What follows belongs to an exercise in optimizing a design on an open flow for small area, a short achievable clock period and few clock cycles per item; a production flow would make more cautious choices. The RTL was checked by simulation tests, not by an equivalence proof against the original design. Some runs may be left out. An edit can pass the tests and still lose a function that they never use.

==> flow/design.v <==
module bitcoin_hash (
  input  logic        clk, reset_n, start,
  input  logic [15:0] message_addr, output_addr,
  output logic        done, mem_clk, mem_we,
  output logic [15:0] mem_addr,
  output logic [31:0] mem_write_data,
  input  logic [31:0] mem_read_data
);
parameter int NUM_NONCES = 16;
assign mem_clk = 1'b0;
localparam logic [2047:0] KTAB = {
  32'h428a2f98,32'h71374491,32'hb5c0fbcf,32'he9b5dba5,32'h3956c25b,32'h59f111f1,32'h923f82a4,32'hab1c5ed5,
  32'hd807aa98,32'h12835b01,32'h243185be,32'h550c7dc3,32'h72be5d74,32'h80deb1fe,32'h9bdc06a7,32'hc19bf174,
  32'he49b69c1,32'hefbe4786,32'h0fc19dc6,32'h240ca1cc,32'h2de92c6f,32'h4a7484aa,32'h5cb0a9dc,32'h76f988da,
  32'h983e5152,32'ha831c66d,32'hb00327c8,32'hbf597fc7,32'hc6e00bf3,32'hd5a79147,32'h06ca6351,32'h14292967,
  32'h27b70a85,32'h2e1b2138,32'h4d2c6dfc,32'h53380d13,32'h650a7354,32'h766a0abb,32'h81c2c92e,32'h92722c85,
  32'ha2bfe8a1,32'ha81a664b,32'hc24b8b70,32'hc76c51a3,32'hd192e819,32'hd6990624,32'hf40e3585,32'h106aa070,
  32'h19a4c116,32'h1e376c08,32'h2748774c,32'h34b0bcb5,32'h391c0cb3,32'h4ed8aa4a,32'h5b9cca4f,32'h682e6ff3,
  32'h748f82ee,32'h78a5636f,32'h84c87814,32'h8cc70208,32'h90befffa,32'ha4506ceb,32'hbef9a3f7,32'hc67178f2
};
function automatic logic [31:0] kc(input logic [6:0] i);
  kc = KTAB[(7'd63 - i)*32 +: 32];
endfunction
localparam logic [31:0] H0C=32'h6a09e667, H1C=32'hbb67ae85, H2C=32'h3c6ef372, H3C=32'ha54ff53a,
                        H4C=32'h510e527f, H5C=32'h9b05688c, H6C=32'h1f83d9ab, H7C=32'h5be0cd19;
function automatic logic [31:0] ror(input logic [31:0] x, input logic [7:0] r);
  ror = (x >> r) | (x << (32-r));
endfunction
function automatic logic [255:0] sha256_op(
  input logic [31:0] a,b,c,d,e,f,g,h,
  input logic [31:0] w, kk
);
  logic [31:0] S1, S0, ch, maj, t1, t2;
  S1 = ror(e,6) ^ ror(e,11) ^ ror(e,25);
  ch = (e & f) ^ ((~e) & g);
  t1 = h + S1 + ch + kk + w;
  S0 = ror(a,2) ^ ror(a,13) ^ ror(a,22);
  maj = (a & b) ^ (a & c) ^ (b & c);
  t2 = S0 + maj;
  sha256_op = {t1 + t2, a, b, c, d + t1, e, f, g};
endfunction
function automatic logic [31:0] wt_next(
  input logic [31:0] w0,  
  input logic [31:0] w1,
  input logic [31:0] w9,  
  input logic [31:0] w14 
);
  logic [31:0] s0, s1;
  s0 = ror(w1,7)  ^ ror(w1,18) ^ (w1 >> 3);
  s1 = ror(w14,17)^ ror(w14,19)^ (w14 >> 10);
  wt_next = w0 + s0 + w9 + s1;
endfunction
typedef enum logic [3:0] {
  S_IDLE, S_READ,
  S_P1_LOAD, S_P1_RUN,
  S_P2_LOAD, S_P2_RUN,
  S_P3_LOAD, S_P3_RUN,
  S_WSET, S_WCOMMIT
} state_t;
state_t state;
logic cur_we;
logic [15:0] cur_addr;
logic [31:0] cur_wdata;
logic [15:0] offset;
assign mem_addr = cur_addr + offset;
assign mem_we = cur_we;
assign mem_write_data = cur_wdata;
logic [31:0] header[0:18];
logic [31:0] wwin[0:15];
logic [31:0] a,b,c,d,e,f,g,h;
logic [31:0] h0,h1,h2,h3,h4,h5,h6,h7;
logic [31:0] p1_0,p1_1,p1_2,p1_3,p1_4,p1_5,p1_6,p1_7;
logic [6:0]  t;
logic [4:0]  nonce;
assign done = (state == S_IDLE);
always_ff @(posedge clk, negedge reset_n) 
	begin
	  if (!reset_n) begin
		 state <= S_IDLE;
		 cur_we <= 1'b0;
		 cur_addr <= '0;
		 cur_wdata <= '0;
		 offset <= '0;
		 nonce <= '0;
		 t <= '0;
		 a<=0; b<=0; c<=0; d<=0; e<=0; f<=0; g<=0; h<=0;
		 h0<=0; h1<=0; h2<=0; h3<=0; h4<=0; h5<=0; h6<=0; h7<=0;
		 p1_0<=0; p1_1<=0; p1_2<=0; p1_3<=0; p1_4<=0; p1_5<=0; p1_6<=0; p1_7<=0;
	  end else begin
		 unique case (state)
			S_IDLE: begin
			  cur_we <= 1'b0;
			  if (start) begin
				 cur_addr <= message_addr;
				 offset <= 16'd0;
				 nonce <= 5'd0;
				 state <= S_READ;
			  end
			end
			S_READ: begin
			  cur_we <= 1'b0;
			  if (offset <= 16'd19) 
			  begin
					 if (offset != 0) header[offset-1] <= mem_read_data;
					 offset <= offset + 16'd1;
			  end else 
			  begin
					 offset <= 16'd0;
					 h0<=H0C; h1<=H1C; h2<=H2C; h3<=H3C; h4<=H4C; h5<=H5C; h6<=H6C; h7<=H7C;
					 a<=H0C; b<=H1C; c<=H2C; d<=H3C; e<=H4C; f<=H5C; g<=H6C; h<=H7C;
					 state <= S_P1_LOAD;
			  end
      end
      S_P1_LOAD: 
		begin
			  for (int i=0;i<16;i++) wwin[i] <= header[i];
			  t <= 7'd0;
			  state <= S_P1_RUN;
      end
      S_P1_RUN: 
		begin
			  logic [31:0] wt;
			  logic [31:0] na,nb,nc,nd,ne,nf,ng,nh;
			  if (t < 7'd16) wt = wwin[t];
			  else begin
				 wt = wt_next(wwin[0], wwin[1], wwin[9], wwin[14]);
				 for (int i=0;i<15;i++) wwin[i] <= wwin[i+1];
				 wwin[15] <= wt;
        end
        {na,nb,nc,nd,ne,nf,ng,nh} = sha256_op(a,b,c,d,e,f,g,h, wt, kc(t));
        if (t == 7'd63) 
		  begin
				 h0 <= h0 + na; h1 <= h1 + nb; h2 <= h2 + nc; h3 <= h3 + nd;
				 h4 <= h4 + ne; h5 <= h5 + nf; h6 <= h6 + ng; h7 <= h7 + nh;
				 p1_0 <= h0 + na; p1_1 <= h1 + nb; p1_2 <= h2 + nc; p1_3 <= h3 + nd;
				 p1_4 <= h4 + ne; p1_5 <= h5 + nf; p1_6 <= h6 + ng; p1_7 <= h7 + nh;
				 state <= S_P2_LOAD;
        end else 
		  begin
				 a<=na; b<=nb; c<=nc; d<=nd; e<=ne; f<=nf; g<=ng; h<=nh;
				 t <= t + 7'd1;
        end
      end
      S_P2_LOAD: begin
        wwin[0] <= header[16];
        wwin[1] <= header[17];
        wwin[2] <= header[18];
        wwin[3] <= {27'd0, nonce};
        wwin[4] <= 32'h80000000;
        for (int i=5;i<15;i++) wwin[i] <= 32'h00000000;
        wwin[15] <= 32'd640;
        h0<=p1_0; h1<=p1_1; h2<=p1_2; h3<=p1_3; h4<=p1_4; h5<=p1_5; h6<=p1_6; h7<=p1_7;
        a <=p1_0; b <=p1_1; c <=p1_2; d <=p1_3; e <=p1_4; f <=p1_5; g <=p1_6; h <=p1_7;
        t <= 7'd0;
        state <= S_P2_RUN;
      end
      S_P2_RUN: 
		begin
				  logic [31:0] wt;
				  logic [31:0] na,nb,nc,nd,ne,nf,ng,nh;
				  if (t < 7'd16) wt = wwin[t];
				  else begin
						 wt = wt_next(wwin[0], wwin[1], wwin[9], wwin[14]);
						 for (int i=0;i<15;i++) wwin[i] <= wwin[i+1];
						 wwin[15] <= wt;
				  end
				  {na,nb,nc,nd,ne,nf,ng,nh} = sha256_op(a,b,c,d,e,f,g,h, wt, kc(t));
				  if (t == 7'd63) 
				  begin
						 h0 <= h0 + na; h1 <= h1 + nb; h2 <= h2 + nc; h3 <= h3 + nd;
						 h4 <= h4 + ne; h5 <= h5 + nf; h6 <= h6 + ng; h7 <= h7 + nh;
						 state <= S_P3_LOAD;
				  end else 
				  begin
						 a<=na; b<=nb; c<=nc; d<=nd; e<=ne; f<=nf; g<=ng; h<=nh;
						 t <= t + 7'd1;
				  end
				end
				S_P3_LOAD: 
				begin
					  wwin[0]<=h0; wwin[1]<=h1; wwin[2]<=h2; wwin[3]<=h3;
					  wwin[4]<=h4; wwin[5]<=h5; wwin[6]<=h6; wwin[7]<=h7;
					  wwin[8]<=32'h80000000;
					  for (int i=9;i<15;i++) wwin[i] <= 32'h00000000;
					  wwin[15] <= 32'd256;
					  h0<=H0C; h1<=H1C; h2<=H2C; h3<=H3C; h4<=H4C; h5<=H5C; h6<=H6C; h7<=H7C;
					  a <=H0C; b <=H1C; c <=H2C; d <=H3C; e <=H4C; f <=H5C; g <=H6C; h <=H7C;
					  t <= 7'd0;
					  state <= S_P3_RUN;
				end
				S_P3_RUN: 
				begin
				  logic [31:0] wt;
				  logic [31:0] na,nb,nc,nd,ne,nf,ng,nh;
				  if (t < 7'd16) wt = wwin[t];
				  else 
				  begin
						 wt = wt_next(wwin[0], wwin[1], wwin[9], wwin[14]);
						 for (int i=0;i<15;i++) wwin[i] <= wwin[i+1];
						 wwin[15] <= wt;
				  end
				  {na,nb,nc,nd,ne,nf,ng,nh} = sha256_op(a,b,c,d,e,f,g,h, wt, kc(t));
				  if (t == 7'd63) 
				  begin
						 cur_we   <= 1'b0;
						 cur_addr <= output_addr;
						 offset   <= nonce;
						 cur_wdata<= H0C + na;
						 state    <= S_WSET;
				  end else 
				  begin
						 a<=na; b<=nb; c<=nc; d<=nd; e<=ne; f<=nf; g<=ng; h<=nh;
						 t <= t + 7'd1;
				  end
      end
      S_WSET: 
		begin
			  cur_we <= 1'b1;
			  state  <= S_WCOMMIT;
      end
      S_WCOMMIT: 
		begin
			  cur_we <= 1'b0;
			  if (nonce + 5'd1 < NUM_NONCES) 
			  begin
				 nonce <= nonce + 5'd1;
				 state <= S_P2_LOAD;
			  end else 
			  begin
				 state <= S_IDLE;
			  end
      end
      default: state <= S_IDLE;
    endcase
  end
end
endmodule
==> flow/run.sh <==
#!/bin/bash
# synth_recipe.tcl (not shown) runs the flow's synth.tcl, then flattens the netlist and writes it again
# the make line also repeats each setting of config.mk as NAME=value (left out here)
make -C /OpenROAD-flow-scripts/flow DESIGN_CONFIG=/design/flow/config.mk WORK_HOME=/design/flow/orfs CLKGATE_MAP_FILE= SYNTH_SCRIPT=/design/flow/synth_recipe.tcl finish
==> flow/config.mk <==
export PLATFORM = sky130hd
export DESIGN_NAME = bitcoin_hash
export DESIGN_NICKNAME = bitcoin_hash
export VERILOG_FILES = /design/flow/design.v
export SDC_FILE = /design/flow/constraint.sdc
export NUM_CORES = 4
export LEC_CHECK = 0
export CAP_MARGIN = 30
export CORE_MARGIN = 2
export CORE_UTILIZATION = 40
export PLACE_DENSITY = 0.55
export SLEW_MARGIN = 40
==> flow/constraint.sdc <==
create_clock -name core_clock -period 12.0 [get_ports {clk}]
set_input_delay 2.4000 -clock core_clock [delete_from_list [all_inputs] [get_ports {clk}]]
set_output_delay 2.4000 -clock core_clock [all_outputs]
set_load 0.01 [all_outputs]
run_1/clock_nets.png
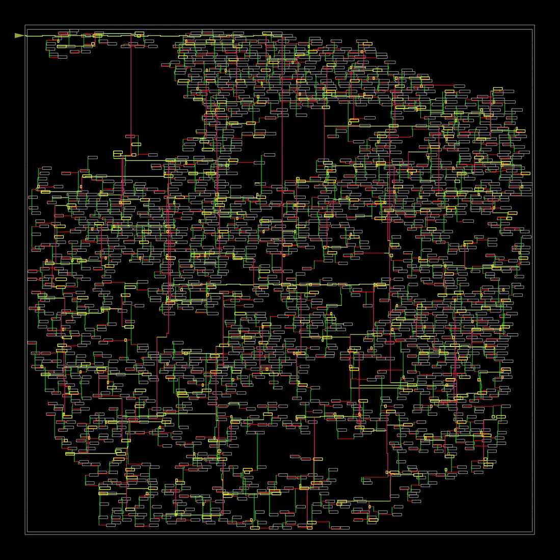
clock sinks: 1,969
clkbuf count: 303
seq_cells: 1,969
CTS Buf Count: 225

run_1/clock_wires.png
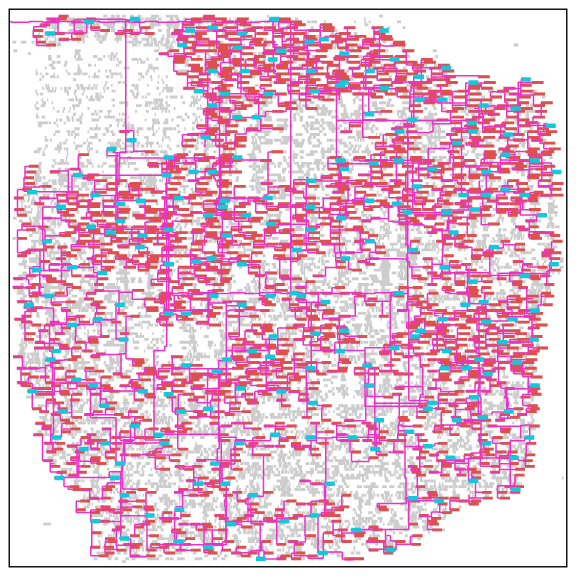
- clock-net drivers: cyan (count 225)
- clock wires: magenta (length 28.5 mm)
- flip-flops: red (count 1,969)
- flops lie: spread over the die
- routed clock nets: 226
Clock Skews: 0.08157 ns
worst-skew pair later-pin latency: 0.96 ns

run_1/closeup.png
Region (116, 378) to (146, 408) µm. Cells in grey, sequential cells in the stronger grey; small squares are vias.
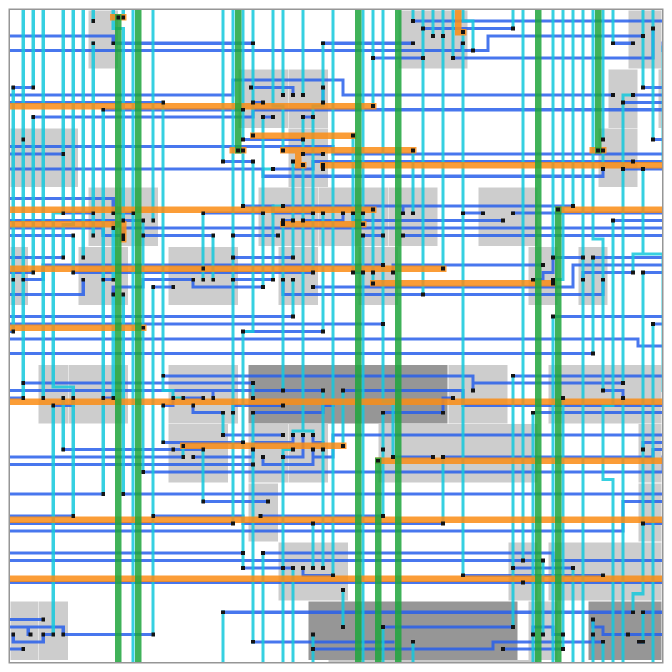
- M3: orange
- M2: cyan
- M1: blue
- M4: green
- cells with their middle in the window: 38
- sequential cells in the window: 2
- most frequent: nor2_1 (5), o21ai_0 (5), buf_4 (4)
- netlist names of flops here include: `t` (2)

==> run 1: final timing paths <==
| path | cells past startpoint | from | endpoint | slack [ns] |
|---|---|---|---|---|
| worst min-delay path | 2 | p1_3[31] | p1_3[31] | 0.48 |
| worst max-delay path | 48 | t[4] | h0[31] | 0.62 |
| worst max register to register | 48 | t[4] | h0[31] | 0.62 |
| worst min register to register | 2 | p1_3[31] | p1_3[31] | 0.48 |
| max in group asynchronous | 6 | reset_n | f[16] | 7.52 |
| min in group asynchronous | 1 | reset_n | offset[8] | 1.35 |
==> run 1: logic make-up after synthesis <==
| kind of cell | synth area share, % |
|---|---|
| compound gates | 20.74 |
| xor+xnor | 5.498 |
| fa+ha+maj | 8.223 |
| buf+inv | 3.775 |
| flops | 50.75 |
| mux | 2.337 |
| other cells | 0.003468 |
| simple gates | 8.670 |
==> run 1: repair_timing <==
item                                   CTS  global route
hold buffers                             0             0
resized for setup                        0             9
setup endpoints to repair                0            15
buffers inserted                         0             1
endpoints found under the hold margin    0             0
==> impl_metrics.tcl, run 1 <==
set metrics [dict create \
    yosys_warnings 3 \
    ys_types 99 \
    yosys-top-cells-count "edfxtp_1, nor2_1, dfrtp_1" \
    clk_share_pct 5.980 \
    fp.dieW_um 523.9 \
    wl_met1_um 198000 \
    drc_errors 0 \
    place.detailed.hpwl_um 354400 \
    fillers 24680 \
    avgSynthCellArea_um2 10.84 \
    worstSetupPathType "flip-flop to flip-flop" \
    yosys.area.top_type "edfxtp_1" \
    grt_pass1_vias 83400 \
    clock_path_buffers 4 \
    path_delay_family "compound AO/OA/AOI/OAI gates" \
    cts_tree "done" \
    placed_cell_area_mm2 0.1145 \
    syn_area_mm2 0.1081 \
    regMostFlops "header" \
    numPortBuffers 116 \
    wl_met3_um 50270 \
    drive_gt1_share_pct 9.843 \
    antenna_left 0 \
    grtUsageMet2_pct 50.60 \
    nNonClkBuffers 448 \
    synth_edf_count 1120 \
    tightestPinTransition_ns 0.9872 \
    clk_pin_slew_ns 0.06 \
    multi_input_area_share_pct 40.77 \
    crit_fanout 19 \
    grt_max_degree 144 \
    rsz0062_at_grt "false" \
    wl_per_cell_um 35.91 \
    drt_iter0_markers 13500 \
    fin_area_mm2 0.1221 \
    maxSlewHeadroom_pct 33.64 \
    wl_met2_um 206400 \
    synth_flop_cell "edfxtp_1" \
    buffer_area_share_pct 3.418 \
    gp_congestion 1.033 \
    finalHoldViolCount 0 \
    worst_hold_slack_ns 0.4822 \
    final_core_util_pct 45.49 \
    area_dominant_class "sequential cells" \
    ys_seq_elements 1969 \
    synth.area.top_cells "edfxtp_1, dfrtp_1, ha_1" \
    num_vias 89190 \
    placed_cells 13280 \
    largest_register_ffs 608 \
    inv_count 392 \
    yosysMostFrequentCell "edfxtp_1" \
    cts_root_buf "clkbuf_16" \
    antenna_found_initial 37 \
    grt_usage_pct 35.16 \
    htree_num_levels 4 \
    max_stage_delay_ns 0.52 \
    io_pins 118 \
    cpMaxStageDelayCell "a2111oi_4" \
    seq_area_mm2 0.05488 \
    dr.pass1.iters 10 \
    rows 190 \
    setup_ws_ns 0.6210 \
    totalWireLength_um 492600 \
    path_buf_inv 6 \
    die_h_um 523.9 \
    end_kind "flip-flop" \
    status "no timing/DRC/antenna violations" \
    multi_input_cells 6921 \
    top_layer_used "met5" \
    tap_cells 3552 \
    grt-ovfl-total 0 \
    setup-tns-final_ns 0 \
    core-area_mm2 0.2684 \
    hold_path_class "flip-flop to flip-flop" \
    grt_first_pass_wirelength_um 679500 \
    layout_commonest_cell "edfxtp_1" \
    pre_cts_ws_ns 0.3997 \
    top_usage_layer "met2" \
    drv_slew 0 \
    min_period_ns 11.38 \
    multi_input_area_mm2 0.04977 \
]
Testbench counts for the RTL of run 1, summed over its fixed seeds: cycles 70,368, items 512.
--- run 2 (changed files replaced; the others as in run 1) ---
==> flow/design.v <==
module bitcoin_hash (
  input  logic        clk, reset_n, start,
  input  logic [15:0] message_addr, output_addr,
  output logic        done, mem_clk, mem_we,
  output logic [15:0] mem_addr,
  output logic [31:0] mem_write_data,
  input  logic [31:0] mem_read_data
);
assign mem_clk = 1'b0;
localparam logic [2047:0] KTAB = {
  32'h428a2f98,32'h71374491,32'hb5c0fbcf,32'he9b5dba5,32'h3956c25b,32'h59f111f1,32'h923f82a4,32'hab1c5ed5,
  32'hd807aa98,32'h12835b01,32'h243185be,32'h550c7dc3,32'h72be5d74,32'h80deb1fe,32'h9bdc06a7,32'hc19bf174,
  32'he49b69c1,32'hefbe4786,32'h0fc19dc6,32'h240ca1cc,32'h2de92c6f,32'h4a7484aa,32'h5cb0a9dc,32'h76f988da,
  32'h983e5152,32'ha831c66d,32'hb00327c8,32'hbf597fc7,32'hc6e00bf3,32'hd5a79147,32'h06ca6351,32'h14292967,
  32'h27b70a85,32'h2e1b2138,32'h4d2c6dfc,32'h53380d13,32'h650a7354,32'h766a0abb,32'h81c2c92e,32'h92722c85,
  32'ha2bfe8a1,32'ha81a664b,32'hc24b8b70,32'hc76c51a3,32'hd192e819,32'hd6990624,32'hf40e3585,32'h106aa070,
  32'h19a4c116,32'h1e376c08,32'h2748774c,32'h34b0bcb5,32'h391c0cb3,32'h4ed8aa4a,32'h5b9cca4f,32'h682e6ff3,
  32'h748f82ee,32'h78a5636f,32'h84c87814,32'h8cc70208,32'h90befffa,32'ha4506ceb,32'hbef9a3f7,32'hc67178f2
};
localparam logic [255:0] IVTAB = {
  32'h6a09e667, 32'hbb67ae85, 32'h3c6ef372, 32'ha54ff53a,
  32'h510e527f, 32'h9b05688c, 32'h1f83d9ab, 32'h5be0cd19
};
function automatic logic [31:0] kc(input logic [5:0] i);
  kc = KTAB[(6'd63 - i)*32 +: 32];
endfunction
function automatic logic [31:0] ivc(input logic [2:0] i);
  ivc = IVTAB[(3'd7 - i)*32 +: 32];
endfunction
function automatic logic [31:0] ror(input logic [31:0] x, input int r);
  ror = (x >> r) | (x << (32-r));
endfunction
function automatic logic [63:0] csa(input logic [31:0] x, y, z);
  logic [31:0] s, c;
  s = x ^ y ^ z;
  c = ((x & y) | (x & z) | (y & z)) << 1;
  csa = {s, c};
endfunction
localparam logic [1:0] B_P1 = 2'd0, B_P2 = 2'd1, B_P3 = 2'd2;
localparam logic [2:0] PH_IDLE = 3'd0, PH_PRE = 3'd1, PH_RND = 3'd2,
                       PH_XFER = 3'd3, PH_FIN = 3'd4;
logic [2:0]  ph;
logic [1:0]  blk;
logic [6:0]  t;
logic [3:0]  nonce;
logic [31:0] a, b, c, d, e, f, g, hk;
logic [15:0][31:0] win;
logic [3:0][31:0] rp, rq;       
logic [15:0] ma;
logic        we;
assign done = (ph == PH_IDLE);
assign mem_addr = ma;
assign mem_we = we;
assign mem_write_data = a + ivc(3'd0);
wire rnd   = (ph == PH_RND);
wire init  = rnd && (t == 7'd0);
wire last  = rnd && (t == 7'd64);
wire is_p2 = (blk == B_P2);
wire is_p3 = (blk == B_P3);
logic [31:0] S0, S1, ch, maj, new_a, new_e;
logic [31:0] s1, c1, s2a, c2a, s3a, c3a, s2e, c2e;
always_comb begin
  S1  = ror(e,6) ^ ror(e,11) ^ ror(e,25);
  ch  = (e & f) ^ (~e & g);
  S0  = ror(a,2) ^ ror(a,13) ^ ror(a,22);
  maj = (a & b) | (a & c) | (b & c);
  {s1, c1}   = csa(hk, S1, ch);
  {s2e, c2e} = csa(s1, c1, d);
  {s2a, c2a} = csa(s1, c1, S0);
  {s3a, c3a} = csa(s2a, c2a, maj);
  new_e = s2e + c2e;
  new_a = s3a + c3a;
end
logic [31:0] fixop, wf;
always_comb begin
  fixop = 32'd0;
  if (ph == PH_XFER) fixop = ivc(t[2:0]);
  else if (rnd && is_p3 && t <= 7'd7) fixop = rq[t[2:1]];
  wf = win[8] + fixop;
end
logic [31:0] gsel, hk_next;
logic [31:0] hs, hc;
always_comb begin
  if (init) gsel = is_p2 ? rq[3] : ivc(3'd7);
  else      gsel = g;
  {hs, hc} = csa(gsel, kc(t[5:0]), wf);
  hk_next = hs + hc;
end
logic [31:0] sg0, sg1, sched, ss, sc;
always_comb begin
  sg0 = ror(win[1],7) ^ ror(win[1],18) ^ (win[1] >> 3);
  sg1 = ror(win[14],17) ^ ror(win[14],19) ^ (win[14] >> 10);
  {ss, sc} = csa(sg1, win[9], sg0);
  sched = ss + sc + win[0];
end
logic [31:0] ins;
logic [3:0]  nn;
always_comb begin
  nn  = (ph == PH_XFER) ? 4'd0 : nonce + 4'd1;
  ins = sched;
  case (ph)
    PH_PRE:  ins = mem_read_data;
    PH_XFER: case (t[2:0])
               3'd0, 3'd1, 3'd2: ins = mem_read_data;
               3'd3: ins = {28'd0, nn};
               3'd4: ins = 32'h80000000;
               default: ins = 32'd0;
             endcase
    PH_RND: begin
      if (t <= 7'd7) begin
        case (blk)
          B_P1: ins = mem_read_data;
          B_P2: ins = (t == 7'd7) ? 32'd640 : 32'd0;
          default: ins = (t == 7'd0) ? 32'h80000000 : (t == 7'd7) ? 32'd256 : 32'd0;
        endcase
      end else if (is_p3 && t >= 7'd57) begin
        case (t[2:0])
          3'd1, 3'd2, 3'd3: ins = mem_read_data;    
          3'd4: ins = {28'd0, nn};                   
          3'd5: ins = 32'h80000000;                  
          default: ins = 32'd0;
        endcase
      end
    end
    default: ;
  endcase
end
logic        ma_wr;
logic [4:0]  ma_off;
always_comb begin
  ma_wr  = 1'b0;
  ma_off = 5'd16;
  case (ph)
    PH_IDLE: ma_off = 5'd0;
    PH_PRE:  ma_off = t[4:0] + 5'd1;
    PH_XFER: ma_off = 5'd18;
    PH_RND: begin
      if (blk == B_P1) begin
        if (t <= 7'd5)       ma_off = t[4:0] + 5'd10;
        else if (t == 7'd64) ma_off = 5'd17;
        else                 ma_off = 5'd16;
      end else begin
        if (t == 7'd56)      ma_off = 5'd17;
        else if (t == 7'd57) ma_off = 5'd18;
        else                 ma_off = 5'd16;
        if (last) begin ma_wr = 1'b1; ma_off = {1'b0, nonce}; end
      end
    end
    default: ;
  endcase
end
always_ff @(posedge clk) begin
  if (init) begin
    if (is_p2) begin
      a <= rp[0]; b <= rq[0]; c <= rp[1]; d <= rq[1];
      e <= rp[2]; f <= rq[2]; g <= rp[3];
    end else begin
      a <= ivc(3'd0); b <= ivc(3'd1); c <= ivc(3'd2); d <= ivc(3'd3);
      e <= ivc(3'd4); f <= ivc(3'd5); g <= ivc(3'd6);
    end
  end else begin
    a <= new_a; b <= a; c <= b; d <= c;
    e <= new_e; f <= e; g <= f;
  end
  hk <= hk_next;
  for (int i = 0; i < 7; i++) win[i] <= win[i+1];
  win[7] <= wf;
  if (last && !is_p3) begin
    win[8]  <= new_a; win[9]  <= a; win[10] <= b; win[11] <= c;
    win[12] <= new_e; win[13] <= e; win[14] <= f; win[15] <= g;
  end else begin
    for (int i = 8; i < 15; i++) win[i] <= win[i+1];
    win[15] <= ins;
  end
  for (int j = 0; j < 4; j++) rp[j] <= rq[j];
  if (ph == PH_XFER) begin
    for (int j = 0; j < 3; j++) rq[j] <= rp[j+1];
    rq[3] <= wf;
  end else begin
    for (int j = 0; j < 4; j++) rq[j] <= rp[j];
  end
  ma <= (ma_wr ? output_addr : message_addr) + {11'd0, ma_off};
end
always_ff @(posedge clk, negedge reset_n) begin
  if (!reset_n) begin
    ph    <= PH_IDLE;
    blk   <= B_P1;
    t     <= 7'd0;
    nonce <= 4'd0;
    we    <= 1'b0;
  end else begin
    we <= rnd && is_p3 && (t == 7'd64);
    case (ph)
      PH_IDLE: if (start) begin
        ph <= PH_PRE; t <= 7'd0; blk <= B_P1; nonce <= 4'd0;
      end
      PH_PRE: begin
        if (t == 7'd8) begin ph <= PH_RND; t <= 7'd0; end
        else t <= t + 7'd1;
      end
      PH_XFER: begin
        if (t == 7'd7) begin ph <= PH_RND; blk <= B_P2; t <= 7'd0; end
        else t <= t + 7'd1;
      end
      PH_RND: begin
        if (t == 7'd64) begin
          t <= 7'd0;
          case (blk)
            B_P1: begin ph <= PH_XFER; end
            B_P2: begin blk <= B_P3; end
            default: begin
              nonce <= nonce + 4'd1;
              if (nonce == 4'd15) ph <= PH_FIN;
              else blk <= B_P2;
            end
          endcase
        end else t <= t + 7'd1;
      end
      PH_FIN: ph <= PH_IDLE;
      default: ph <= PH_IDLE;
    endcase
  end
end
endmodule
==> run 2 against run 1 <==
Net effect:
- worst hold slack got worse by 0.20 ns
- global-route usage decreased by 3.8 points
- still clean
- clock-buffer cell count decreased by 157
- flip-flop and latch count decreased by 912
- utilization increased by 0.41 points
- via count decreased by 54%
==> impl_metrics.tcl, run 2 <==
set metrics [dict create \
    status "no timing/DRC/antenna violations" \
    setup-tns-final_ns 0 \
    path_buf_inv 6 \
    regMostFlops "win" \
    rsz0062_at_grt "false" \
    n_sequential_cell 1057 \
    yosys_warnings 1 \
    finalHoldViolCount 0 \
    layout_commonest_cell "nand2_1" \
    worstSetupPathType "flip-flop to flip-flop" \
    drv_slew 0 \
    yosys.area.top_type "dfxtp_1" \
    multi_input_area_share_pct 47.43 \
    grt_max_degree 149 \
    cpMaxStageDelayCell "dfrtp_4" \
    clk_latency_ns 0.76 \
    cts.sinks 1057 \
    synthAdderAreaFrac_pct 13.64 \
    wl_met3_um 14130 \
    num_vias 40980 \
    totalWireLength_um 207300 \
    maxSlewHeadroom_pct 34.07 \
    clk_share_pct 6.702 \
    nNonClkBuffers 204 \
    ctsHoldBuffers 0 \
    wl_per_cell_um 28.58 \
    cts_tree "done" \
    antenna_found_initial 3 \
    cts-buffers-inserted 110 \
    tightestPinTransition_ns 0.9844 \
    placed_cell_area_mm2 0.05382 \
    largest_register_ffs 512 \
    multi_input_area_mm2 0.02740 \
    dr.pass1.iters 6 \
    antenna_left 0 \
    synth_compound_area_share_pct 15.68 \
    grt_pass1_vias 39260 \
    synth-simple-area-share_pct 13.58 \
    end_kind "flip-flop" \
    yosys-top-cells-count "nand2_1, dfxtp_1, inv_1" \
    drc_errors 0 \
    io_pins 118 \
    syn_area_mm2 0.05090 \
    avgSynthCellArea_um2 9.254 \
    synth_flop_cell "dfxtp_1" \
    crit_fanout 37 \
    clk_pin_slew_ns 0.07 \
    numPortBuffers 116 \
    synth.area.top_cells "dfxtp_1, fa_1, nand2_1" \
    muxShareOfSynthArea_pct 3.213 \
    gp_congestion 1.007 \
    hold_path_class "flip-flop to flip-flop" \
    wl_met2_um 92150 \
    drive_gt1_share_pct 7.481 \
    yosysMostFrequentCell "nand2_1" \
    drt_iter0_markers 3925 \
    place.detailed.hpwl_um 160100 \
    inv_count 329 \
    fp.dieW_um 360.7 \
    multi_input_cells 3801 \
    path_delay_family "compound AO/OA/AOI/OAI gates" \
    synth-xor-area-share_pct 7.375 \
    top_usage_layer "met2" \
    placed_cells 7040 \
    buffer_area_share_pct 3.341 \
    ys_seq_elements 1057 \
    wl_met1_um 88860 \
    grt_usage_pct 31.33 \
    post_cts_resized 0 \
    top_layer_used "met4" \
    max_stage_delay_ns 0.64 \
    cts_root_buf "clkbuf_16" \
    min_period_ns 9.246 \
    ys_types 94 \
    grt_first_pass_wirelength_um 293000 \
    area_dominant_class "multi-input combinational cells" \
    clock_path_buffers 3 \
    grt-ovfl-total 0 \
    yosysSeqAreaShare_pct 41.74 \
    htree_num_levels 3 \
    grtUsageMet2_pct 48.67 \
    synth_edf_count 0 \
    fin_area_mm2 0.05778 \
    synth_top_family_by_area "compound AO/OA/AOI/OAI gates" \
]
Testbench counts for the RTL of run 2, summed over its fixed seeds: cycles 69,248, items 512.
==> run 2: changes by cell type after synthesis, moves of 195 or more <==
cell	previous run	this run
edfxtp_1	1120	0
a21oi_1	524	278
a221oi_1	260	9
clkbuf_1	665	284
xnor2_1	526	276
nor2_1	919	206
nand2_1	788	1108
o21ai_0	586	186
a222oi_1	198	3
dfxtp_1	0	1040
ha_1	465	179
dfrtp_1	849	17
a22oi_1	283	20
a22o_1	332	99
==> run 2: path summary, 6_finish.rpt <==
path	start	endpoint	slack (ns)	cells past startpoint
max	t[1]	hk[31]	2.75	32
min reg2reg	win[208]	win[176]	0.28	0
max in group asynchronous	reset_n	t[3]	9.98	1
max reg2reg	t[1]	hk[31]	2.75	32
min	win[208]	win[176]	0.28	0
min in group asynchronous	reset_n	t[0]	1.60	1
==> run 2: stage by stage <==
| stage | hold slack, ns | setup WS, ns |
|---|---|---|
| detailed placement | 0.3121 | 3.029 |
| finish | 0.2781 | 2.754 |
| global placement | 0.3096 | 3.105 |
| global route | 0.2946 | 2.290 |
| CTS | 0.2777 | 2.908 |
| floorplan | 0.3096 | 4.787 |
run_2/closeup.png
Region (75, 256) to (105, 286) µm. Cells in grey, sequential cells in the stronger grey; small squares are vias.
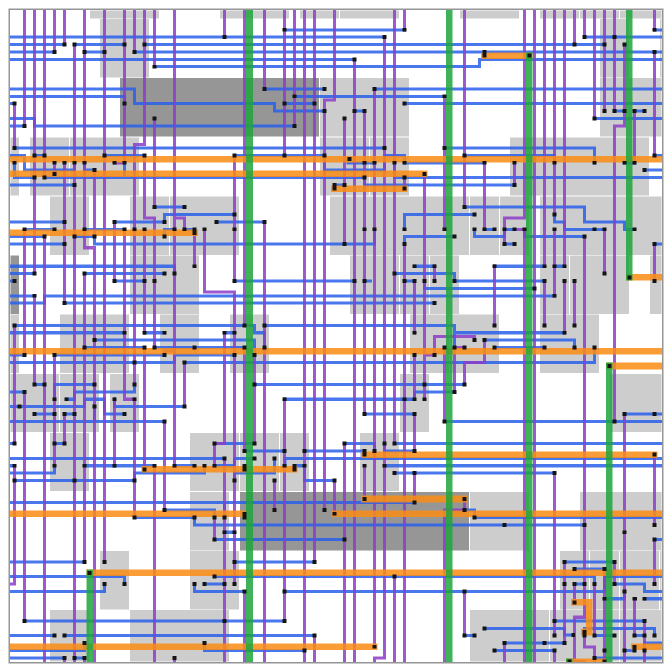
- M2: purple
- M1: blue
- M3: orange
- M4: green
- netlist names of flops here include: `t` (2)
- cells with their middle in the window: 53
- sequential cells in the window: 2
- most frequent: nor2_1 (9), a21oi_1 (6)

run_2/ff_map.png
Scale bar: 100 µm. Other sequential cells in the stronger grey, the rest of the logic in the fainter grey.
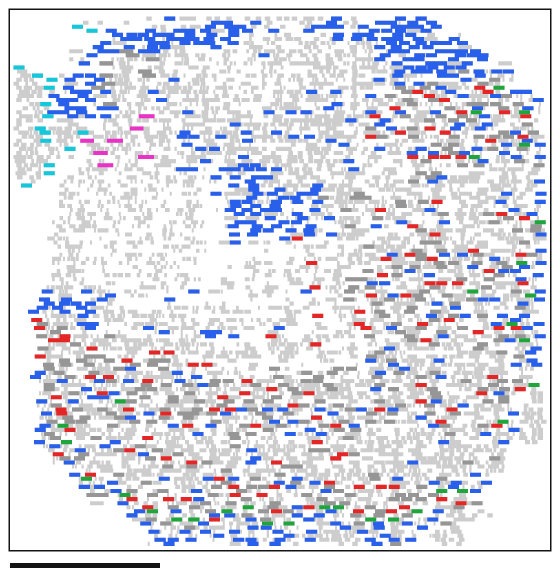
- `rq`: red (sequential cells 128; where spread over the die)
- `ma`: cyan (sequential cells 16; where top left)
- `t`: magenta (sequential cells 7; where top left)
- `b`: green (sequential cells 32; where spread over the die)
- `win`: blue (sequential cells 512; where spread over the die)
area occupied by registers: 0.02126 mm²
sequential cell area share: 36.80%
final core utilization: 45.89%

run_2/clock_wires.png
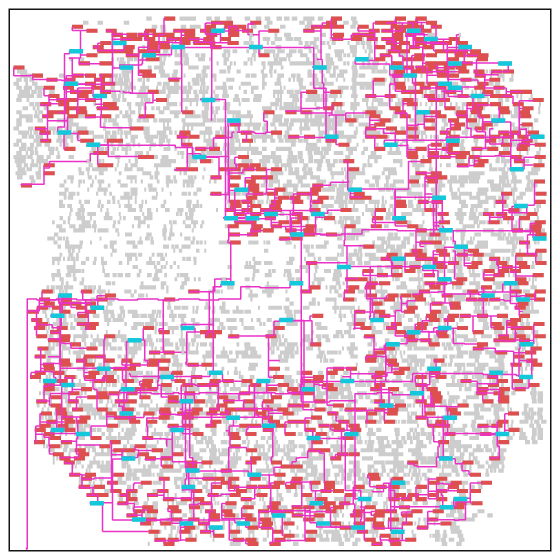
- flip-flops: red (count 1,057)
- clock-net drivers: cyan (count 110)
- clock wires: magenta (length 13,700 µm)
- routed clock nets: 111
Clock Skews: 0.06576 ns

run_2/placed.png
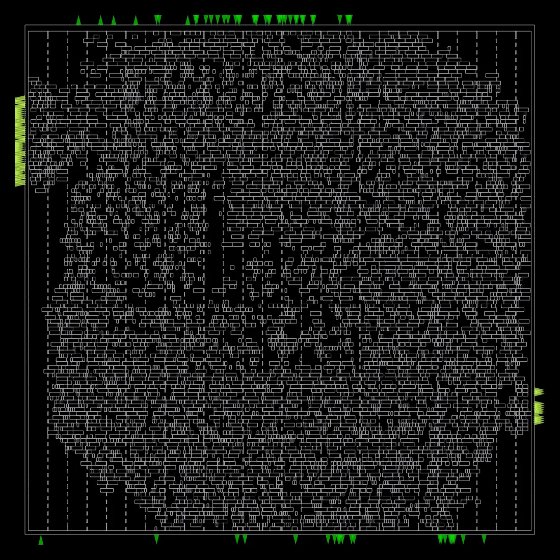
FP Rows: 130
fillers: 12,270
# Taps: 1,650
core footprint: 0.1259 mm²

--- run 3 (changed files replaced; the others as in run 2) ---
==> flow/design.v <==
module bitcoin_hash (
  input  logic        clk, reset_n, start,
  input  logic [15:0] message_addr, output_addr,
  output logic        done, mem_clk, mem_we,
  output logic [15:0] mem_addr,
  output logic [31:0] mem_write_data,
  input  logic [31:0] mem_read_data
);
assign mem_clk = 1'b0;
localparam logic [2047:0] KTAB = {
  32'h428a2f98,32'h71374491,32'hb5c0fbcf,32'he9b5dba5,32'h3956c25b,32'h59f111f1,32'h923f82a4,32'hab1c5ed5,
  32'hd807aa98,32'h12835b01,32'h243185be,32'h550c7dc3,32'h72be5d74,32'h80deb1fe,32'h9bdc06a7,32'hc19bf174,
  32'he49b69c1,32'hefbe4786,32'h0fc19dc6,32'h240ca1cc,32'h2de92c6f,32'h4a7484aa,32'h5cb0a9dc,32'h76f988da,
  32'h983e5152,32'ha831c66d,32'hb00327c8,32'hbf597fc7,32'hc6e00bf3,32'hd5a79147,32'h06ca6351,32'h14292967,
  32'h27b70a85,32'h2e1b2138,32'h4d2c6dfc,32'h53380d13,32'h650a7354,32'h766a0abb,32'h81c2c92e,32'h92722c85,
  32'ha2bfe8a1,32'ha81a664b,32'hc24b8b70,32'hc76c51a3,32'hd192e819,32'hd6990624,32'hf40e3585,32'h106aa070,
  32'h19a4c116,32'h1e376c08,32'h2748774c,32'h34b0bcb5,32'h391c0cb3,32'h4ed8aa4a,32'h5b9cca4f,32'h682e6ff3,
  32'h748f82ee,32'h78a5636f,32'h84c87814,32'h8cc70208,32'h90befffa,32'ha4506ceb,32'hbef9a3f7,32'hc67178f2
};
localparam logic [255:0] IVTAB = {
  32'h6a09e667, 32'hbb67ae85, 32'h3c6ef372, 32'ha54ff53a,
  32'h510e527f, 32'h9b05688c, 32'h1f83d9ab, 32'h5be0cd19
};
function automatic logic [31:0] kc(input logic [5:0] i);
  kc = KTAB[(6'd63 - i)*32 +: 32];
endfunction
function automatic logic [31:0] ivc(input logic [2:0] i);
  ivc = IVTAB[(3'd7 - i)*32 +: 32];
endfunction
function automatic logic [31:0] ror(input logic [31:0] x, input int r);
  ror = (x >> r) | (x << (32-r));
endfunction
function automatic logic [63:0] csa(input logic [31:0] x, y, z);
  logic [31:0] s, c;
  s = x ^ y ^ z;
  c = ((x & y) | (x & z) | (y & z)) << 1;
  csa = {s, c};
endfunction
localparam logic [1:0] B_P1 = 2'd0, B_P2 = 2'd1, B_P3 = 2'd2;
localparam logic [2:0] PH_IDLE = 3'd0, PH_PRE = 3'd1, PH_RND = 3'd2,
                       PH_XFER = 3'd3, PH_FIN = 3'd4;
logic [2:0]  ph, ph_n;
logic [1:0]  blk, blk_n;
logic [6:0]  t, t_n;
logic [3:0]  nonce, nonce_n;
logic [31:0] a, b, c, d, e, f, g, hk;
logic [15:0][31:0] win;
logic [3:0][31:0] rp, rq;       
logic [15:0] ma;
logic        we;
logic [31:0] kr;                
logic        c_init, c_initp2, c_load, c_xfer;
logic [3:0]  c_fix;
logic        c_sched, c_mem, c_k80, c_k640, c_k256;
logic [3:0]  c_nn;
logic        c_wr;
logic [4:0]  c_off;
assign done = (ph == PH_IDLE);
assign mem_addr = ma;
assign mem_we = we;
assign mem_write_data = a + ivc(3'd0);
always_comb begin
  ph_n = ph; blk_n = blk; t_n = t + 7'd1; nonce_n = nonce;
  case (ph)
    PH_IDLE: begin
      t_n = 7'd0;
      if (start) begin ph_n = PH_PRE; blk_n = B_P1; nonce_n = 4'd0; end
    end
    PH_PRE:  if (t == 7'd8) begin ph_n = PH_RND; t_n = 7'd0; end
    PH_XFER: if (t == 7'd7) begin ph_n = PH_RND; blk_n = B_P2; t_n = 7'd0; end
    PH_RND:  if (t == 7'd64) begin
      t_n = 7'd0;
      case (blk)
        B_P1: ph_n = PH_XFER;
        B_P2: blk_n = B_P3;
        default: begin
          nonce_n = nonce + 4'd1;
          if (nonce == 4'd15) ph_n = PH_FIN;
          else blk_n = B_P2;
        end
      endcase
    end
    default: begin ph_n = PH_IDLE; t_n = 7'd0; end
  endcase
end
logic        d_init, d_initp2, d_load, d_xfer;
logic [3:0]  d_fix;
logic        d_sched, d_mem, d_k80, d_k640, d_k256;
logic [3:0]  d_nn;
logic        d_wr;
logic [4:0]  d_off;
always_comb begin
  logic rn;
  rn       = (ph_n == PH_RND);
  d_init   = rn && (t_n == 7'd0);
  d_initp2 = d_init && (blk_n == B_P2);
  d_load   = rn && (t_n == 7'd64) && (blk_n != B_P3);
  d_xfer   = (ph_n == PH_XFER);
  d_fix    = 4'd0;
  if (rn && blk_n == B_P3 && t_n <= 7'd7) d_fix[t_n[2:1]] = 1'b1;
  d_sched = 1'b0; d_mem = 1'b0; d_k80 = 1'b0; d_k640 = 1'b0; d_k256 = 1'b0;
  d_nn = 4'd0;
  case (ph_n)
    PH_PRE:  d_mem = 1'b1;
    PH_XFER: case (t_n[2:0])
               3'd0, 3'd1, 3'd2: d_mem = 1'b1;
               3'd3: d_nn = 4'd0;
               3'd4: d_k80 = 1'b1;
               default: ;
             endcase
    PH_RND: begin
      if (t_n <= 7'd7) begin
        case (blk_n)
          B_P1: d_mem = 1'b1;
          B_P2: d_k640 = (t_n == 7'd7);
          default: begin d_k80 = (t_n == 7'd0); d_k256 = (t_n == 7'd7); end
        endcase
      end else if (blk_n == B_P3 && t_n >= 7'd57) begin
        case (t_n[2:0])
          3'd1, 3'd2, 3'd3: d_mem = 1'b1;          
          3'd4: d_nn = nonce_n + 4'd1;              
          3'd5: d_k80 = 1'b1;                       
          default: ;
        endcase
      end else d_sched = 1'b1;
    end
    default: ;
  endcase
  d_wr  = 1'b0;
  d_off = 5'd16;
  case (ph_n)
    PH_IDLE: d_off = 5'd0;
    PH_PRE:  d_off = t_n[4:0] + 5'd1;
    PH_XFER: d_off = 5'd18;
    PH_RND: begin
      if (blk_n == B_P1) begin
        if (t_n <= 7'd5)       d_off = t_n[4:0] + 5'd10;
        else if (t_n == 7'd64) d_off = 5'd17;
        else                   d_off = 5'd16;
      end else begin
        if (t_n == 7'd56)      d_off = 5'd17;
        else if (t_n == 7'd57) d_off = 5'd18;
        else                   d_off = 5'd16;
        if (blk_n == B_P3 && t_n == 7'd64) begin d_wr = 1'b1; d_off = {1'b0, nonce_n}; end
      end
    end
    default: ;
  endcase
end
logic [31:0] S0, S1, ch, maj, new_a, new_e;
logic [31:0] s1, c1, s2a, c2a, s3a, c3a, s2e, c2e;
always_comb begin
  S1  = ror(e,6) ^ ror(e,11) ^ ror(e,25);
  ch  = (e & f) ^ (~e & g);
  S0  = ror(a,2) ^ ror(a,13) ^ ror(a,22);
  maj = (a & b) | (a & c) | (b & c);
  {s1, c1}   = csa(hk, S1, ch);
  {s2e, c2e} = csa(s1, c1, d);
  {s2a, c2a} = csa(s1, c1, S0);
  {s3a, c3a} = csa(s2a, c2a, maj);
  new_e = s2e + c2e;
  new_a = s3a + c3a;
end
logic [31:0] fixop, wf;
always_comb begin
  fixop = c_xfer ? ivc(t[2:0]) : 32'd0;
  for (int j = 0; j < 4; j++) fixop = fixop | (rq[j] & {32{c_fix[j]}});
  wf = win[8] + fixop;
end
logic [31:0] gsel, hk_next;
logic [31:0] hs, hc, hs2, hc2;
always_comb begin
  if (c_init) gsel = c_initp2 ? rq[3] : ivc(3'd7);
  else        gsel = g;
  {hs, hc}   = csa(gsel, kr, win[8]);
  {hs2, hc2} = csa(hs, hc, fixop);
  hk_next = hs2 + hc2;
end
logic [31:0] sg0, sg1, sched, ss, sc, ins;
always_comb begin
  sg0 = ror(win[1],7) ^ ror(win[1],18) ^ (win[1] >> 3);
  sg1 = ror(win[14],17) ^ ror(win[14],19) ^ (win[14] >> 10);
  {ss, sc} = csa(sg1, win[9], sg0);
  sched = ss + sc + win[0];
  if (c_sched)    ins = sched;
  else if (c_mem) ins = mem_read_data;
  else            ins = {c_k80, 21'd0, c_k640, c_k256, c_k640, 3'd0, c_nn};
end
always_ff @(posedge clk) begin
  if (c_init) begin
    if (c_initp2) begin
      a <= rp[0]; b <= rq[0]; c <= rp[1]; d <= rq[1];
      e <= rp[2]; f <= rq[2]; g <= rp[3];
    end else begin
      a <= ivc(3'd0); b <= ivc(3'd1); c <= ivc(3'd2); d <= ivc(3'd3);
      e <= ivc(3'd4); f <= ivc(3'd5); g <= ivc(3'd6);
    end
  end else begin
    a <= new_a; b <= a; c <= b; d <= c;
    e <= new_e; f <= e; g <= f;
  end
  hk <= hk_next;
  kr <= kc(t_n[5:0]);
  for (int i = 0; i < 7; i++) win[i] <= win[i+1];
  win[7] <= wf;
  if (c_load) begin
    win[8]  <= new_a; win[9]  <= a; win[10] <= b; win[11] <= c;
    win[12] <= new_e; win[13] <= e; win[14] <= f; win[15] <= g;
  end else begin
    for (int i = 8; i < 15; i++) win[i] <= win[i+1];
    win[15] <= ins;
  end
  for (int j = 0; j < 4; j++) rp[j] <= rq[j];
  if (c_xfer) begin
    for (int j = 0; j < 3; j++) rq[j] <= rp[j+1];
    rq[3] <= wf;
  end else begin
    for (int j = 0; j < 4; j++) rq[j] <= rp[j];
  end
  ma <= (c_wr ? output_addr : message_addr) + {11'd0, c_off};
end
always_ff @(posedge clk, negedge reset_n) begin
  if (!reset_n) begin
    ph <= PH_IDLE; blk <= B_P1; t <= 7'd0; nonce <= 4'd0; we <= 1'b0;
    c_init <= 1'b0; c_initp2 <= 1'b0; c_load <= 1'b0; c_xfer <= 1'b0; c_fix <= 4'd0;
    c_sched <= 1'b0; c_mem <= 1'b0; c_k80 <= 1'b0; c_k640 <= 1'b0; c_k256 <= 1'b0;
    c_nn <= 4'd0; c_wr <= 1'b0; c_off <= 5'd0;
  end else begin
    ph <= ph_n; blk <= blk_n; t <= t_n; nonce <= nonce_n;
    we <= (ph == PH_RND) && (blk == B_P3) && (t == 7'd64);
    c_init <= d_init; c_initp2 <= d_initp2; c_load <= d_load; c_xfer <= d_xfer; c_fix <= d_fix;
    c_sched <= d_sched; c_mem <= d_mem; c_k80 <= d_k80; c_k640 <= d_k640; c_k256 <= d_k256;
    c_nn <= d_nn; c_wr <= d_wr; c_off <= d_off;
  end
end
endmodule
==> flow/config.mk <==
export PLATFORM = sky130hd
export DESIGN_NAME = bitcoin_hash
export DESIGN_NICKNAME = bitcoin_hash
export VERILOG_FILES = /design/flow/design.v
export SDC_FILE = /design/flow/constraint.sdc
export NUM_CORES = 4
export LEC_CHECK = 0
export CAP_MARGIN = 30
export CORE_MARGIN = 2
export CORE_UTILIZATION = 50
export PLACE_DENSITY = 0.65
export SETUP_SLACK_MARGIN = 5
export SLEW_MARGIN = 40
==> run 3 against run 2 <==
Net effect:
- clock skew decreased by 0.0069 ns
- non-clock buffer count fell by 18
- wire length down 5.1%
- synthesized cell count is 3.1% lower
- flip-flop and latch count rose by 55
- global-route usage is 3.7 points higher
- critical endpoint is now mem_write_data[30]
- highest routed layer is now met5
==> impl_metrics.tcl, run 3 <==
set metrics [dict create \
    netlist_instances 5327 \
    end_kind "primary output" \
    r2r_start "e[26]" \
    synth.area.top_cells "dfxtp_1, fa_1, mux2_2" \
    critical_path.endpoint "mem_write_data[30]" \
    syn-num-nets 5831 \
    rows 120 \
    drive_gt1_share_pct 12.29 \
    num-nets-final 5840 \
    finalHoldViolCount 0 \
    drv_cap 0 \
    yosys.area.top_type "dfxtp_1" \
    area_growth_pct 11.72 \
    worstSetupPathType "flip-flop to primary output" \
    antenna_left 0 \
    crit_arrival_ns 4.26 \
    clk_pin_slew_ns 0.06 \
    top_layer_used "met5" \
    ys_seq_elements 1112 \
    numPortBuffers 116 \
    setup_ws_ns 5.336 \
    yosys-top-cells-count "dfxtp_1, inv_1, mux2_2" \
    fin_crit_sh_pct 55.54 \
    routed_via_density 6.012 \
    hp-start "win[178]" \
    wl_met3_um 18690 \
    die_h_um 332.3 \
    pre_cts_ws_ns 5.767 \
    ctsHoldBuffers 0 \
    layout_commonest_cell "dfxtp_1" \
    ff2ff_path_depth 19 \
    synthAdderAreaFrac_pct 14.18 \
    final_cells 6838 \
    worstReg2RegEnd "a[31]" \
    htree_num_levels 3 \
    grt_pass1_vias 39500 \
    initial_core_util_pct 50.40 \
    core-area_mm2 0.1069 \
    path_buf_inv 2 \
    min_to "win[146]" \
    io_pins 118 \
    dieArea_mm2 0.1104 \
    antenna_found_initial 13 \
    max_stage_delay_ns 0.55 \
    regMostFlops "win" \
    yosysSeqAreaShare_pct 41.69 \
    synth_top_family_by_area "compound AO/OA/AOI/OAI gates" \
    placed_cell_area_mm2 0.05624 \
    drc_errors 0 \
    syn_area_mm2 0.05388 \
    fmax_mhz 150.1 \
    final_cell_mix "dfxtp_1, inv_1, mux2_2, xnor2_1, o21ai_0" \
    fin_area_mm2 0.06019 \
    grt_first_pass_wirelength_um 280300 \
    synthArstFlopShare_pct 3.597 \
    synth-simple-area-share_pct 6.760 \
    wl_met2_um 84190 \
    cts_root_buf "clkbuf_16" \
    grt-ovfl-total 0 \
    synth_edf_count 0 \
    drt_iter0_markers 4876 \
    placed_cells 6626 \
    cts_tree "done" \
    crit_fanout 8 \
    cts-buffers-inserted 110 \
    yosys_warnings 1 \
    reg2reg_setup_slack_ns 5.69 \
    setup_viol 0 \
    synth_compound_area_share_pct 16.29 \
    cpMaxStageDelayCell "clkdlybuf4s50_1" \
    grt_max_degree 145 \
    grt_usage_pct 35.07 \
    crit_top_cell "o21bai_1" \
    dr.pass1.iters 6 \
    drv_slew 0 \
    setup-tns-final_ns 0 \
    gp_congestion 1.016 \
    wl_met1_um 82810 \
    fp.dieW_um 332.3 \
    critPathLaunchType "flip-flop" \
    wl_per_cell_um 28.78 \
    path_delay_family "compound AO/OA/AOI/OAI gates" \
    synth_top_area_share_pct 39.83 \
    largest_register_ffs 512 \
    rsz0062_at_grt "false" \
    clock_path_buffers 3 \
    cp_cell_sequence "inv_1 -> ha_1 -> nor2b_2 -> o21ai_1 -> a311oi_2 -> o21bai_1 -> a31o_2 -> a41oi_1 -> o21bai_1 -> a21oi_1 -> xor2_1 -> clkdlybuf4s50_1" \
    min_period_ns 6.664 \
    status "no timing/DRC/antenna violations" \
    muxShareOfSynthArea_pct 7.564 \
    worstHoldPathCells 0 \
    maxSlewHeadroom_pct 37.77 \
    place.detailed.hpwl_um 150500 \
    reg.largest.list "win: 512 flops, rp: 128 flops, rq: 128 flops" \
    cp_data_required_time_ns 9.60 \
    tightestPinTransition_ns 0.9237 \
    worst_hold_slack_ns 0.2929 \
    crit_start "a[0]" \
    cp.depth 12 \
    synth_flop_cell "dfxtp_1" \
    yosysMostFrequentCell "dfxtp_1" \
    avgSynthCellArea_um2 10.11 \
    synth-xor-area-share_pct 7.100 \
    hold_path_class "flip-flop to flip-flop" \
    ys_types 103 \
]
Testbench counts for the RTL of run 3, summed over its fixed seeds: cycles 69,248, items 512.
[run 3: cell types whose count changed in the layout (fill, tap and decap cells not counted), sizes merged, moves of 39 or more]
cell   delta
o21ai    +45
a22oi    +59
nand2   -845
a21oi    -39
mux2    +300
inv     +279
[run 3: per-layer routing]
layer / vias to the layer above / track usage, %
met3: 443 / 6.773
met1: 20240 / 48.38
met4: 8 / 17.14
li1: 18240 / -
met5: - / 0
met2: 2175 / 52.71
[run 3: repair_timing]
| item | CTS | global route |
|---|---|---|
| setup endpoints to repair | 0 | 2 |
| gates resized for setup | 0 | 3 |
| setup buffers | 0 | 0 |
[run 3: layout make-up]
type | count | area [µm²]
timing repair buffer | 186 | 1697
clock buffer | 151 | 3159
antenna | 7 | 17.52
fill | 9379 | 46710
inverter | 611 | 2297
clock inverter | 53 | 738.2
sequential | 1112 | 22480
multi-input combinational | 3315 | 28040
tap | 1403 | 1755
run_3/clock_nets.png
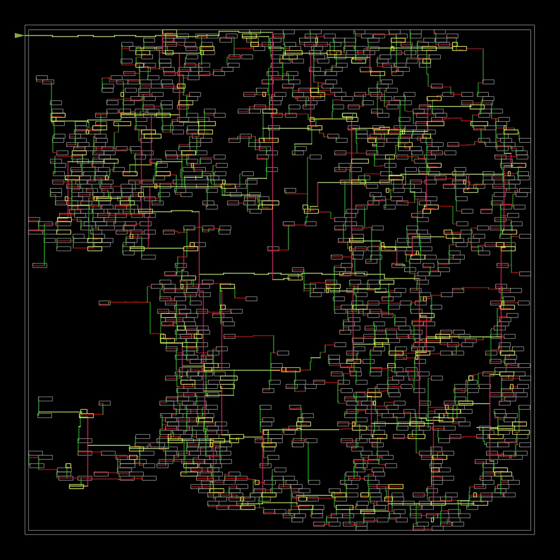
worst-skew pair later-pin latency: 0.75 ns
Clock Skews: 0.05889 ns
clock sinks: 1,112
seq_cells: 1,112

run_3/ff_map.png
Scale bar: 100 µm. Other sequential cells in the stronger grey, the rest of the logic in the fainter grey.
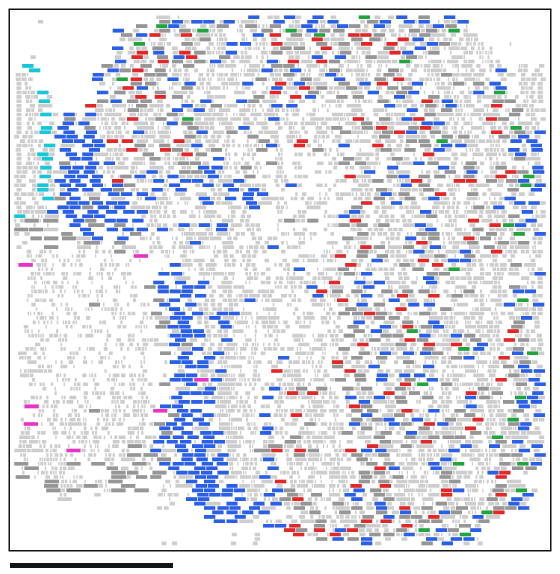
- `win`: blue (sequential cells 512; where spread over the die)
- `rq`: red (sequential cells 128; where spread over the die)
- `t`: magenta (sequential cells 7)
- `b`: green (sequential cells 32; where spread over the die)
- `ma`: cyan (sequential cells 16; where top left)
- not coloured: 417
area occupied by registers: 0.02248 mm²
sequential cell area share: 37.35%
final core utilization: 56.30%

run_3/closeup.png
Region (68, 234) to (98, 264) µm. Cells in grey, sequential cells in the stronger grey; small squares are vias.
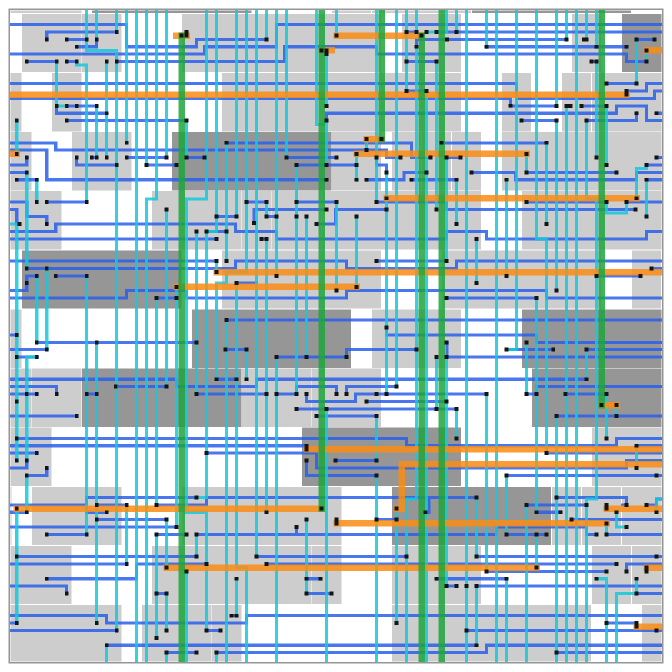
- M3: orange
- M4: green
- M1: blue
- M2: cyan
- netlist names of flops here include: `rq` (3)
- sequential cells in the window: 8
- cells with their middle in the window: 54
- most frequent: inv_1 (11), dfxtp_1 (8), fa_1 (7)

run_3/m3.png
Scale bar: 100 µm.
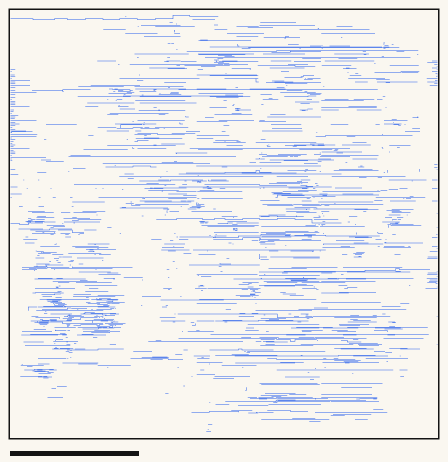
- longest straight run: 169 µm
- nets with wire on the layer: 776
- wire length on this layer: 18,700 µm
Routed Wire Length: 196,800 µm
vias post-DR: 41,110
Global Route met3 Usage: 6.773%

==> run 3 -> run 4 <==
--- a/flow/config.mk
+++ b/flow/config.mk
@@ -9,5 +9,4 @@
 export CORE_MARGIN = 2
-export CORE_UTILIZATION = 50
-export PLACE_DENSITY = 0.65
-export SETUP_SLACK_MARGIN = 5
+export CORE_UTILIZATION = 40
+export PLACE_DENSITY = 0.55
 export SLEW_MARGIN = 40
==> run 4 against run 3 <==
Net effect:
- via count down 0.53%
- wire length up 6.7%
- final area up 1.1%
- fmax down 3.8%
- flip-flop and latch count unchanged
==> impl_metrics.tcl, run 4 <==
set metrics [dict create \
    status "no timing/DRC/antenna violations" \
    synthArstFlopShare_pct 3.597 \
    setup-tns-final_ns 0 \
    hold_path_class "flip-flop to flip-flop" \
    nNonClkBuffers 189 \
    htree_num_levels 3 \
    fmax_mhz 144.3 \
    reg.largest.list "win: 512 flops, rp: 128 flops, rq: 128 flops" \
    netlist_instances 5327 \
    drive_gt1_share_pct 12.40 \
    cts_root_buf "clkbuf_16" \
    io_pins 118 \
    area_growth_pct 12.89 \
    syn-num-nets 5831 \
    grt_first_pass_wirelength_um 295500 \
    rsz0062_at_grt "false" \
    ff2ff_path_depth 18 \
    drc_errors 0 \
    worstHoldPathCells 0 \
    crit_fanout 7 \
    critPathLaunchType "flip-flop" \
    layout_commonest_cell "dfxtp_1" \
    diodes 5 \
    grtUsageMet2_pct 45.68 \
    worstReg2RegEnd "hk[30]" \
    fin_crit_sh_pct 57.73 \
    clock_path_buffers 3 \
    inv_count 611 \
    n_sequential_cell 1112 \
    wl_per_cell_um 29.10 \
    place.detailed.hpwl_um 163300 \
    dieArea_mm2 0.1376 \
    antenna_found_initial 19 \
    buffer_area_share_pct 2.861 \
    totalWireLength_um 210000 \
    min_period_ns 6.928 \
    top_layer_used "met5" \
    area_dominant_class "multi-input combinational cells" \
    antenna_left 0 \
    reg2reg_setup_slack_ns 5.60 \
    crit_arrival_ns 4.53 \
    avgSynthCellArea_um2 10.11 \
    num-nets-final 5851 \
    yosys.area.top_type "dfxtp_1" \
    yosys_warnings 1 \
    final_cells 7217 \
    multi_input_area_share_pct 46.08 \
    wl_met3_um 17280 \
    syn_area_mm2 0.05388 \
    placed_cell_area_mm2 0.05673 \
    cts.sinks 1112 \
    fp.dieW_um 371 \
    multi_input_cells 3315 \
    gr-usage-met1_pct 42.80 \
    final_core_util_pct 45.52 \
    wl_met2_um 90610 \
    final_cell_mix "dfxtp_1, inv_1, mux2_2, xnor2_1, o21ai_0" \
    r2r_start "c_init" \
    finalHoldViolCount 0 \
    cp_data_required_time_ns 9.60 \
    rows 134 \
    wl_met1_um 93800 \
    setup_viol 0 \
    crit_start "a[1]" \
    ys_types 103 \
    cts_tree "done" \
    grt_max_degree 96 \
    synth_flop_cell "dfxtp_1" \
    dr.pass1.iters 6 \
    ys_seq_elements 1112 \
    die_h_um 371 \
    worstSetupPathType "flip-flop to primary output" \
    synth.area.top_cells "dfxtp_1, fa_1, mux2_2" \
    fin_area_mm2 0.06082 \
    yosysMostFrequentCell "dfxtp_1" \
    top_usage_layer "met2" \
    drt_iter0_markers 4425 \
    drv_cap 0 \
    clk_pin_slew_ns 0.06 \
    synth_edf_count 0 \
    gp_congestion 0.9918 \
    drv_slew 0 \
    numPortBuffers 116 \
    synth_top_area_share_pct 39.83 \
    routed_via_density 5.666 \
    min_to "win[169]" \
    largest_register_ffs 512 \
    maxSlewHeadroom_pct 37.14 \
    post_cts_buffers 0 \
    grt_pass1_vias 39420 \
    grt-ovfl-total 0 \
    initial_core_util_pct 40.32 \
    post_cts_resized 0 \
    hp-start "win[201]" \
    yosys-top-cells-count "dfxtp_1, inv_1, mux2_2" \
    grt_usage_pct 30.12 \
    multi_input_area_mm2 0.02803 \
    end_kind "primary output" \
    clk_share_pct 6.671 \
    seq_area_mm2 0.02248 \
    worst_hold_slack_ns 0.3089 \
    pre_cts_ws_ns 5.701 \
    tightestPinTransition_ns 0.9430 \
    yosysSeqAreaShare_pct 41.69 \
    regMostFlops "win" \
    ctsHoldBuffers 0 \
    placed_cells 6995 \
    setup_ws_ns 5.072 \
]
==> run 4: cell counts after synthesis <==
Identical to the previous run, type by type.
==> run 4: worst max-delay path by stage <==
stage | to | cells after the start
floorplan | mem_write_data[30] | 12
global placement | hk[30] | 18
detailed placement | hk[30] | 18
CTS | mem_write_data[30] | 12
global route | mem_write_data[30] | 12
finish | mem_write_data[30] | 12
==> run 4: cells by family after synthesis <==
logic type,Yosys count,share of synthesized area (%)
compound gates,1272,16.29
xor+xnor,435,7.100
fa+ha+maj,467,14.18
buf+inv,900,6.412
flops,1112,41.69
mux,366,7.564
other cells,1,0.006961
simple gates,774,6.761
==> run 4: critical path: stages (launching register included) <==
cell,delay (ns)
dfxtp_1,0.46
inv_1,0.18
ha_1,0.20
nor2b_1,0.47
o21ai_1,0.23
a311oi_2,0.39
o21bai_1,0.17
a31o_2,0.32
a41oi_1,0.29
o21bai_1,0.13
a21oi_1,0.21
xor2_1,0.16
clkdlybuf4s50_1,0.55
run_4/placed.png
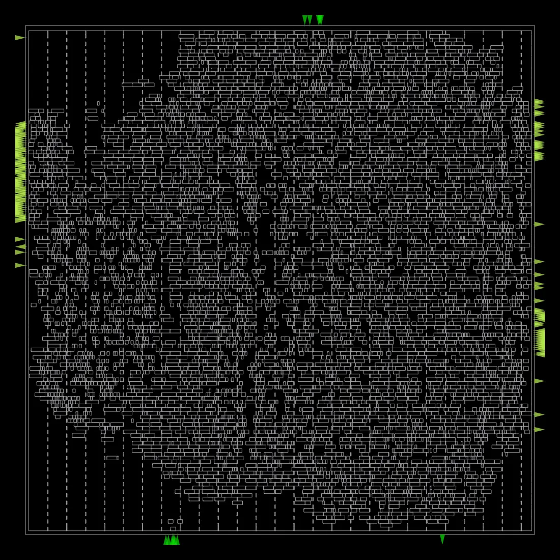
fillers: 12,740
sequential cell area share: 36.95%
core footprint: 0.1336 mm²
# Taps: 1,768

run_4/clock_wires.png
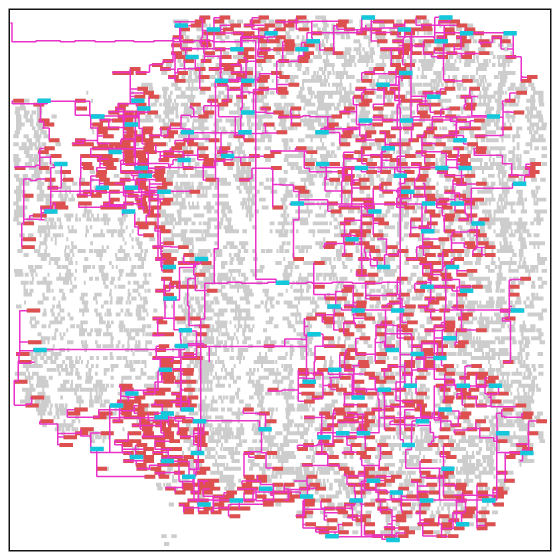
- clock wires: magenta (length 14,100 µm)
- clock-net drivers: cyan (count 118)
- flip-flops: red (count 1,112)
- flops lie: spread over the die
- routed clock nets: 119
Clock Skews: 0.06144 ns

run_4/m3.png
Scale bar: 100 µm.
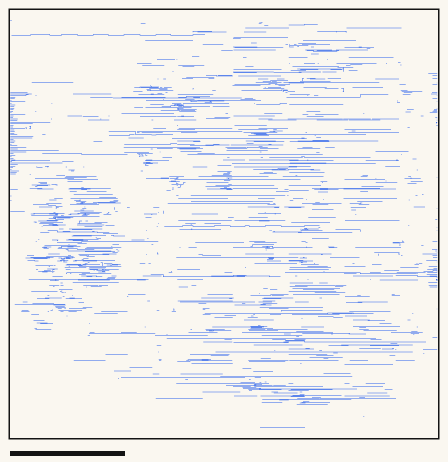
- main direction: horizontal
- longest straight run: 181 µm
- wire length on this layer: 17,300 µm
- share of all routed wire: 8.2%
Global Route met3 Usage: 5.133%
vias post-DR: 40,890

run_4/clock_nets.png
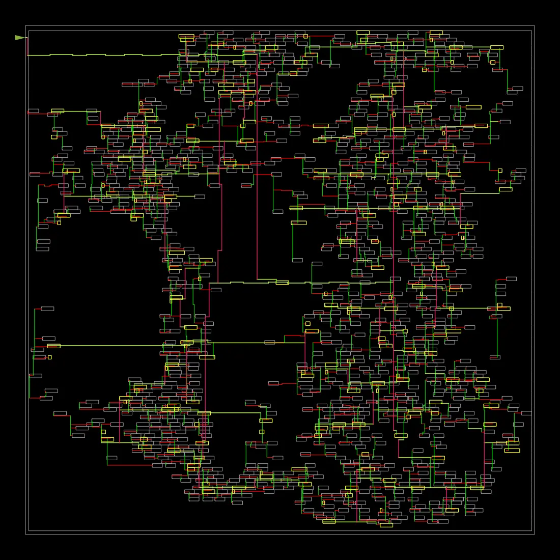
CTS Buf Count: 118
worst-skew pair later-pin latency: 0.77 ns
clkbuf count: 159

==> run 4 -> run 5 <==
--- a/flow/design.v
+++ b/flow/design.v
@@ -51,3 +51,3 @@
 logic [31:0] kr;                
-logic        c_init, c_initp2, c_load, c_xfer;
+logic        c_init, c_initp2, c_load, c_xfer, c_iv0;
 logic [3:0]  c_fix;
@@ -60,3 +60,3 @@
 assign mem_we = we;
-assign mem_write_data = a + ivc(3'd0);
+assign mem_write_data = a;    
 always_comb begin
@@ -85,3 +85,3 @@
 end
-logic        d_init, d_initp2, d_load, d_xfer;
+logic        d_init, d_initp2, d_load, d_xfer, d_iv0;
 logic [3:0]  d_fix;
@@ -98,2 +98,3 @@
   d_xfer   = (ph_n == PH_XFER);
+  d_iv0    = rn && (blk_n == B_P3) && (t_n == 7'd63);    
   d_fix    = 4'd0;
@@ -165,3 +166,3 @@
 always_comb begin
-  fixop = c_xfer ? ivc(t[2:0]) : 32'd0;
+  fixop = c_xfer ? ivc(t[2:0]) : c_iv0 ? ivc(3'd0) : 32'd0;
   for (int j = 0; j < 4; j++) fixop = fixop | (rq[j] & {32{c_fix[j]}});
@@ -178,3 +179,3 @@
 end
-logic [31:0] sg0, sg1, sched, ss, sc, ins;
+logic [31:0] sg0, sg1, sched, ss, sc, ss2, sc2, ins;
 always_comb begin
@@ -182,4 +183,5 @@
   sg1 = ror(win[14],17) ^ ror(win[14],19) ^ (win[14] >> 10);
-  {ss, sc} = csa(sg1, win[9], sg0);
-  sched = ss + sc + win[0];
+  {ss, sc}   = csa(sg1, win[9], sg0);
+  {ss2, sc2} = csa(ss, sc, win[0]);
+  sched = ss2 + sc2;
   if (c_sched)    ins = sched;
@@ -224,3 +226,3 @@
     ph <= PH_IDLE; blk <= B_P1; t <= 7'd0; nonce <= 4'd0; we <= 1'b0;
-    c_init <= 1'b0; c_initp2 <= 1'b0; c_load <= 1'b0; c_xfer <= 1'b0; c_fix <= 4'd0;
+    c_init <= 1'b0; c_initp2 <= 1'b0; c_load <= 1'b0; c_xfer <= 1'b0; c_iv0 <= 1'b0; c_fix <= 4'd0;
     c_sched <= 1'b0; c_mem <= 1'b0; c_k80 <= 1'b0; c_k640 <= 1'b0; c_k256 <= 1'b0;
@@ -230,3 +232,3 @@
     we <= (ph == PH_RND) && (blk == B_P3) && (t == 7'd64);
-    c_init <= d_init; c_initp2 <= d_initp2; c_load <= d_load; c_xfer <= d_xfer; c_fix <= d_fix;
+    c_init <= d_init; c_initp2 <= d_initp2; c_load <= d_load; c_xfer <= d_xfer; c_iv0 <= d_iv0; c_fix <= d_fix;
     c_sched <= d_sched; c_mem <= d_mem; c_k80 <= d_k80; c_k640 <= d_k640; c_k256 <= d_k256;
==> run 5 against run 4 <==
Net effect:
- largest cell class unchanged
- register-to-register slack got worse by 0.21 ns
- still clean on timing, DRC and antenna
- highest routed layer unchanged
- final cell count decreased by 2.7%
- synthesized area decreased by 2.0%
- flip-flop and latch count increased by 1
- synthesized cell count decreased by 3.1%
==> impl_metrics.tcl, run 5 <==
set metrics [dict create \
    max_stage_delay_ns 0.80 \
    hp-start "win[184]" \
    wl_met3_um 14280 \
    setup-tns-final_ns 0 \
    tap_cells 1755 \
    n_sequential_cell 1113 \
    final_cell_mix "dfxtp_1, inv_1, mux2_2, nand2_1, xnor2_1" \
    yosys.area.top_type "dfxtp_1" \
    setup_ws_ns 5.388 \
    pre_cts_ws_ns 5.803 \
    grt_usage_pct 30.34 \
    num_vias 39690 \
    layout_commonest_cell "dfxtp_1" \
    syn_area_mm2 0.05277 \
    grt_pass1_vias 39190 \
    synth_top_area_share_pct 40.67 \
    cpMaxStageDelayCell "dfrtp_1" \
    gr-usage-met1_pct 38.03 \
    cts_tree "done" \
    drv_slew 0 \
    synth_flop_cell "dfxtp_1" \
    clock_path_buffers 3 \
    syn-num-nets 5664 \
    inv_count 489 \
    hold_path_class "flip-flop to flip-flop" \
    ys_types 91 \
    place.detailed.hpwl_um 162100 \
    maxSlewHeadroom_pct 37.21 \
    post_cts_resized 0 \
    initial_core_util_pct 40.24 \
    setup_viol 0 \
    fin_area_mm2 0.05980 \
    dr.pass1.iters 6 \
    yosys_warnings 1 \
    top_usage_layer "met2" \
    nNonClkBuffers 184 \
    htree_num_levels 3 \
    multi_input_cells 3267 \
    fin_crit_sh_pct 55.10 \
    finalHoldViolCount 0 \
    area_growth_pct 13.32 \
    ys_seq_elements 1113 \
    regMostFlops "win" \
    placed_cell_area_mm2 0.05564 \
    top_layer_used "met5" \
    antenna_found_initial 7 \
    cts_root_buf "clkbuf_16" \
    tightestPinTransition_ns 0.9320 \
    drt_iter0_markers 3655 \
    grt-ovfl-total 0 \
    status "no timing/DRC/antenna violations" \
    grtUsageMet2_pct 49.71 \
    yosysMostFrequentCell "dfxtp_1" \
    wl_per_cell_um 29.62 \
    synth.area.top_cells "dfxtp_1, fa_1, mux2_2" \
    wl_met1_um 83730 \
    area_dominant_class "multi-input combinational cells" \
    nClkBuffers 163 \
    dieArea_mm2 0.1349 \
    reg.largest.list "win: 512 flops, rp: 128 flops, rq: 128 flops" \
    routed_via_density 5.651 \
    fp.dieW_um 367.2 \
    antenna_left 0 \
]
Testbench counts for the RTL of run 5, summed over its fixed seeds: cycles 69,248, items 512.
-- run 5: cell types whose count changed in the layout (fill, tap and decap cells not counted), sizes merged, moves of 11 or more --
cell / before / now
o21ai: 289 / 273
inv: 620 / 491
a21boi: 20 / 5
a21o: 104 / 73
nand2: 263 / 310
mux2i: 37 / 24
nor2: 190 / 171
nand2b: 21 / 32
xnor2: 305 / 287
and3: 35 / 19
a22o: 65 / 76
a21oi: 240 / 261
-- run 5: path summary, 6_finish.rpt --
check	to	slack, ns	cells past startpoint
setup reg to reg	rq[124]	5.39	14
hold / removal	win[152]	0.32	0
hold reg to reg	win[152]	0.32	0
min in group asynchronous	c_off[3]	1.75	2
max in group asynchronous	c_load	9.76	2
setup / recovery	rq[124]	5.39	14
-- run 5: cells by family (layout without fill, tap and decap cells) --
logic type / count (synthesis) / in the layout / synth area share [%]
XOR/XNOR: 411 / 411 / 6.835
AND/OR/NAND/NOR: 790 / 790 / 6.930
buffers and inverters: 781 / 884 / 5.631
AO/OA/AOI/OAI: 1241 / 1241 / 15.96
flip-flops: 1113 / 1113 / 42.61
adder cells (fa/ha/maj): 466 / 466 / 14.45
multiplexers: 358 / 358 / 7.582
other: 1 / 5 / 0.007106
run_5/m3.png
Scale bar: 100 µm.
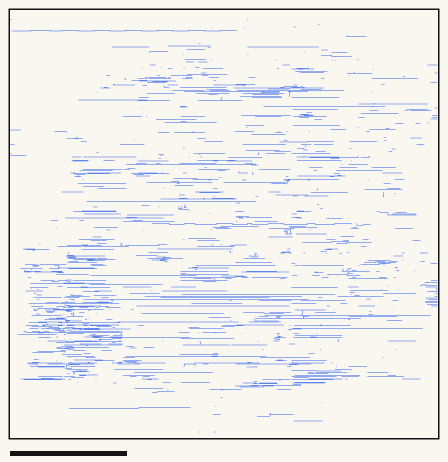
- wire length on this layer: 14,300 µm
- longest straight run: 193 µm
- share of all routed wire: 6.9%
Global Route met3 Usage: 5.103%
Routed Wire Length: 208,000 µm

run_5/clock_nets.png
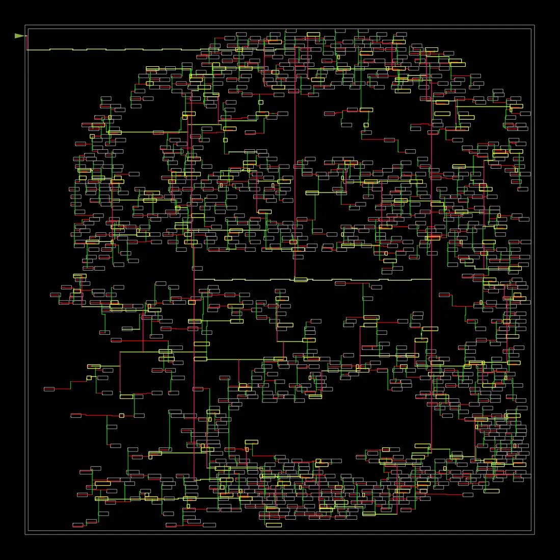
Clock Skews: 0.04633 ns
CTS Buf Count: 117

run_5/placed.png
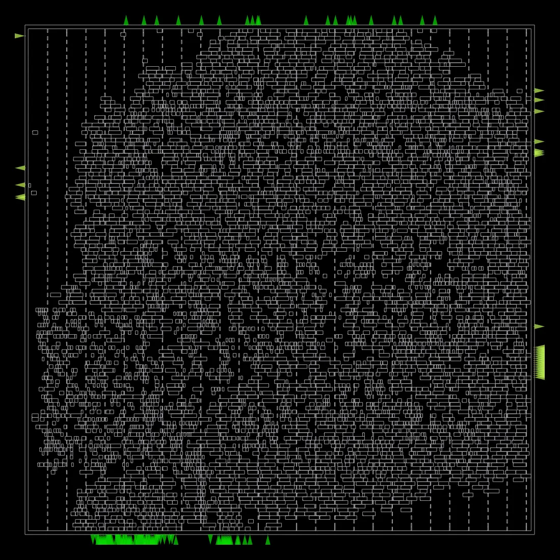
sequential cell area share: 37.62%
fillers: 12,610
core footprint: 0.1311 mm²

run_5/closeup.png
Region (77, 260) to (107, 290) µm. Cells in grey, sequential cells in the stronger grey; small squares are vias.
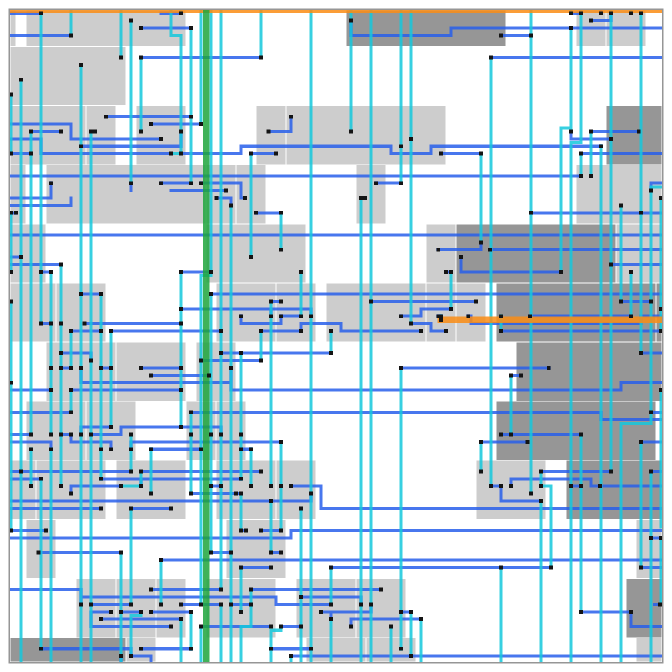
- M4: green
- M2: cyan
- M3: orange
- M1: blue
- netlist names of flops here include: `win` (3)
- cells with their middle in the window: 51
- most frequent: inv_1 (10), dfxtp_1 (6), fa_1 (4)
- sequential cells in the window: 6

==> run 5 -> run 6 <==
==> flow/flow/run.sh (new file) <==
#!/bin/bash
set -euo pipefail
cd "$(dirname "$0")/.."
export SETUP_SLACK_MARGIN=${MARGIN:-6.5}
bash standard.sh > make.log 2>&1
==> flow/standard.sh (new file) <==
#!/bin/bash
# synth_recipe.tcl (not shown) runs the flow's synth.tcl, then flattens the netlist and writes it again
# the make line also repeats each setting of config.mk as NAME=value (left out here)
make -C /OpenROAD-flow-scripts/flow DESIGN_CONFIG=/design/flow/config.mk WORK_HOME=/design/flow/orfs CLKGATE_MAP_FILE= SYNTH_SCRIPT=/design/flow/synth_recipe.tcl "${@:-finish}"
removed: flow/run.sh
==> run 6 against run 5 <==
Net effect:
- utilization rose by 0.33 points
- via count rose by 0.36%
- still clean on timing, DRC and antenna
- synthesized area is the same
- critical path type unchanged
==> impl_metrics.tcl, run 6 <==
set metrics [dict create \
    num-nets-final 5694 \
    ys_seq_elements 1113 \
    ctsHoldBuffers 0 \
    drv_cap 0 \
    grt_pass1_vias 39220 \
    initial_core_util_pct 40.24 \
    regMostFlops "win" \
    fin_crit_sh_pct 44.83 \
    fin_area_mm2 0.06023 \
    area_dominant_class "multi-input combinational cells" \
    min_period_ns 5.380 \
    nNonClkBuffers 203 \
    final_cells 7041 \
    clk_pin_slew_ns 0.07 \
    crit_fanout 9 \
    tightestPinTransition_ns 0.8697 \
    max_stage_delay_ns 0.71 \
    clock_path_buffers 3 \
    worstSetupPathType "flip-flop to flip-flop" \
    critical_path.endpoint "win[287]" \
    critPathLaunchType "flip-flop" \
    r2r_start "e[30]" \
    fp.dieW_um 367.2 \
    grt_usage_pct 30.38 \
    muxShareOfSynthArea_pct 7.582 \
    cp.depth 16 \
    synth-simple-area-share_pct 6.930 \
    post_cts_buffers 5 \
    hold_path_class "flip-flop to flip-flop" \
    grt_first_pass_wirelength_um 292900 \
    setup-tns-final_ns 0 \
    worstReg2RegEnd "win[287]" \
    place.detailed.hpwl_um 162100 \
    drv_slew 0 \
    synthAdderAreaFrac_pct 14.45 \
    path_buf_inv 2 \
    netlist_instances 5161 \
    avgSynthCellArea_um2 10.23 \
    maxSlewHeadroom_pct 41.41 \
    largest_register_ffs 512 \
    antenna_found_initial 9 \
    final_cell_mix "dfxtp_1, inv_1, mux2_2, nand2_1, xnor2_1" \
    status "no timing/DRC/antenna violations" \
    synth_top_family_by_area "compound AO/OA/AOI/OAI gates" \
    placed_cells 6808 \
    ys_types 91 \
    ff2ff_path_depth 16 \
    cp_data_required_time_ns 12.65 \
    yosysMostFrequentCell "dfxtp_1" \
    die_h_um 367.2 \
    layout_commonest_cell "dfxtp_1" \
    diodes 3 \
    synth-xor-area-share_pct 6.835 \
    placed_cell_area_mm2 0.05564 \
    synth.area.top_cells "dfxtp_1, fa_1, mux2_2" \
    synth_edf_count 0 \
    num_vias 39830 \
    cp_cell_sequence "xnor2_1 -> xnor2_1 -> fa_1 -> inv_1 -> fa_1 -> inv_1 -> fa_1 -> ha_1 -> a21o_1 -> a21o_1 -> a21oi_1 -> a21bo_2 -> a221o_1 -> a31oi_1 -> xnor2_1 -> mux2_2" \
    grt_max_degree 70 \
    buffer_area_share_pct 3.118 \
    crit_start "e[30]" \
    totalWireLength_um 209100 \
    htree_num_levels 3 \
    fmax_mhz 185.9 \
    reg2reg_setup_slack_ns 6.62 \
    worstHoldPathCells 0 \
    numPortBuffers 116 \
    reg.largest.list "win: 512 flops, rp: 128 flops, rq: 128 flops" \
    post_cts_resized 24 \
    cts_tree "done" \
    path_delay_family "adder cells" \
    gp_congestion 0.9983 \
    syn_area_mm2 0.05277 \
    yosys-top-cells-count "dfxtp_1, inv_1, mux2_2" \
    nClkBuffers 163 \
    synth_flop_cell "dfxtp_1" \
    multi_input_area_mm2 0.02760 \
    cpMaxStageDelayCell "dfxtp_1" \
    multi_input_cells 3267 \
    core-area_mm2 0.1311 \
    yosys_warnings 1 \
    yosysSeqAreaShare_pct 42.61 \
    multi_input_area_share_pct 45.82 \
    crit_arrival_ns 6.03 \
    hp-start "win[184]" \
    synthArstFlopShare_pct 3.684 \
    synth_compound_area_share_pct 15.96 \
    yosys.area.top_type "dfxtp_1" \
    clk_share_pct 6.884 \
    drive_gt1_share_pct 13.63 \
    cts-buffers-inserted 117 \
    area_growth_pct 14.14 \
    drc_errors 0 \
    rows 133 \
    drt_iter0_markers 3588 \
    routed_via_density 5.656 \
    synth_top_area_share_pct 40.67 \
    setup_viol 0 \
    inv_count 489 \
    grt-ovfl-total 0 \
    rsz0062_at_grt "false" \
    dr.pass1.iters 5 \
    antenna_left 0 \
    min_to "win[152]" \
    syn-num-nets 5664 \
    end_kind "flip-flop" \
    cts_root_buf "clkbuf_16" \
    wl_per_cell_um 29.69 \
    dieArea_mm2 0.1349 \
    finalHoldViolCount 0 \
]
==> run 6: cell counts after synthesis <==
Identical to the previous run, type by type.
==> run 6: cell families (layout without fill, tap and decap cells) <==
group,Yosys count,after routing
AOI/OAI and AO/OA,1241,1241
xor gates and xnor gates,411,411
adders and majority gates,466,466
buffers and inverters,781,903
DFF,1113,1113
muxes,358,358
other,1,4
and+or+nand+nor,790,790
==> run 6: routing by layer <==
metal  up-vias  GRT usage (%)  routed length, µm
met1     19950          38.09              84630
met4         8          17.20              13630
met5         -              0                 52
li1      17810              -                  -
met3       399          5.222              14020
met2      1659          49.41              96720
==> run 6: stage by stage <==
step | hold WS [ns] | utilization, % | setup WS (ns)
floorplan | 0.3096 | - | 6.865
global placement | 0.3097 | 42.38 | 5.590
detailed placement | 0.3121 | 42.43 | 5.803
CTS | 0.3168 | 45.68 | 6.461
global route | 0.3183 | 45.93 | 6.509
finish | 0.3168 | 45.93 | 6.620
run_6/placed.png
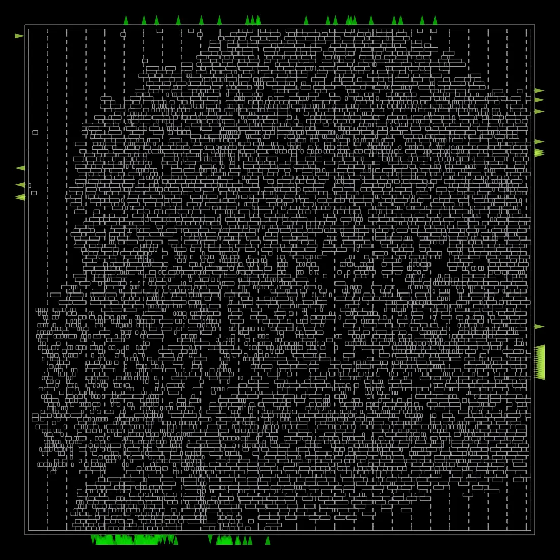
fillers: 12,590
# Taps: 1,755
sequential cell area share: 37.42%
final core utilization: 45.93%
seq_cells: 1,113

run_6/closeup.png
Region (77, 260) to (107, 290) µm. Cells in grey, sequential cells in the stronger grey; small squares are vias.
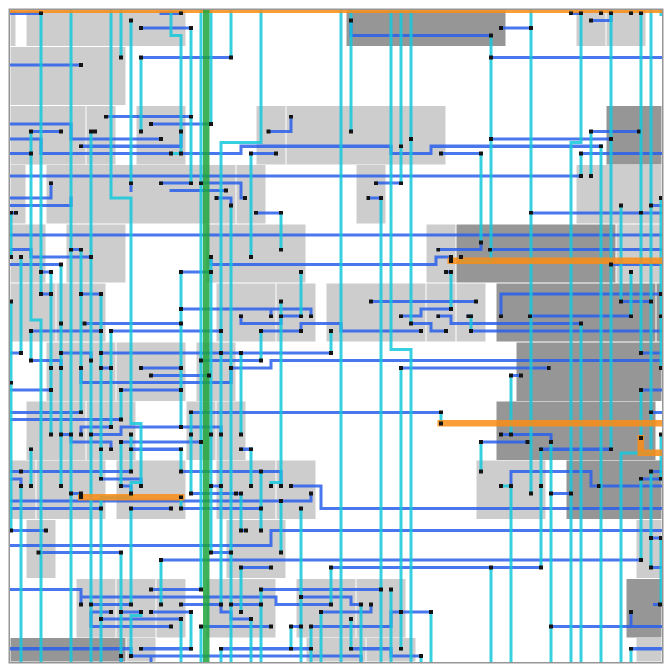
- M3: orange
- M2: cyan
- M4: green
- M1: blue
- most frequent: inv_1 (10), dfxtp_1 (6), fa_1 (4)
- netlist names of flops here include: `win` (3)
- cells with their middle in the window: 52
- sequential cells in the window: 6

run_6/ff_map.png
Scale bar: 100 µm. Other sequential cells in the stronger grey, the rest of the logic in the fainter grey.
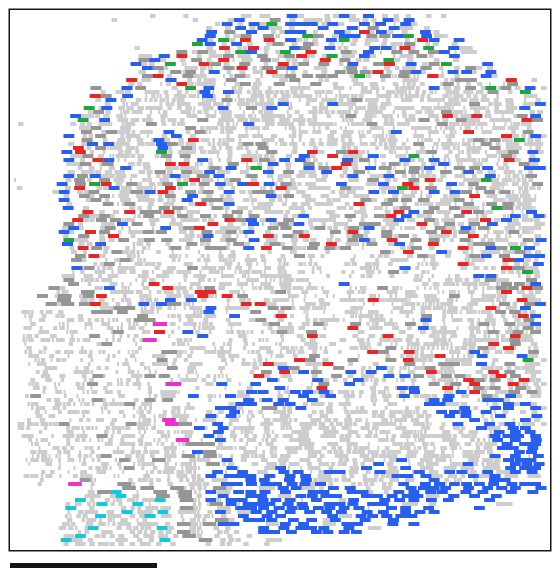
- `b`: green (sequential cells 32)
- `rq`: red (sequential cells 128)
- `win`: blue (sequential cells 512)
- `t`: magenta (sequential cells 7)
- `ma`: cyan (sequential cells 16; where bottom left)
- not coloured: 418
area occupied by registers: 0.02254 mm²

run_6/clock_nets.png
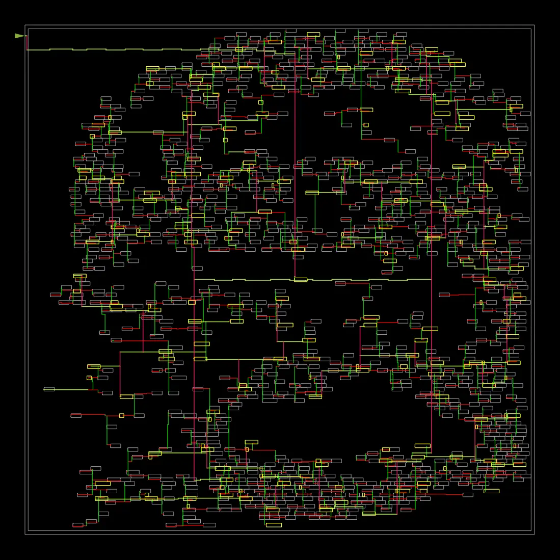
worst-skew pair later-pin latency: 0.78 ns
Clock Skews: 0.04501 ns
clock sinks: 1,113

==> run 6 -> run 7 <==
==> flow/flow/run.sh (replaced) <==
#!/bin/bash
set -euo pipefail
cd "$(dirname "$0")/.."
export SETUP_SLACK_MARGIN=8
bash standard.sh > make.log 2>&1
==> run 7 against run 6 <==
Net effect:
- utilization rose by 6.4 points
- clock skew is 0.010 ns higher
- wire length increased by 8.9%
- register-to-register slack improved by 0.57 ns
- critical path depth rose by 1
- non-clock buffer count is 338 higher
- synthesized cell count stayed put
- synthesized area did not move
- fmax grew 12%
- largest cell class unchanged
==> impl_metrics.tcl, run 7 <==
set metrics [dict create \
    status "no timing/DRC/antenna violations" \
    gp_congestion 1.031 \
    placed_cells 6807 \
    core-area_mm2 0.1311 \
    grt_pass1_vias 41480 \
    worstReg2RegEnd "win[286]" \
    crit_fanout 6 \
    yosys-top-cells-count "dfxtp_1, inv_1, mux2_2" \
    finalHoldViolCount 0 \
    min_to "win[54]" \
    drc_errors 0 \
    crit_arrival_ns 5.44 \
    path_delay_family "adder cells" \
    max_stage_delay_ns 0.49 \
    cp.depth 17 \
    die_h_um 367.2 \
    drv_slew 0 \
    antenna_found_initial 15 \
    htree_num_levels 3 \
    yosys.area.top_type "dfxtp_1" \
    synth_top_area_share_pct 40.67 \
    cp_cell_sequence "xnor2_2 -> xnor2_2 -> fa_1 -> inv_2 -> fa_1 -> inv_2 -> fa_1 -> ha_4 -> a21oi_2 -> o211ai_1 -> a221o_2 -> a221oi_4 -> buf_12 -> nor4_4 -> o31ai_2 -> xnor2_2 -> mux2_4" \
    yosysSeqAreaShare_pct 42.61 \
    avgSynthCellArea_um2 10.23 \
    ys_seq_elements 1113 \
    placed_cell_area_mm2 0.05597 \
    area_growth_pct 30.04 \
    cpMaxStageDelayCell "fa_1" \
    path_buf_inv 3 \
    grt-ovfl-total 0 \
    yosysMostFrequentCell "dfxtp_1" \
    synth_flop_cell "dfxtp_1" \
    routed_via_density 5.830 \
    critPathLaunchType "flip-flop" \
    synthArstFlopShare_pct 3.684 \
    maxSlewHeadroom_pct 37.54 \
    hp-start "win[86]" \
    cts-buffers-inserted 116 \
    ff2ff_path_depth 17 \
    fp.dieW_um 367.2 \
    initial_core_util_pct 40.24 \
    clock_path_buffers 3 \
    multi_input_area_share_pct 46.49 \
    drv_cap 0 \
    regMostFlops "win" \
    largest_register_ffs 512 \
    grt_first_pass_wirelength_um 313700 \
    io_pins 118 \
    synth.area.top_cells "dfxtp_1, fa_1, mux2_2" \
    r2r_start "e[12]" \
    area_dominant_class "multi-input combinational cells" \
    cts_root_buf "clkbuf_16" \
    fin_area_mm2 0.06862 \
    clk_share_pct 5.997 \
    crit_start "e[12]" \
    setup-tns-final_ns 0 \
    multi_input_cells 3268 \
    place.detailed.hpwl_um 161200 \
    n_sequential_cell 1113 \
    inv_count 491 \
    fin_crit_sh_pct 40.07 \
    ys_types 91 \
    reg2reg_setup_slack_ns 7.19 \
    cts_tree "done" \
    tightestPinTransition_ns 0.9314 \
    worstSetupPathType "flip-flop to flip-flop" \
    grt_max_degree 141 \
    fillers 11720 \
    min_period_ns 4.808 \
    rsz0062_at_grt "true" \
    dr.pass1.iters 6 \
    end_kind "flip-flop" \
    nNonClkBuffers 541 \
    grt_usage_pct 32.56 \
    fmax_mhz 208.0 \
    rows 133 \
    final_cell_mix "dfxtp_1, inv_1, mux2_2, nand2_1, buf_4" \
    antenna_left 0 \
    netlist_instances 5161 \
    numPortBuffers 116 \
    critical_path.endpoint "win[286]" \
    wl_per_cell_um 30.79 \
    synth_edf_count 0 \
    num-nets-final 6034 \
    yosys_warnings 1 \
    drt_iter0_markers 4651 \
    syn_area_mm2 0.05277 \
    hold_path_class "flip-flop to flip-flop" \
    diodes 7 \
    syn-num-nets 5664 \
    worstHoldPathCells 0 \
    drive_gt1_share_pct 30.52 \
    cts.sinks 1113 \
    cp_data_required_time_ns 12.63 \
    nClkBuffers 158 \
    layout_commonest_cell "dfxtp_1" \
    clk_pin_slew_ns 0.06 \
    tap_cells 1755 \
    buffer_area_share_pct 8.248 \
    dieArea_mm2 0.1349 \
    multi_input_area_mm2 0.03190 \
    setup_viol 0 \
    reg.largest.list "win: 512 flops, rp: 128 flops, rq: 128 flops" \
]
## run 7: cell counts after synthesis
No cell type changed its count.
## run 7: metrics by stage
step	worst slack (ns)	utilization, %	hold WS (ns)
floorplan	7.487	-	0.3096
global placement	5.898	42.60	0.3099
detailed placement	5.846	42.68	0.3121
CTS	7.169	49.87	0.3225
global route	7.109	52.32	0.3282
finish	7.192	52.33	0.3229
## run 7: cell families after synthesis
| kind of cell | count (synthesis) | synth area share [%] |
|---|---|---|
| buf+inv | 781 | 5.631 |
| simple gates | 790 | 6.930 |
| xor+xnor | 411 | 6.835 |
| flops | 1113 | 42.61 |
| fa+ha+maj | 466 | 14.45 |
| other cells | 1 | 0.007106 |
| compound gates | 1241 | 15.96 |
| mux | 358 | 7.582 |
## run 7: what timing repair did
action	in CTS	in global routing
gates resized for setup	851	414
cloned	17	3
setup endpoints to repair	321	229
endpoints found under the hold margin	0	0
hold buffers	0	0
pin swaps	221	276
buffers inserted	204	136
## run 7: routing by layer
layer  routed length [µm]  GRT usage, %
met5                   68             0
met1                87690         40.52
met3                19230         6.034
met4                20760         22.45
met2                99860         51.15
run_7/clock_wires.png
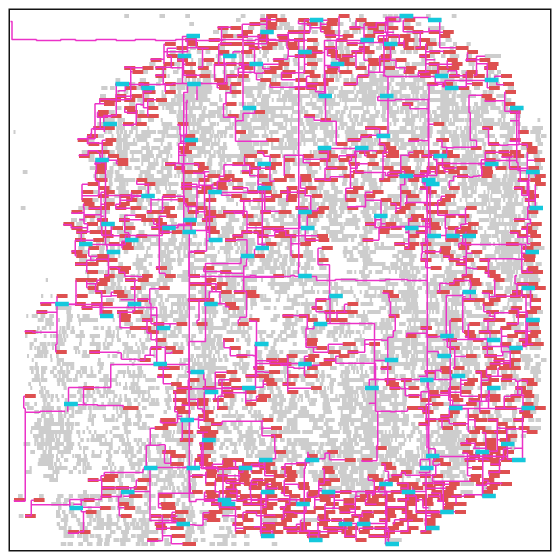
- flip-flops: red (count 1,113)
- clock-net drivers: cyan (count 116)
- clock wires: magenta (length 14,600 µm)
- routed clock nets: 117
Clock Skews: 0.05526 ns
worst-skew pair later-pin latency: 0.77 ns

run_7/placed.png
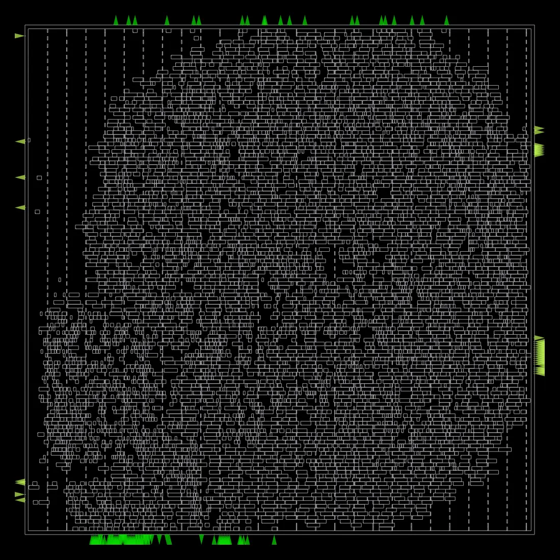
fin cells: 7,392
sequential cell area share: 33.25%
final core utilization: 52.33%

run_7/m3.png
Scale bar: 100 µm.
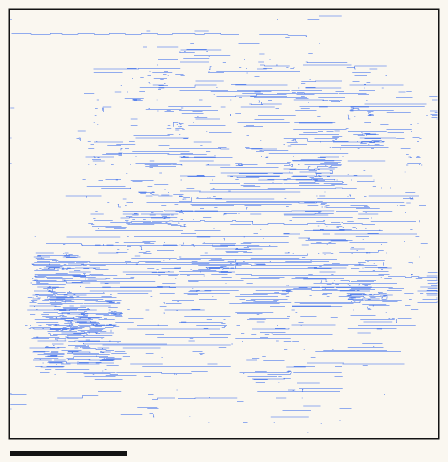
- share of all routed wire: 8.5%
- wire length on this layer: 19,200 µm
- nets with wire on the layer: 778
- main direction: horizontal
- longest straight run: 146 µm
Global Route met3 Usage: 6.034%
vias post-DR: 43,100
Routed Wire Length: 227,600 µm

run_7/ff_map.png
Scale bar: 100 µm. Other sequential cells in the stronger grey, the rest of the logic in the fainter grey.
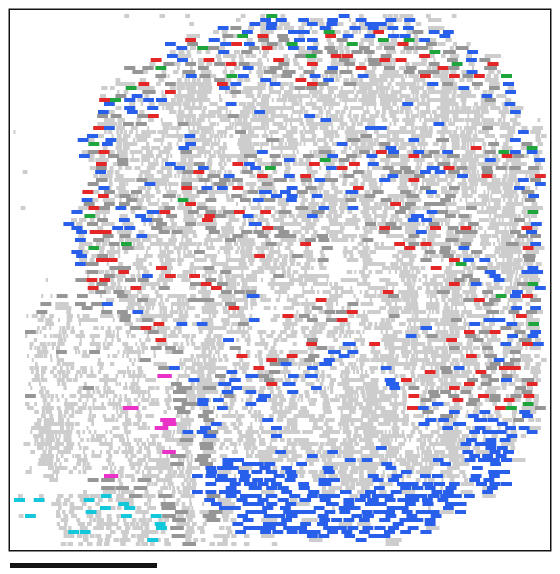
- `rq`: red (sequential cells 128)
- `b`: green (sequential cells 32)
- `t`: magenta (sequential cells 7)
- `ma`: cyan (sequential cells 16; where bottom left)
- `win`: blue (sequential cells 512)
- not coloured: 418
area occupied by registers: 0.02282 mm²

==> run 7 -> run 8 <==
--- a/flow/config.mk
+++ b/flow/config.mk
@@ -12 +12,2 @@
 export SLEW_MARGIN = 40
+export TNS_END_PERCENT = 5
==> run 8 against run 7 <==
Net effect:
- register-to-register slack got worse by 0.10 ns
- non-clock buffer count shrank 200
- final area down 7.1%
- utilization is 3.7 points lower
- critical path depth unchanged
==> impl_metrics.tcl, run 8 <==
set metrics [dict create \
    status "no timing/DRC/antenna violations" \
    largest_register_ffs 512 \
    pre_cts_ws_ns 5.831 \
    syn-num-nets 5664 \
    synthArstFlopShare_pct 3.684 \
    crit_fanout 5 \
    grt_max_degree 64 \
    fin_area_mm2 0.06373 \
    ff2ff_path_depth 17 \
    grt-ovfl-total 0 \
    cts-buffers-inserted 117 \
    worstSetupPathType "flip-flop to flip-flop" \
    io_pins 118 \
    multi_input_area_mm2 0.02938 \
    setup_ws_ns 7.088 \
    place.detailed.hpwl_um 161800 \
    core-area_mm2 0.1311 \
    grtUsageMet2_pct 50.94 \
    drive_gt1_share_pct 21.11 \
    antenna_found_initial 12 \
    top_usage_layer "met2" \
    fin_crit_sh_pct 40.93 \
    hold_path_class "flip-flop to flip-flop" \
    synth_compound_area_share_pct 15.96 \
    crit_top_cell "fa_1" \
    clk_pin_slew_ns 0.06 \
    final_cells 7193 \
    dieArea_mm2 0.1349 \
    num-nets-final 5835 \
    fillers 12200 \
    yosys.area.top_type "dfxtp_1" \
    end_kind "flip-flop" \
    muxShareOfSynthArea_pct 7.582 \
    ys_types 91 \
    grtUsageMet3_pct 6.249 \
    synth.area.top_cells "dfxtp_1, fa_1, mux2_2" \
    synth_top_area_share_pct 40.67 \
    synth_top_family_by_area "compound AO/OA/AOI/OAI gates" \
    yosys_warnings 1 \
    yosysSeqAreaShare_pct 42.61 \
    cts.sinks 1113 \
    synth_edf_count 0 \
    crit_start "e[15]" \
    cts_root_buf "clkbuf_16" \
    crit_arrival_ns 5.58 \
    synth-simple-area-share_pct 6.930 \
    setup-tns-final_ns 0 \
    path_buf_inv 4 \
    area_growth_pct 20.77 \
    tightestPinTransition_ns 0.9169 \
    r2r_start "e[15]" \
    antenna_left 0 \
    ys_seq_elements 1113 \
    drt_iter0_markers 4519 \
    synthAdderAreaFrac_pct 14.45 \
    grt_usage_pct 31.62 \
    rows 133 \
    hp-start "win[143]" \
    yosys-top-cells-count "dfxtp_1, inv_1, mux2_2" \
    totalWireLength_um 217800 \
    drv_cap 0 \
    layout_commonest_cell "dfxtp_1" \
    final_cell_mix "dfxtp_1, inv_1, mux2_2, nand2_1, fa_1" \
    htree_num_levels 3 \
    reg.largest.list "win: 512 flops, rp: 128 flops, rq: 128 flops" \
    cts_tree "done" \
    routed_via_density 5.707 \
    synth-xor-area-share_pct 6.835 \
    avgSynthCellArea_um2 10.23 \
    ctsHoldBuffers 0 \
    drv_slew 0 \
    gr-usage-met1_pct 39.04 \
    initial_core_util_pct 40.24 \
    setup_viol 0 \
    die_h_um 367.2 \
    cp_cell_sequence "mux2_4 -> fa_1 -> inv_2 -> fa_1 -> inv_1 -> fa_1 -> ha_4 -> a21o_1 -> a221oi_4 -> o21a_1 -> o31ai_4 -> buf_12 -> buf_4 -> a221o_1 -> a31oi_4 -> xnor2_2 -> mux2_2" \
    regMostFlops "win" \
    min_period_ns 4.912 \
    yosysMostFrequentCell "dfxtp_1" \
    fmax_mhz 203.6 \
    critical_path.endpoint "win[287]" \
    grt_pass1_vias 40280 \
    cp.depth 17 \
    worst_hold_slack_ns 0.3234 \
    cp_data_required_time_ns 12.67 \
    worstReg2RegEnd "win[287]" \
    rsz0062_at_grt "true" \
    reg2reg_setup_slack_ns 7.09 \
    wl_per_cell_um 30.28 \
    netlist_instances 5161 \
    syn_area_mm2 0.05277 \
    num_vias 41050 \
    finalHoldViolCount 0 \
    placed_cells 6810 \
    maxSlewHeadroom_pct 38.88 \
    critPathLaunchType "flip-flop" \
    dr.pass1.iters 7 \
    grt_first_pass_wirelength_um 304000 \
    clock_path_buffers 3 \
    drc_errors 0 \
    path_delay_family "adder cells" \
    numPortBuffers 116 \
    max_stage_delay_ns 0.61 \
    synth_flop_cell "dfxtp_1" \
    cpMaxStageDelayCell "fa_1" \
    placed_cell_area_mm2 0.05573 \
    gp_congestion 0.9903 \
    fp.dieW_um 367.2 \
]
==> run 8: layout make-up <==
type,count,area share [%]
timing repair inverter,2,0.02748
inverter,489,2.956
timing repair buffer,341,5.355
antenna,4,0.01571
clock inverter,51,1.162
multi-input combinational,3268,46.10
sequential,1113,35.61
tap,1755,3.445
clock buffer,170,5.330
==> run 8: worst min path at each step <==
stage | to | slack [ns] | cells after the start
global route | win[69] | 0.32 | 0
global placement | win[112] | 0.31 | 0
detailed placement | win[39] | 0.31 | 0
floorplan | win[100] | 0.31 | 0
CTS | win[68] | 0.32 | 0
finish | win[111] | 0.32 | 0
==> run 8: layer usage <==
metal	up-vias	share of wire [%]
li1	18140	-
met1	20540	39
met2	1873	46
met3	492	8.0
met4	10	7.1
met5	-	0.026
==> run 8: repair_timing <==
action / in CTS / in global routing
gates resized for setup: 323 / 209
setup endpoints to repair: 321 / 286
hold endpoints to repair: 0 / 0
pin swaps: 97 / 89
cloned: 12 / 0
setup buffers: 112 / 34
run_8/ff_map.png
Scale bar: 100 µm. Other sequential cells in the stronger grey, the rest of the logic in the fainter grey.
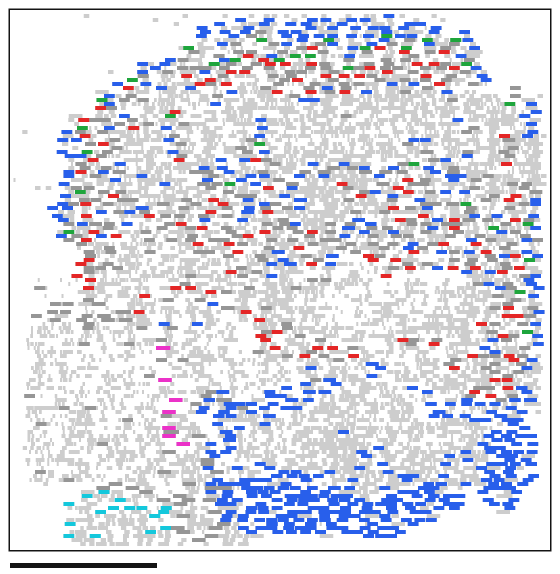
- `t`: magenta (sequential cells 7)
- `b`: green (sequential cells 32)
- `win`: blue (sequential cells 512)
- `ma`: cyan (sequential cells 16; where bottom left)
- `rq`: red (sequential cells 128)
- not coloured: 418
final core utilization: 48.60%
area occupied by registers: 0.02269 mm²
sequential cell area share: 35.61%

run_8/clock_wires.png
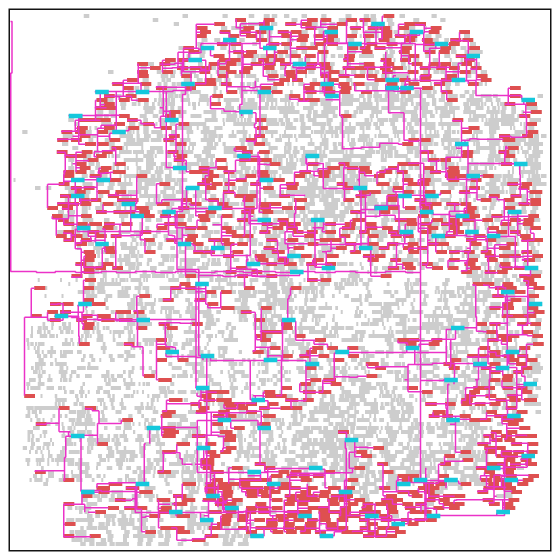
- clock-net drivers: cyan (count 117)
- flip-flops: red (count 1,113)
- clock wires: magenta (length 14,400 µm)
- flops lie: spread over the die
- routed clock nets: 118
worst-skew pair later-pin latency: 0.80 ns
Clock Skews: 0.07112 ns

run_8/clock_nets.png
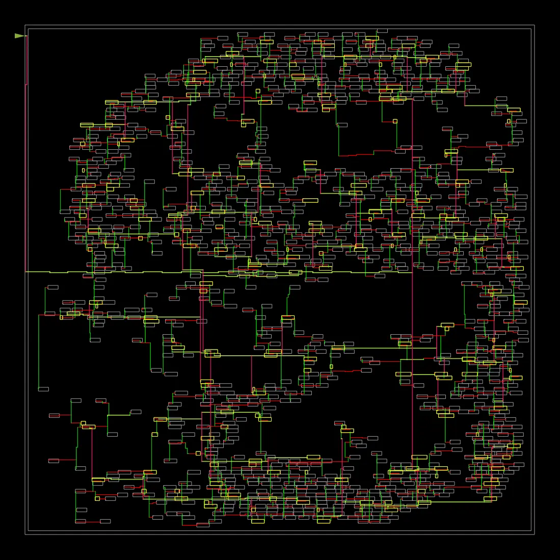
clkbuf count: 170

run_8/closeup.png
Region (77, 260) to (107, 290) µm. Cells in grey, sequential cells in the stronger grey; small squares are vias.
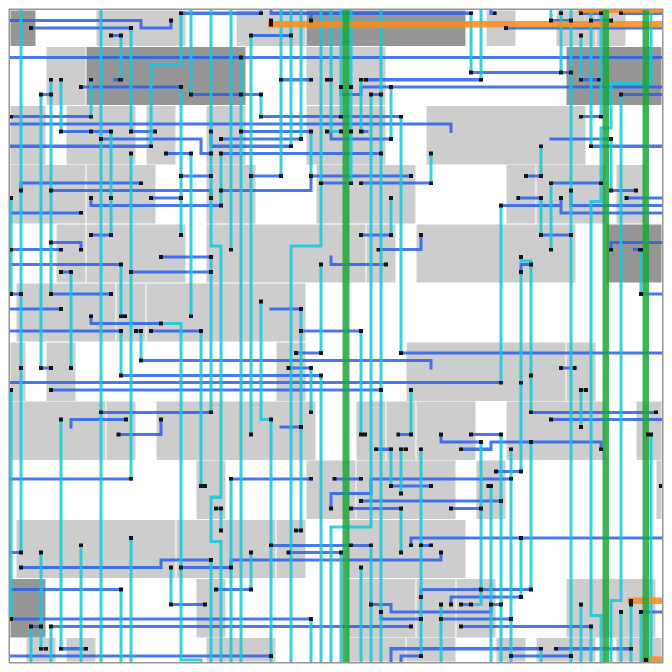
- M1: blue
- M4: green
- M2: cyan
- M3: orange
- cells with their middle in the window: 56
- most frequent: inv_1 (16), fa_1 (8), ha_1 (6)
- sequential cells in the window: 3

==> run 8 -> run 9 <==
==> flow/flow/run.sh (replaced) <==
#!/bin/bash
set -euo pipefail
cd "$(dirname "$0")/.."
export SETUP_SLACK_MARGIN=7
bash standard.sh > make.log 2>&1
==> run 9 against run 8 <==
Net effect:
- die area unchanged
- setup slack got worse by 0.18 ns
- register-to-register slack got worse by 0.18 ns
- fmax decreased by 3.6%
- first-iteration DRC count decreased by 13%
- largest cell class unchanged
- highest routed layer unchanged
==> impl_metrics.tcl, run 9 <==
set metrics [dict create \
    gp_congestion 1.014 \
    cp_cell_sequence "clkinvlp_4 -> nand2_1 -> nand2_1 -> o21ai_1 -> nand3_1 -> ha_1 -> a211o_1 -> o2111ai_1 -> a211oi_1 -> or2_2 -> a211o_1 -> xnor2_1 -> mux2_2" \
    cts.sinks 1113 \
    yosys.area.top_type "dfxtp_1" \
    reg.largest.list "win: 512 flops, rp: 128 flops, rq: 128 flops" \
    drv_slew 0 \
    wl_met2_um 95460 \
    setup-tns-final_ns 0 \
    muxShareOfSynthArea_pct 7.582 \
    hold_path_class "flip-flop to flip-flop" \
    grt-ovfl-total 0 \
    cts_root_buf "clkbuf_16" \
    wl_met1_um 82570 \
    gr-usage-met1_pct 37.45 \
    fin_area_mm2 0.06053 \
    wl_per_cell_um 29.89 \
    synth_top_family_by_area "compound AO/OA/AOI/OAI gates" \
    status "no timing/DRC/antenna violations" \
    clk_pin_slew_ns 0.07 \
    synthArstFlopShare_pct 3.684 \
    dieArea_mm2 0.1349 \
    ys_types 91 \
    grt_usage_pct 30.75 \
    fp.dieW_um 367.2 \
    path_buf_inv 1 \
    post_cts_buffers 17 \
    tightestPinTransition_ns 0.8877 \
    drive_gt1_share_pct 14.51 \
    drc_errors 0 \
    maxSlewHeadroom_pct 40.07 \
    final_cell_mix "dfxtp_1, inv_1, mux2_2, nand2_1, xnor2_1" \
    syn-num-nets 5664 \
    setup_viol 0 \
    cp_data_required_time_ns 12.69 \
    grt_first_pass_wirelength_um 295700 \
    top_layer_used "met5" \
    synth-simple-area-share_pct 6.930 \
    ys_seq_elements 1113 \
    die_h_um 367.2 \
    largest_register_ffs 512 \
    yosysSeqAreaShare_pct 42.61 \
    rsz0062_at_grt "true" \
    yosys_warnings 1 \
    yosysMostFrequentCell "dfxtp_1" \
    dr.pass1.iters 8 \
    yosys-top-cells-count "dfxtp_1, inv_1, mux2_2" \
    io_pins 118 \
    antenna_left 0 \
    area_growth_pct 14.69 \
    cts_tree "done" \
    synth_edf_count 0 \
    finalHoldViolCount 0 \
    avgSynthCellArea_um2 10.23 \
    layout_commonest_cell "dfxtp_1" \
    numPortBuffers 116 \
    routed_via_density 5.693 \
    min_period_ns 5.093 \
    grtUsageMet2_pct 49.31 \
    grt_max_degree 71 \
    synth_flop_cell "dfxtp_1" \
    synth_top_area_share_pct 40.67 \
    drv_cap 0 \
    top_usage_layer "met2" \
    crit_fanout 22 \
    post_cts_resized 67 \
    regMostFlops "win" \
    netlist_instances 5161 \
    syn_area_mm2 0.05277 \
    synth-xor-area-share_pct 6.835 \
    path_delay_family "compound AO/OA/AOI/OAI gates" \
    fin_crit_sh_pct 42.45 \
    crit_arrival_ns 5.78 \
    antenna_found_initial 11 \
    synth_compound_area_share_pct 15.96 \
    htree_num_levels 3 \
    place.detailed.hpwl_um 162600 \
    end_kind "flip-flop" \
    critPathLaunchType "flip-flop" \
    placed_cell_area_mm2 0.05565 \
    drt_iter0_markers 3915 \
    synthAdderAreaFrac_pct 14.45 \
    ctsHoldBuffers 0 \
    wl_met3_um 15840 \
    synth.area.top_cells "dfxtp_1, fa_1, mux2_2" \
    worstSetupPathType "flip-flop to flip-flop" \
    clock_path_buffers 3 \
    worst_hold_slack_ns 0.2974 \
]
==> run 9: final timing paths <==
kind                       startpoint        to  slack, ns  depth (start not counted)
max in group asynchronous     reset_n    c_init       9.73                          2
hold reg to reg              win[222]  win[190]       0.30                          0
setup / recovery                 t[2]   rq[121]       6.91                         13
hold / removal               win[222]  win[190]       0.30                          0
min in group asynchronous     reset_n      t[5]       1.77                          2
setup reg to reg                 t[2]   rq[121]       6.91                         13
==> run 9: area by class of cell <==
cell class	count	area [µm²]
Fill cell	12540	70600
Clock inverter	54	784.5
Sequential cell	1113	22570
Multi-Input combinational cell	3267	27730
Antenna cell	5	12.51
Tap cell	1755	2196
Timing Repair Buffer	218	2064
Clock buffer	160	3301
Inverter	489	1867
==> run 9: stage by stage <==
step / util (%) / worst slack [ns] / instances
2_1_floorplan: - / 7.007 / 5161
3_3_place_gp: 42.41 / 6.029 / 6811
3_5_place_dp: 42.44 / 6.040 / 6812
4_1_cts: 45.85 / 6.857 / 7043
5_1_grt: 46.15 / 6.814 / 7056
6_report: 46.16 / 6.907 / 7061
run_9/clock_wires.png
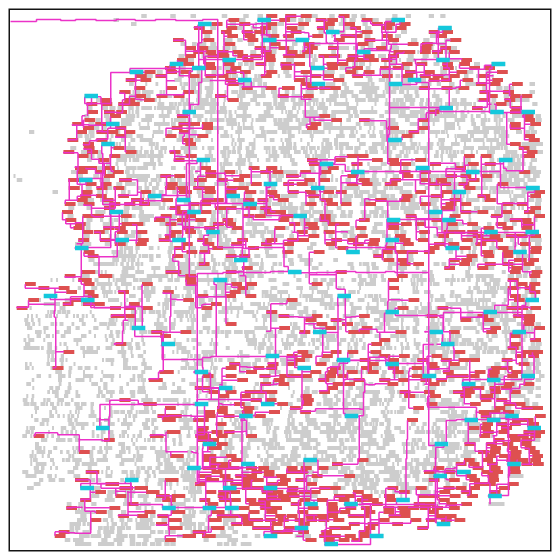
- flip-flops: red (count 1,113)
- clock-net drivers: cyan (count 116)
- clock wires: magenta (length 14,100 µm)
- flops lie: spread over the die
- routed clock nets: 117
worst-skew pair later-pin latency: 0.76 ns
Clock Skews: 0.04961 ns

run_9/placed.png
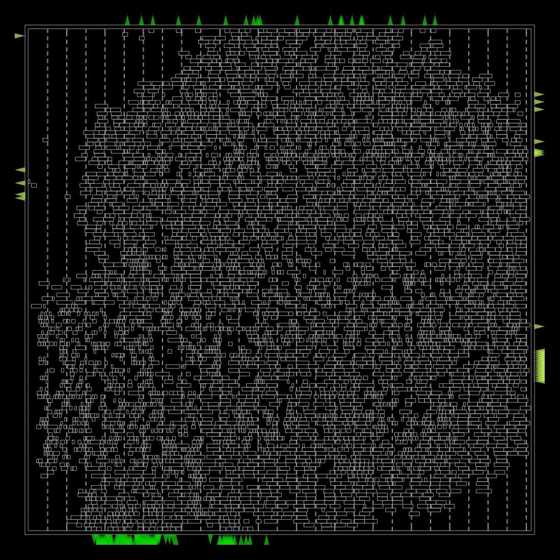
final core utilization: 46.16%
sequential cell area share: 37.29%
FP Rows: 133

run_9/clock_nets.png
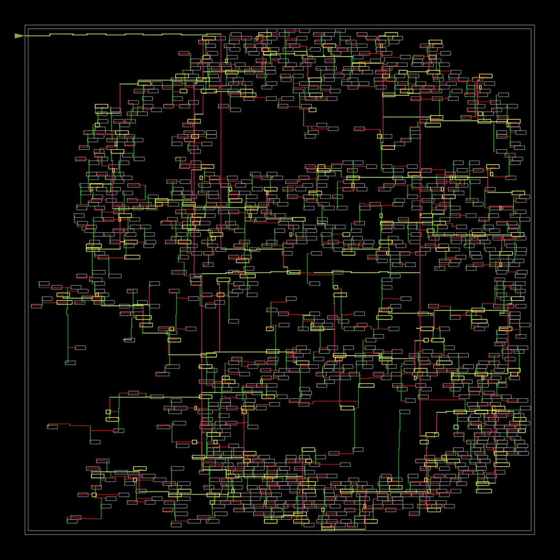
clkbuf count: 160
CTS Buf Count: 116

run_9/m3.png
Scale bar: 100 µm.
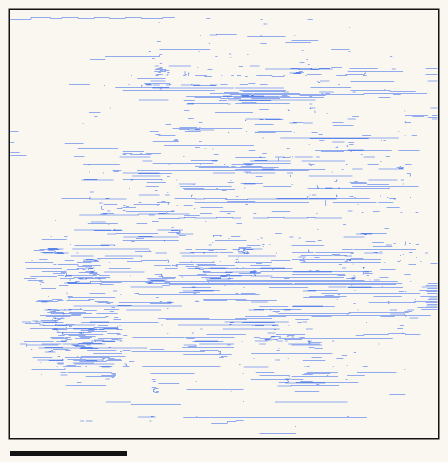
- main direction: horizontal
- wire length on this layer: 15,800 µm
- share of all routed wire: 7.5%
Routed Wire Length: 211,100 µm
vias post-DR: 40,200
Global Route met3 Usage: 5.839%


==> screenshots <==
The metal 3 layer.
(a)
Scale bar: 100 µm.
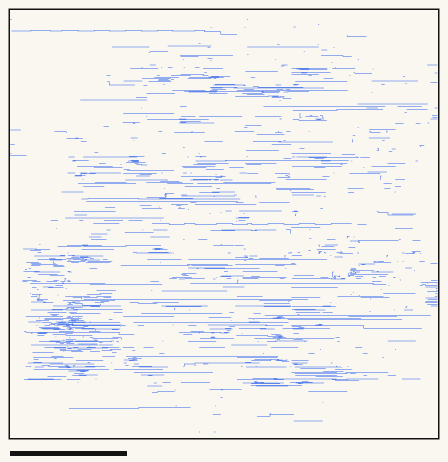
(b)
Scale bar: 100 µm.
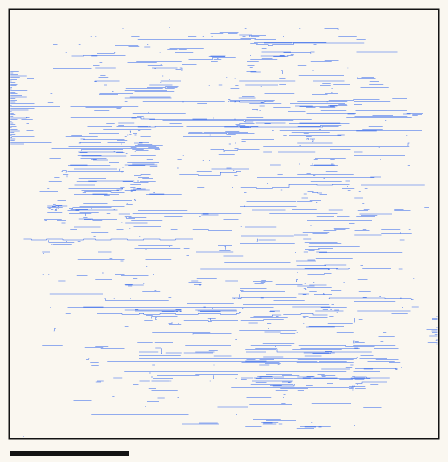
(c)
Scale bar: 200 µm.
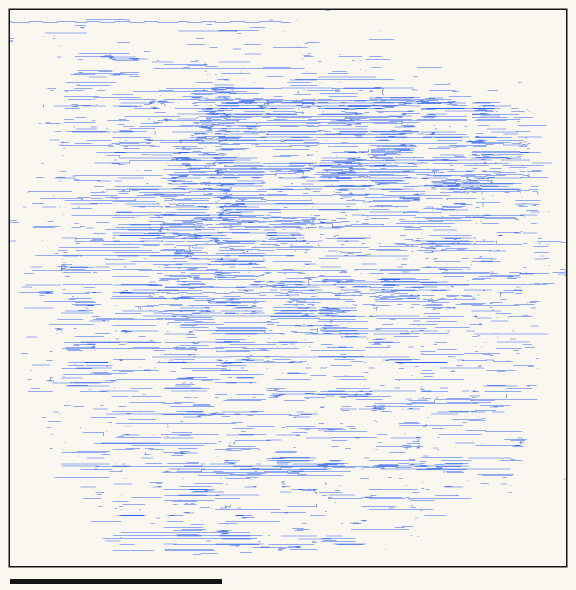
The one with the largest die is (c).
run 6 -> (a)
run 2 -> (b)
run 1 -> (c)


==> layout pictures side by side <==
Clock distribution.
Plate I
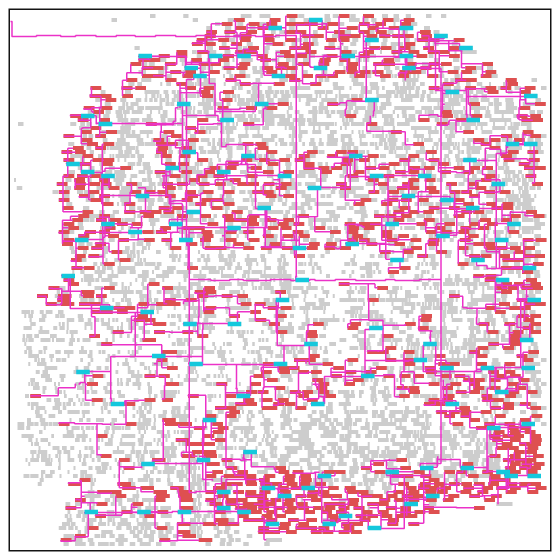
Plate II
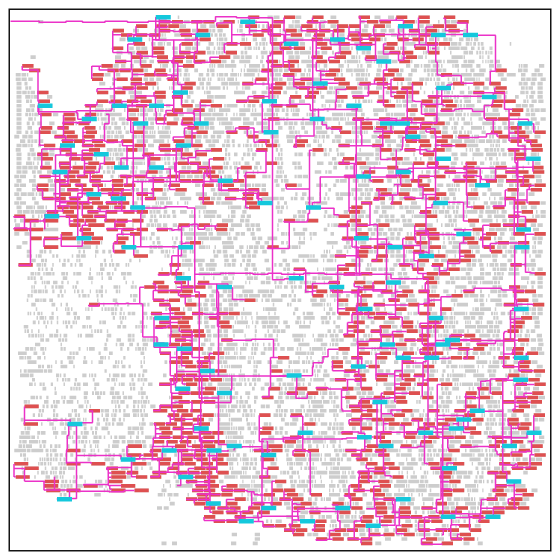
| picture | from |
|---|---|
| Plate I | run 5 |
| Plate II | run 3 |

Key to Plate I:
- flip-flops: red (count 1,113)
- clock-net drivers: cyan (count 117)
- clock wires: magenta (length 13,900 µm)
- routed clock nets: 118
- flops lie: spread over the die

==> separate check: timing with driven ports <==
How much do the figures lean on ideal ports? The routed layouts below were timed once more, with nothing changed but the port constraints.
Step 1, drivers: a clkbuf_16 drives clk and a buf_2 each remaining input, both assumed.
Step 2 times the ports against the registers' clock, not the clock port: input delays grow and output delays shrink by t, the midpoint of the rising clock arrivals with the driver on.
Slacks: ideal / step 1 / step 2; pairs: ideal / step 1.
run | t, ns | slack for setup (ns) | latest minus earliest clock arrival (ns) | worst slew at a driven data input, ns
run 1 | 1.042 | 0.621 / 0.621 / 0.621 | 0.082 / 0.082 | 0.15
run 2 | 0.800 | 2.754 / 2.754 / 2.754 | 0.066 / 0.066 | 0.06
run 3 | 0.793 | 5.336 / 5.261 / 5.693 | 0.060 / 0.060 | 0.07
run 4 | 0.820 | 5.072 / 4.992 / 5.604 | 0.063 / 0.063 | 0.07
run 5 | 0.838 | 5.388 / 5.388 / 5.388 | 0.048 / 0.048 | 0.04
run 6 | 0.837 | 6.620 / 6.620 / 6.620 | 0.047 / 0.047 | 0.04
run 7 | 0.826 | 7.192 / 7.192 / 7.192 | 0.056 / 0.056 | 0.06
run 8 | 0.839 | 7.088 / 7.088 / 6.698 | 0.072 / 0.071 | 0.05
run 9 | 0.818 | 6.907 / 6.907 / 6.717 | 0.050 / 0.050 | 0.04
After both steps setup and hold are still met in every run listed. The setup slack of run 8, which loses most, moves by 0.000 ns with the drivers and by -0.390 ns with both steps.
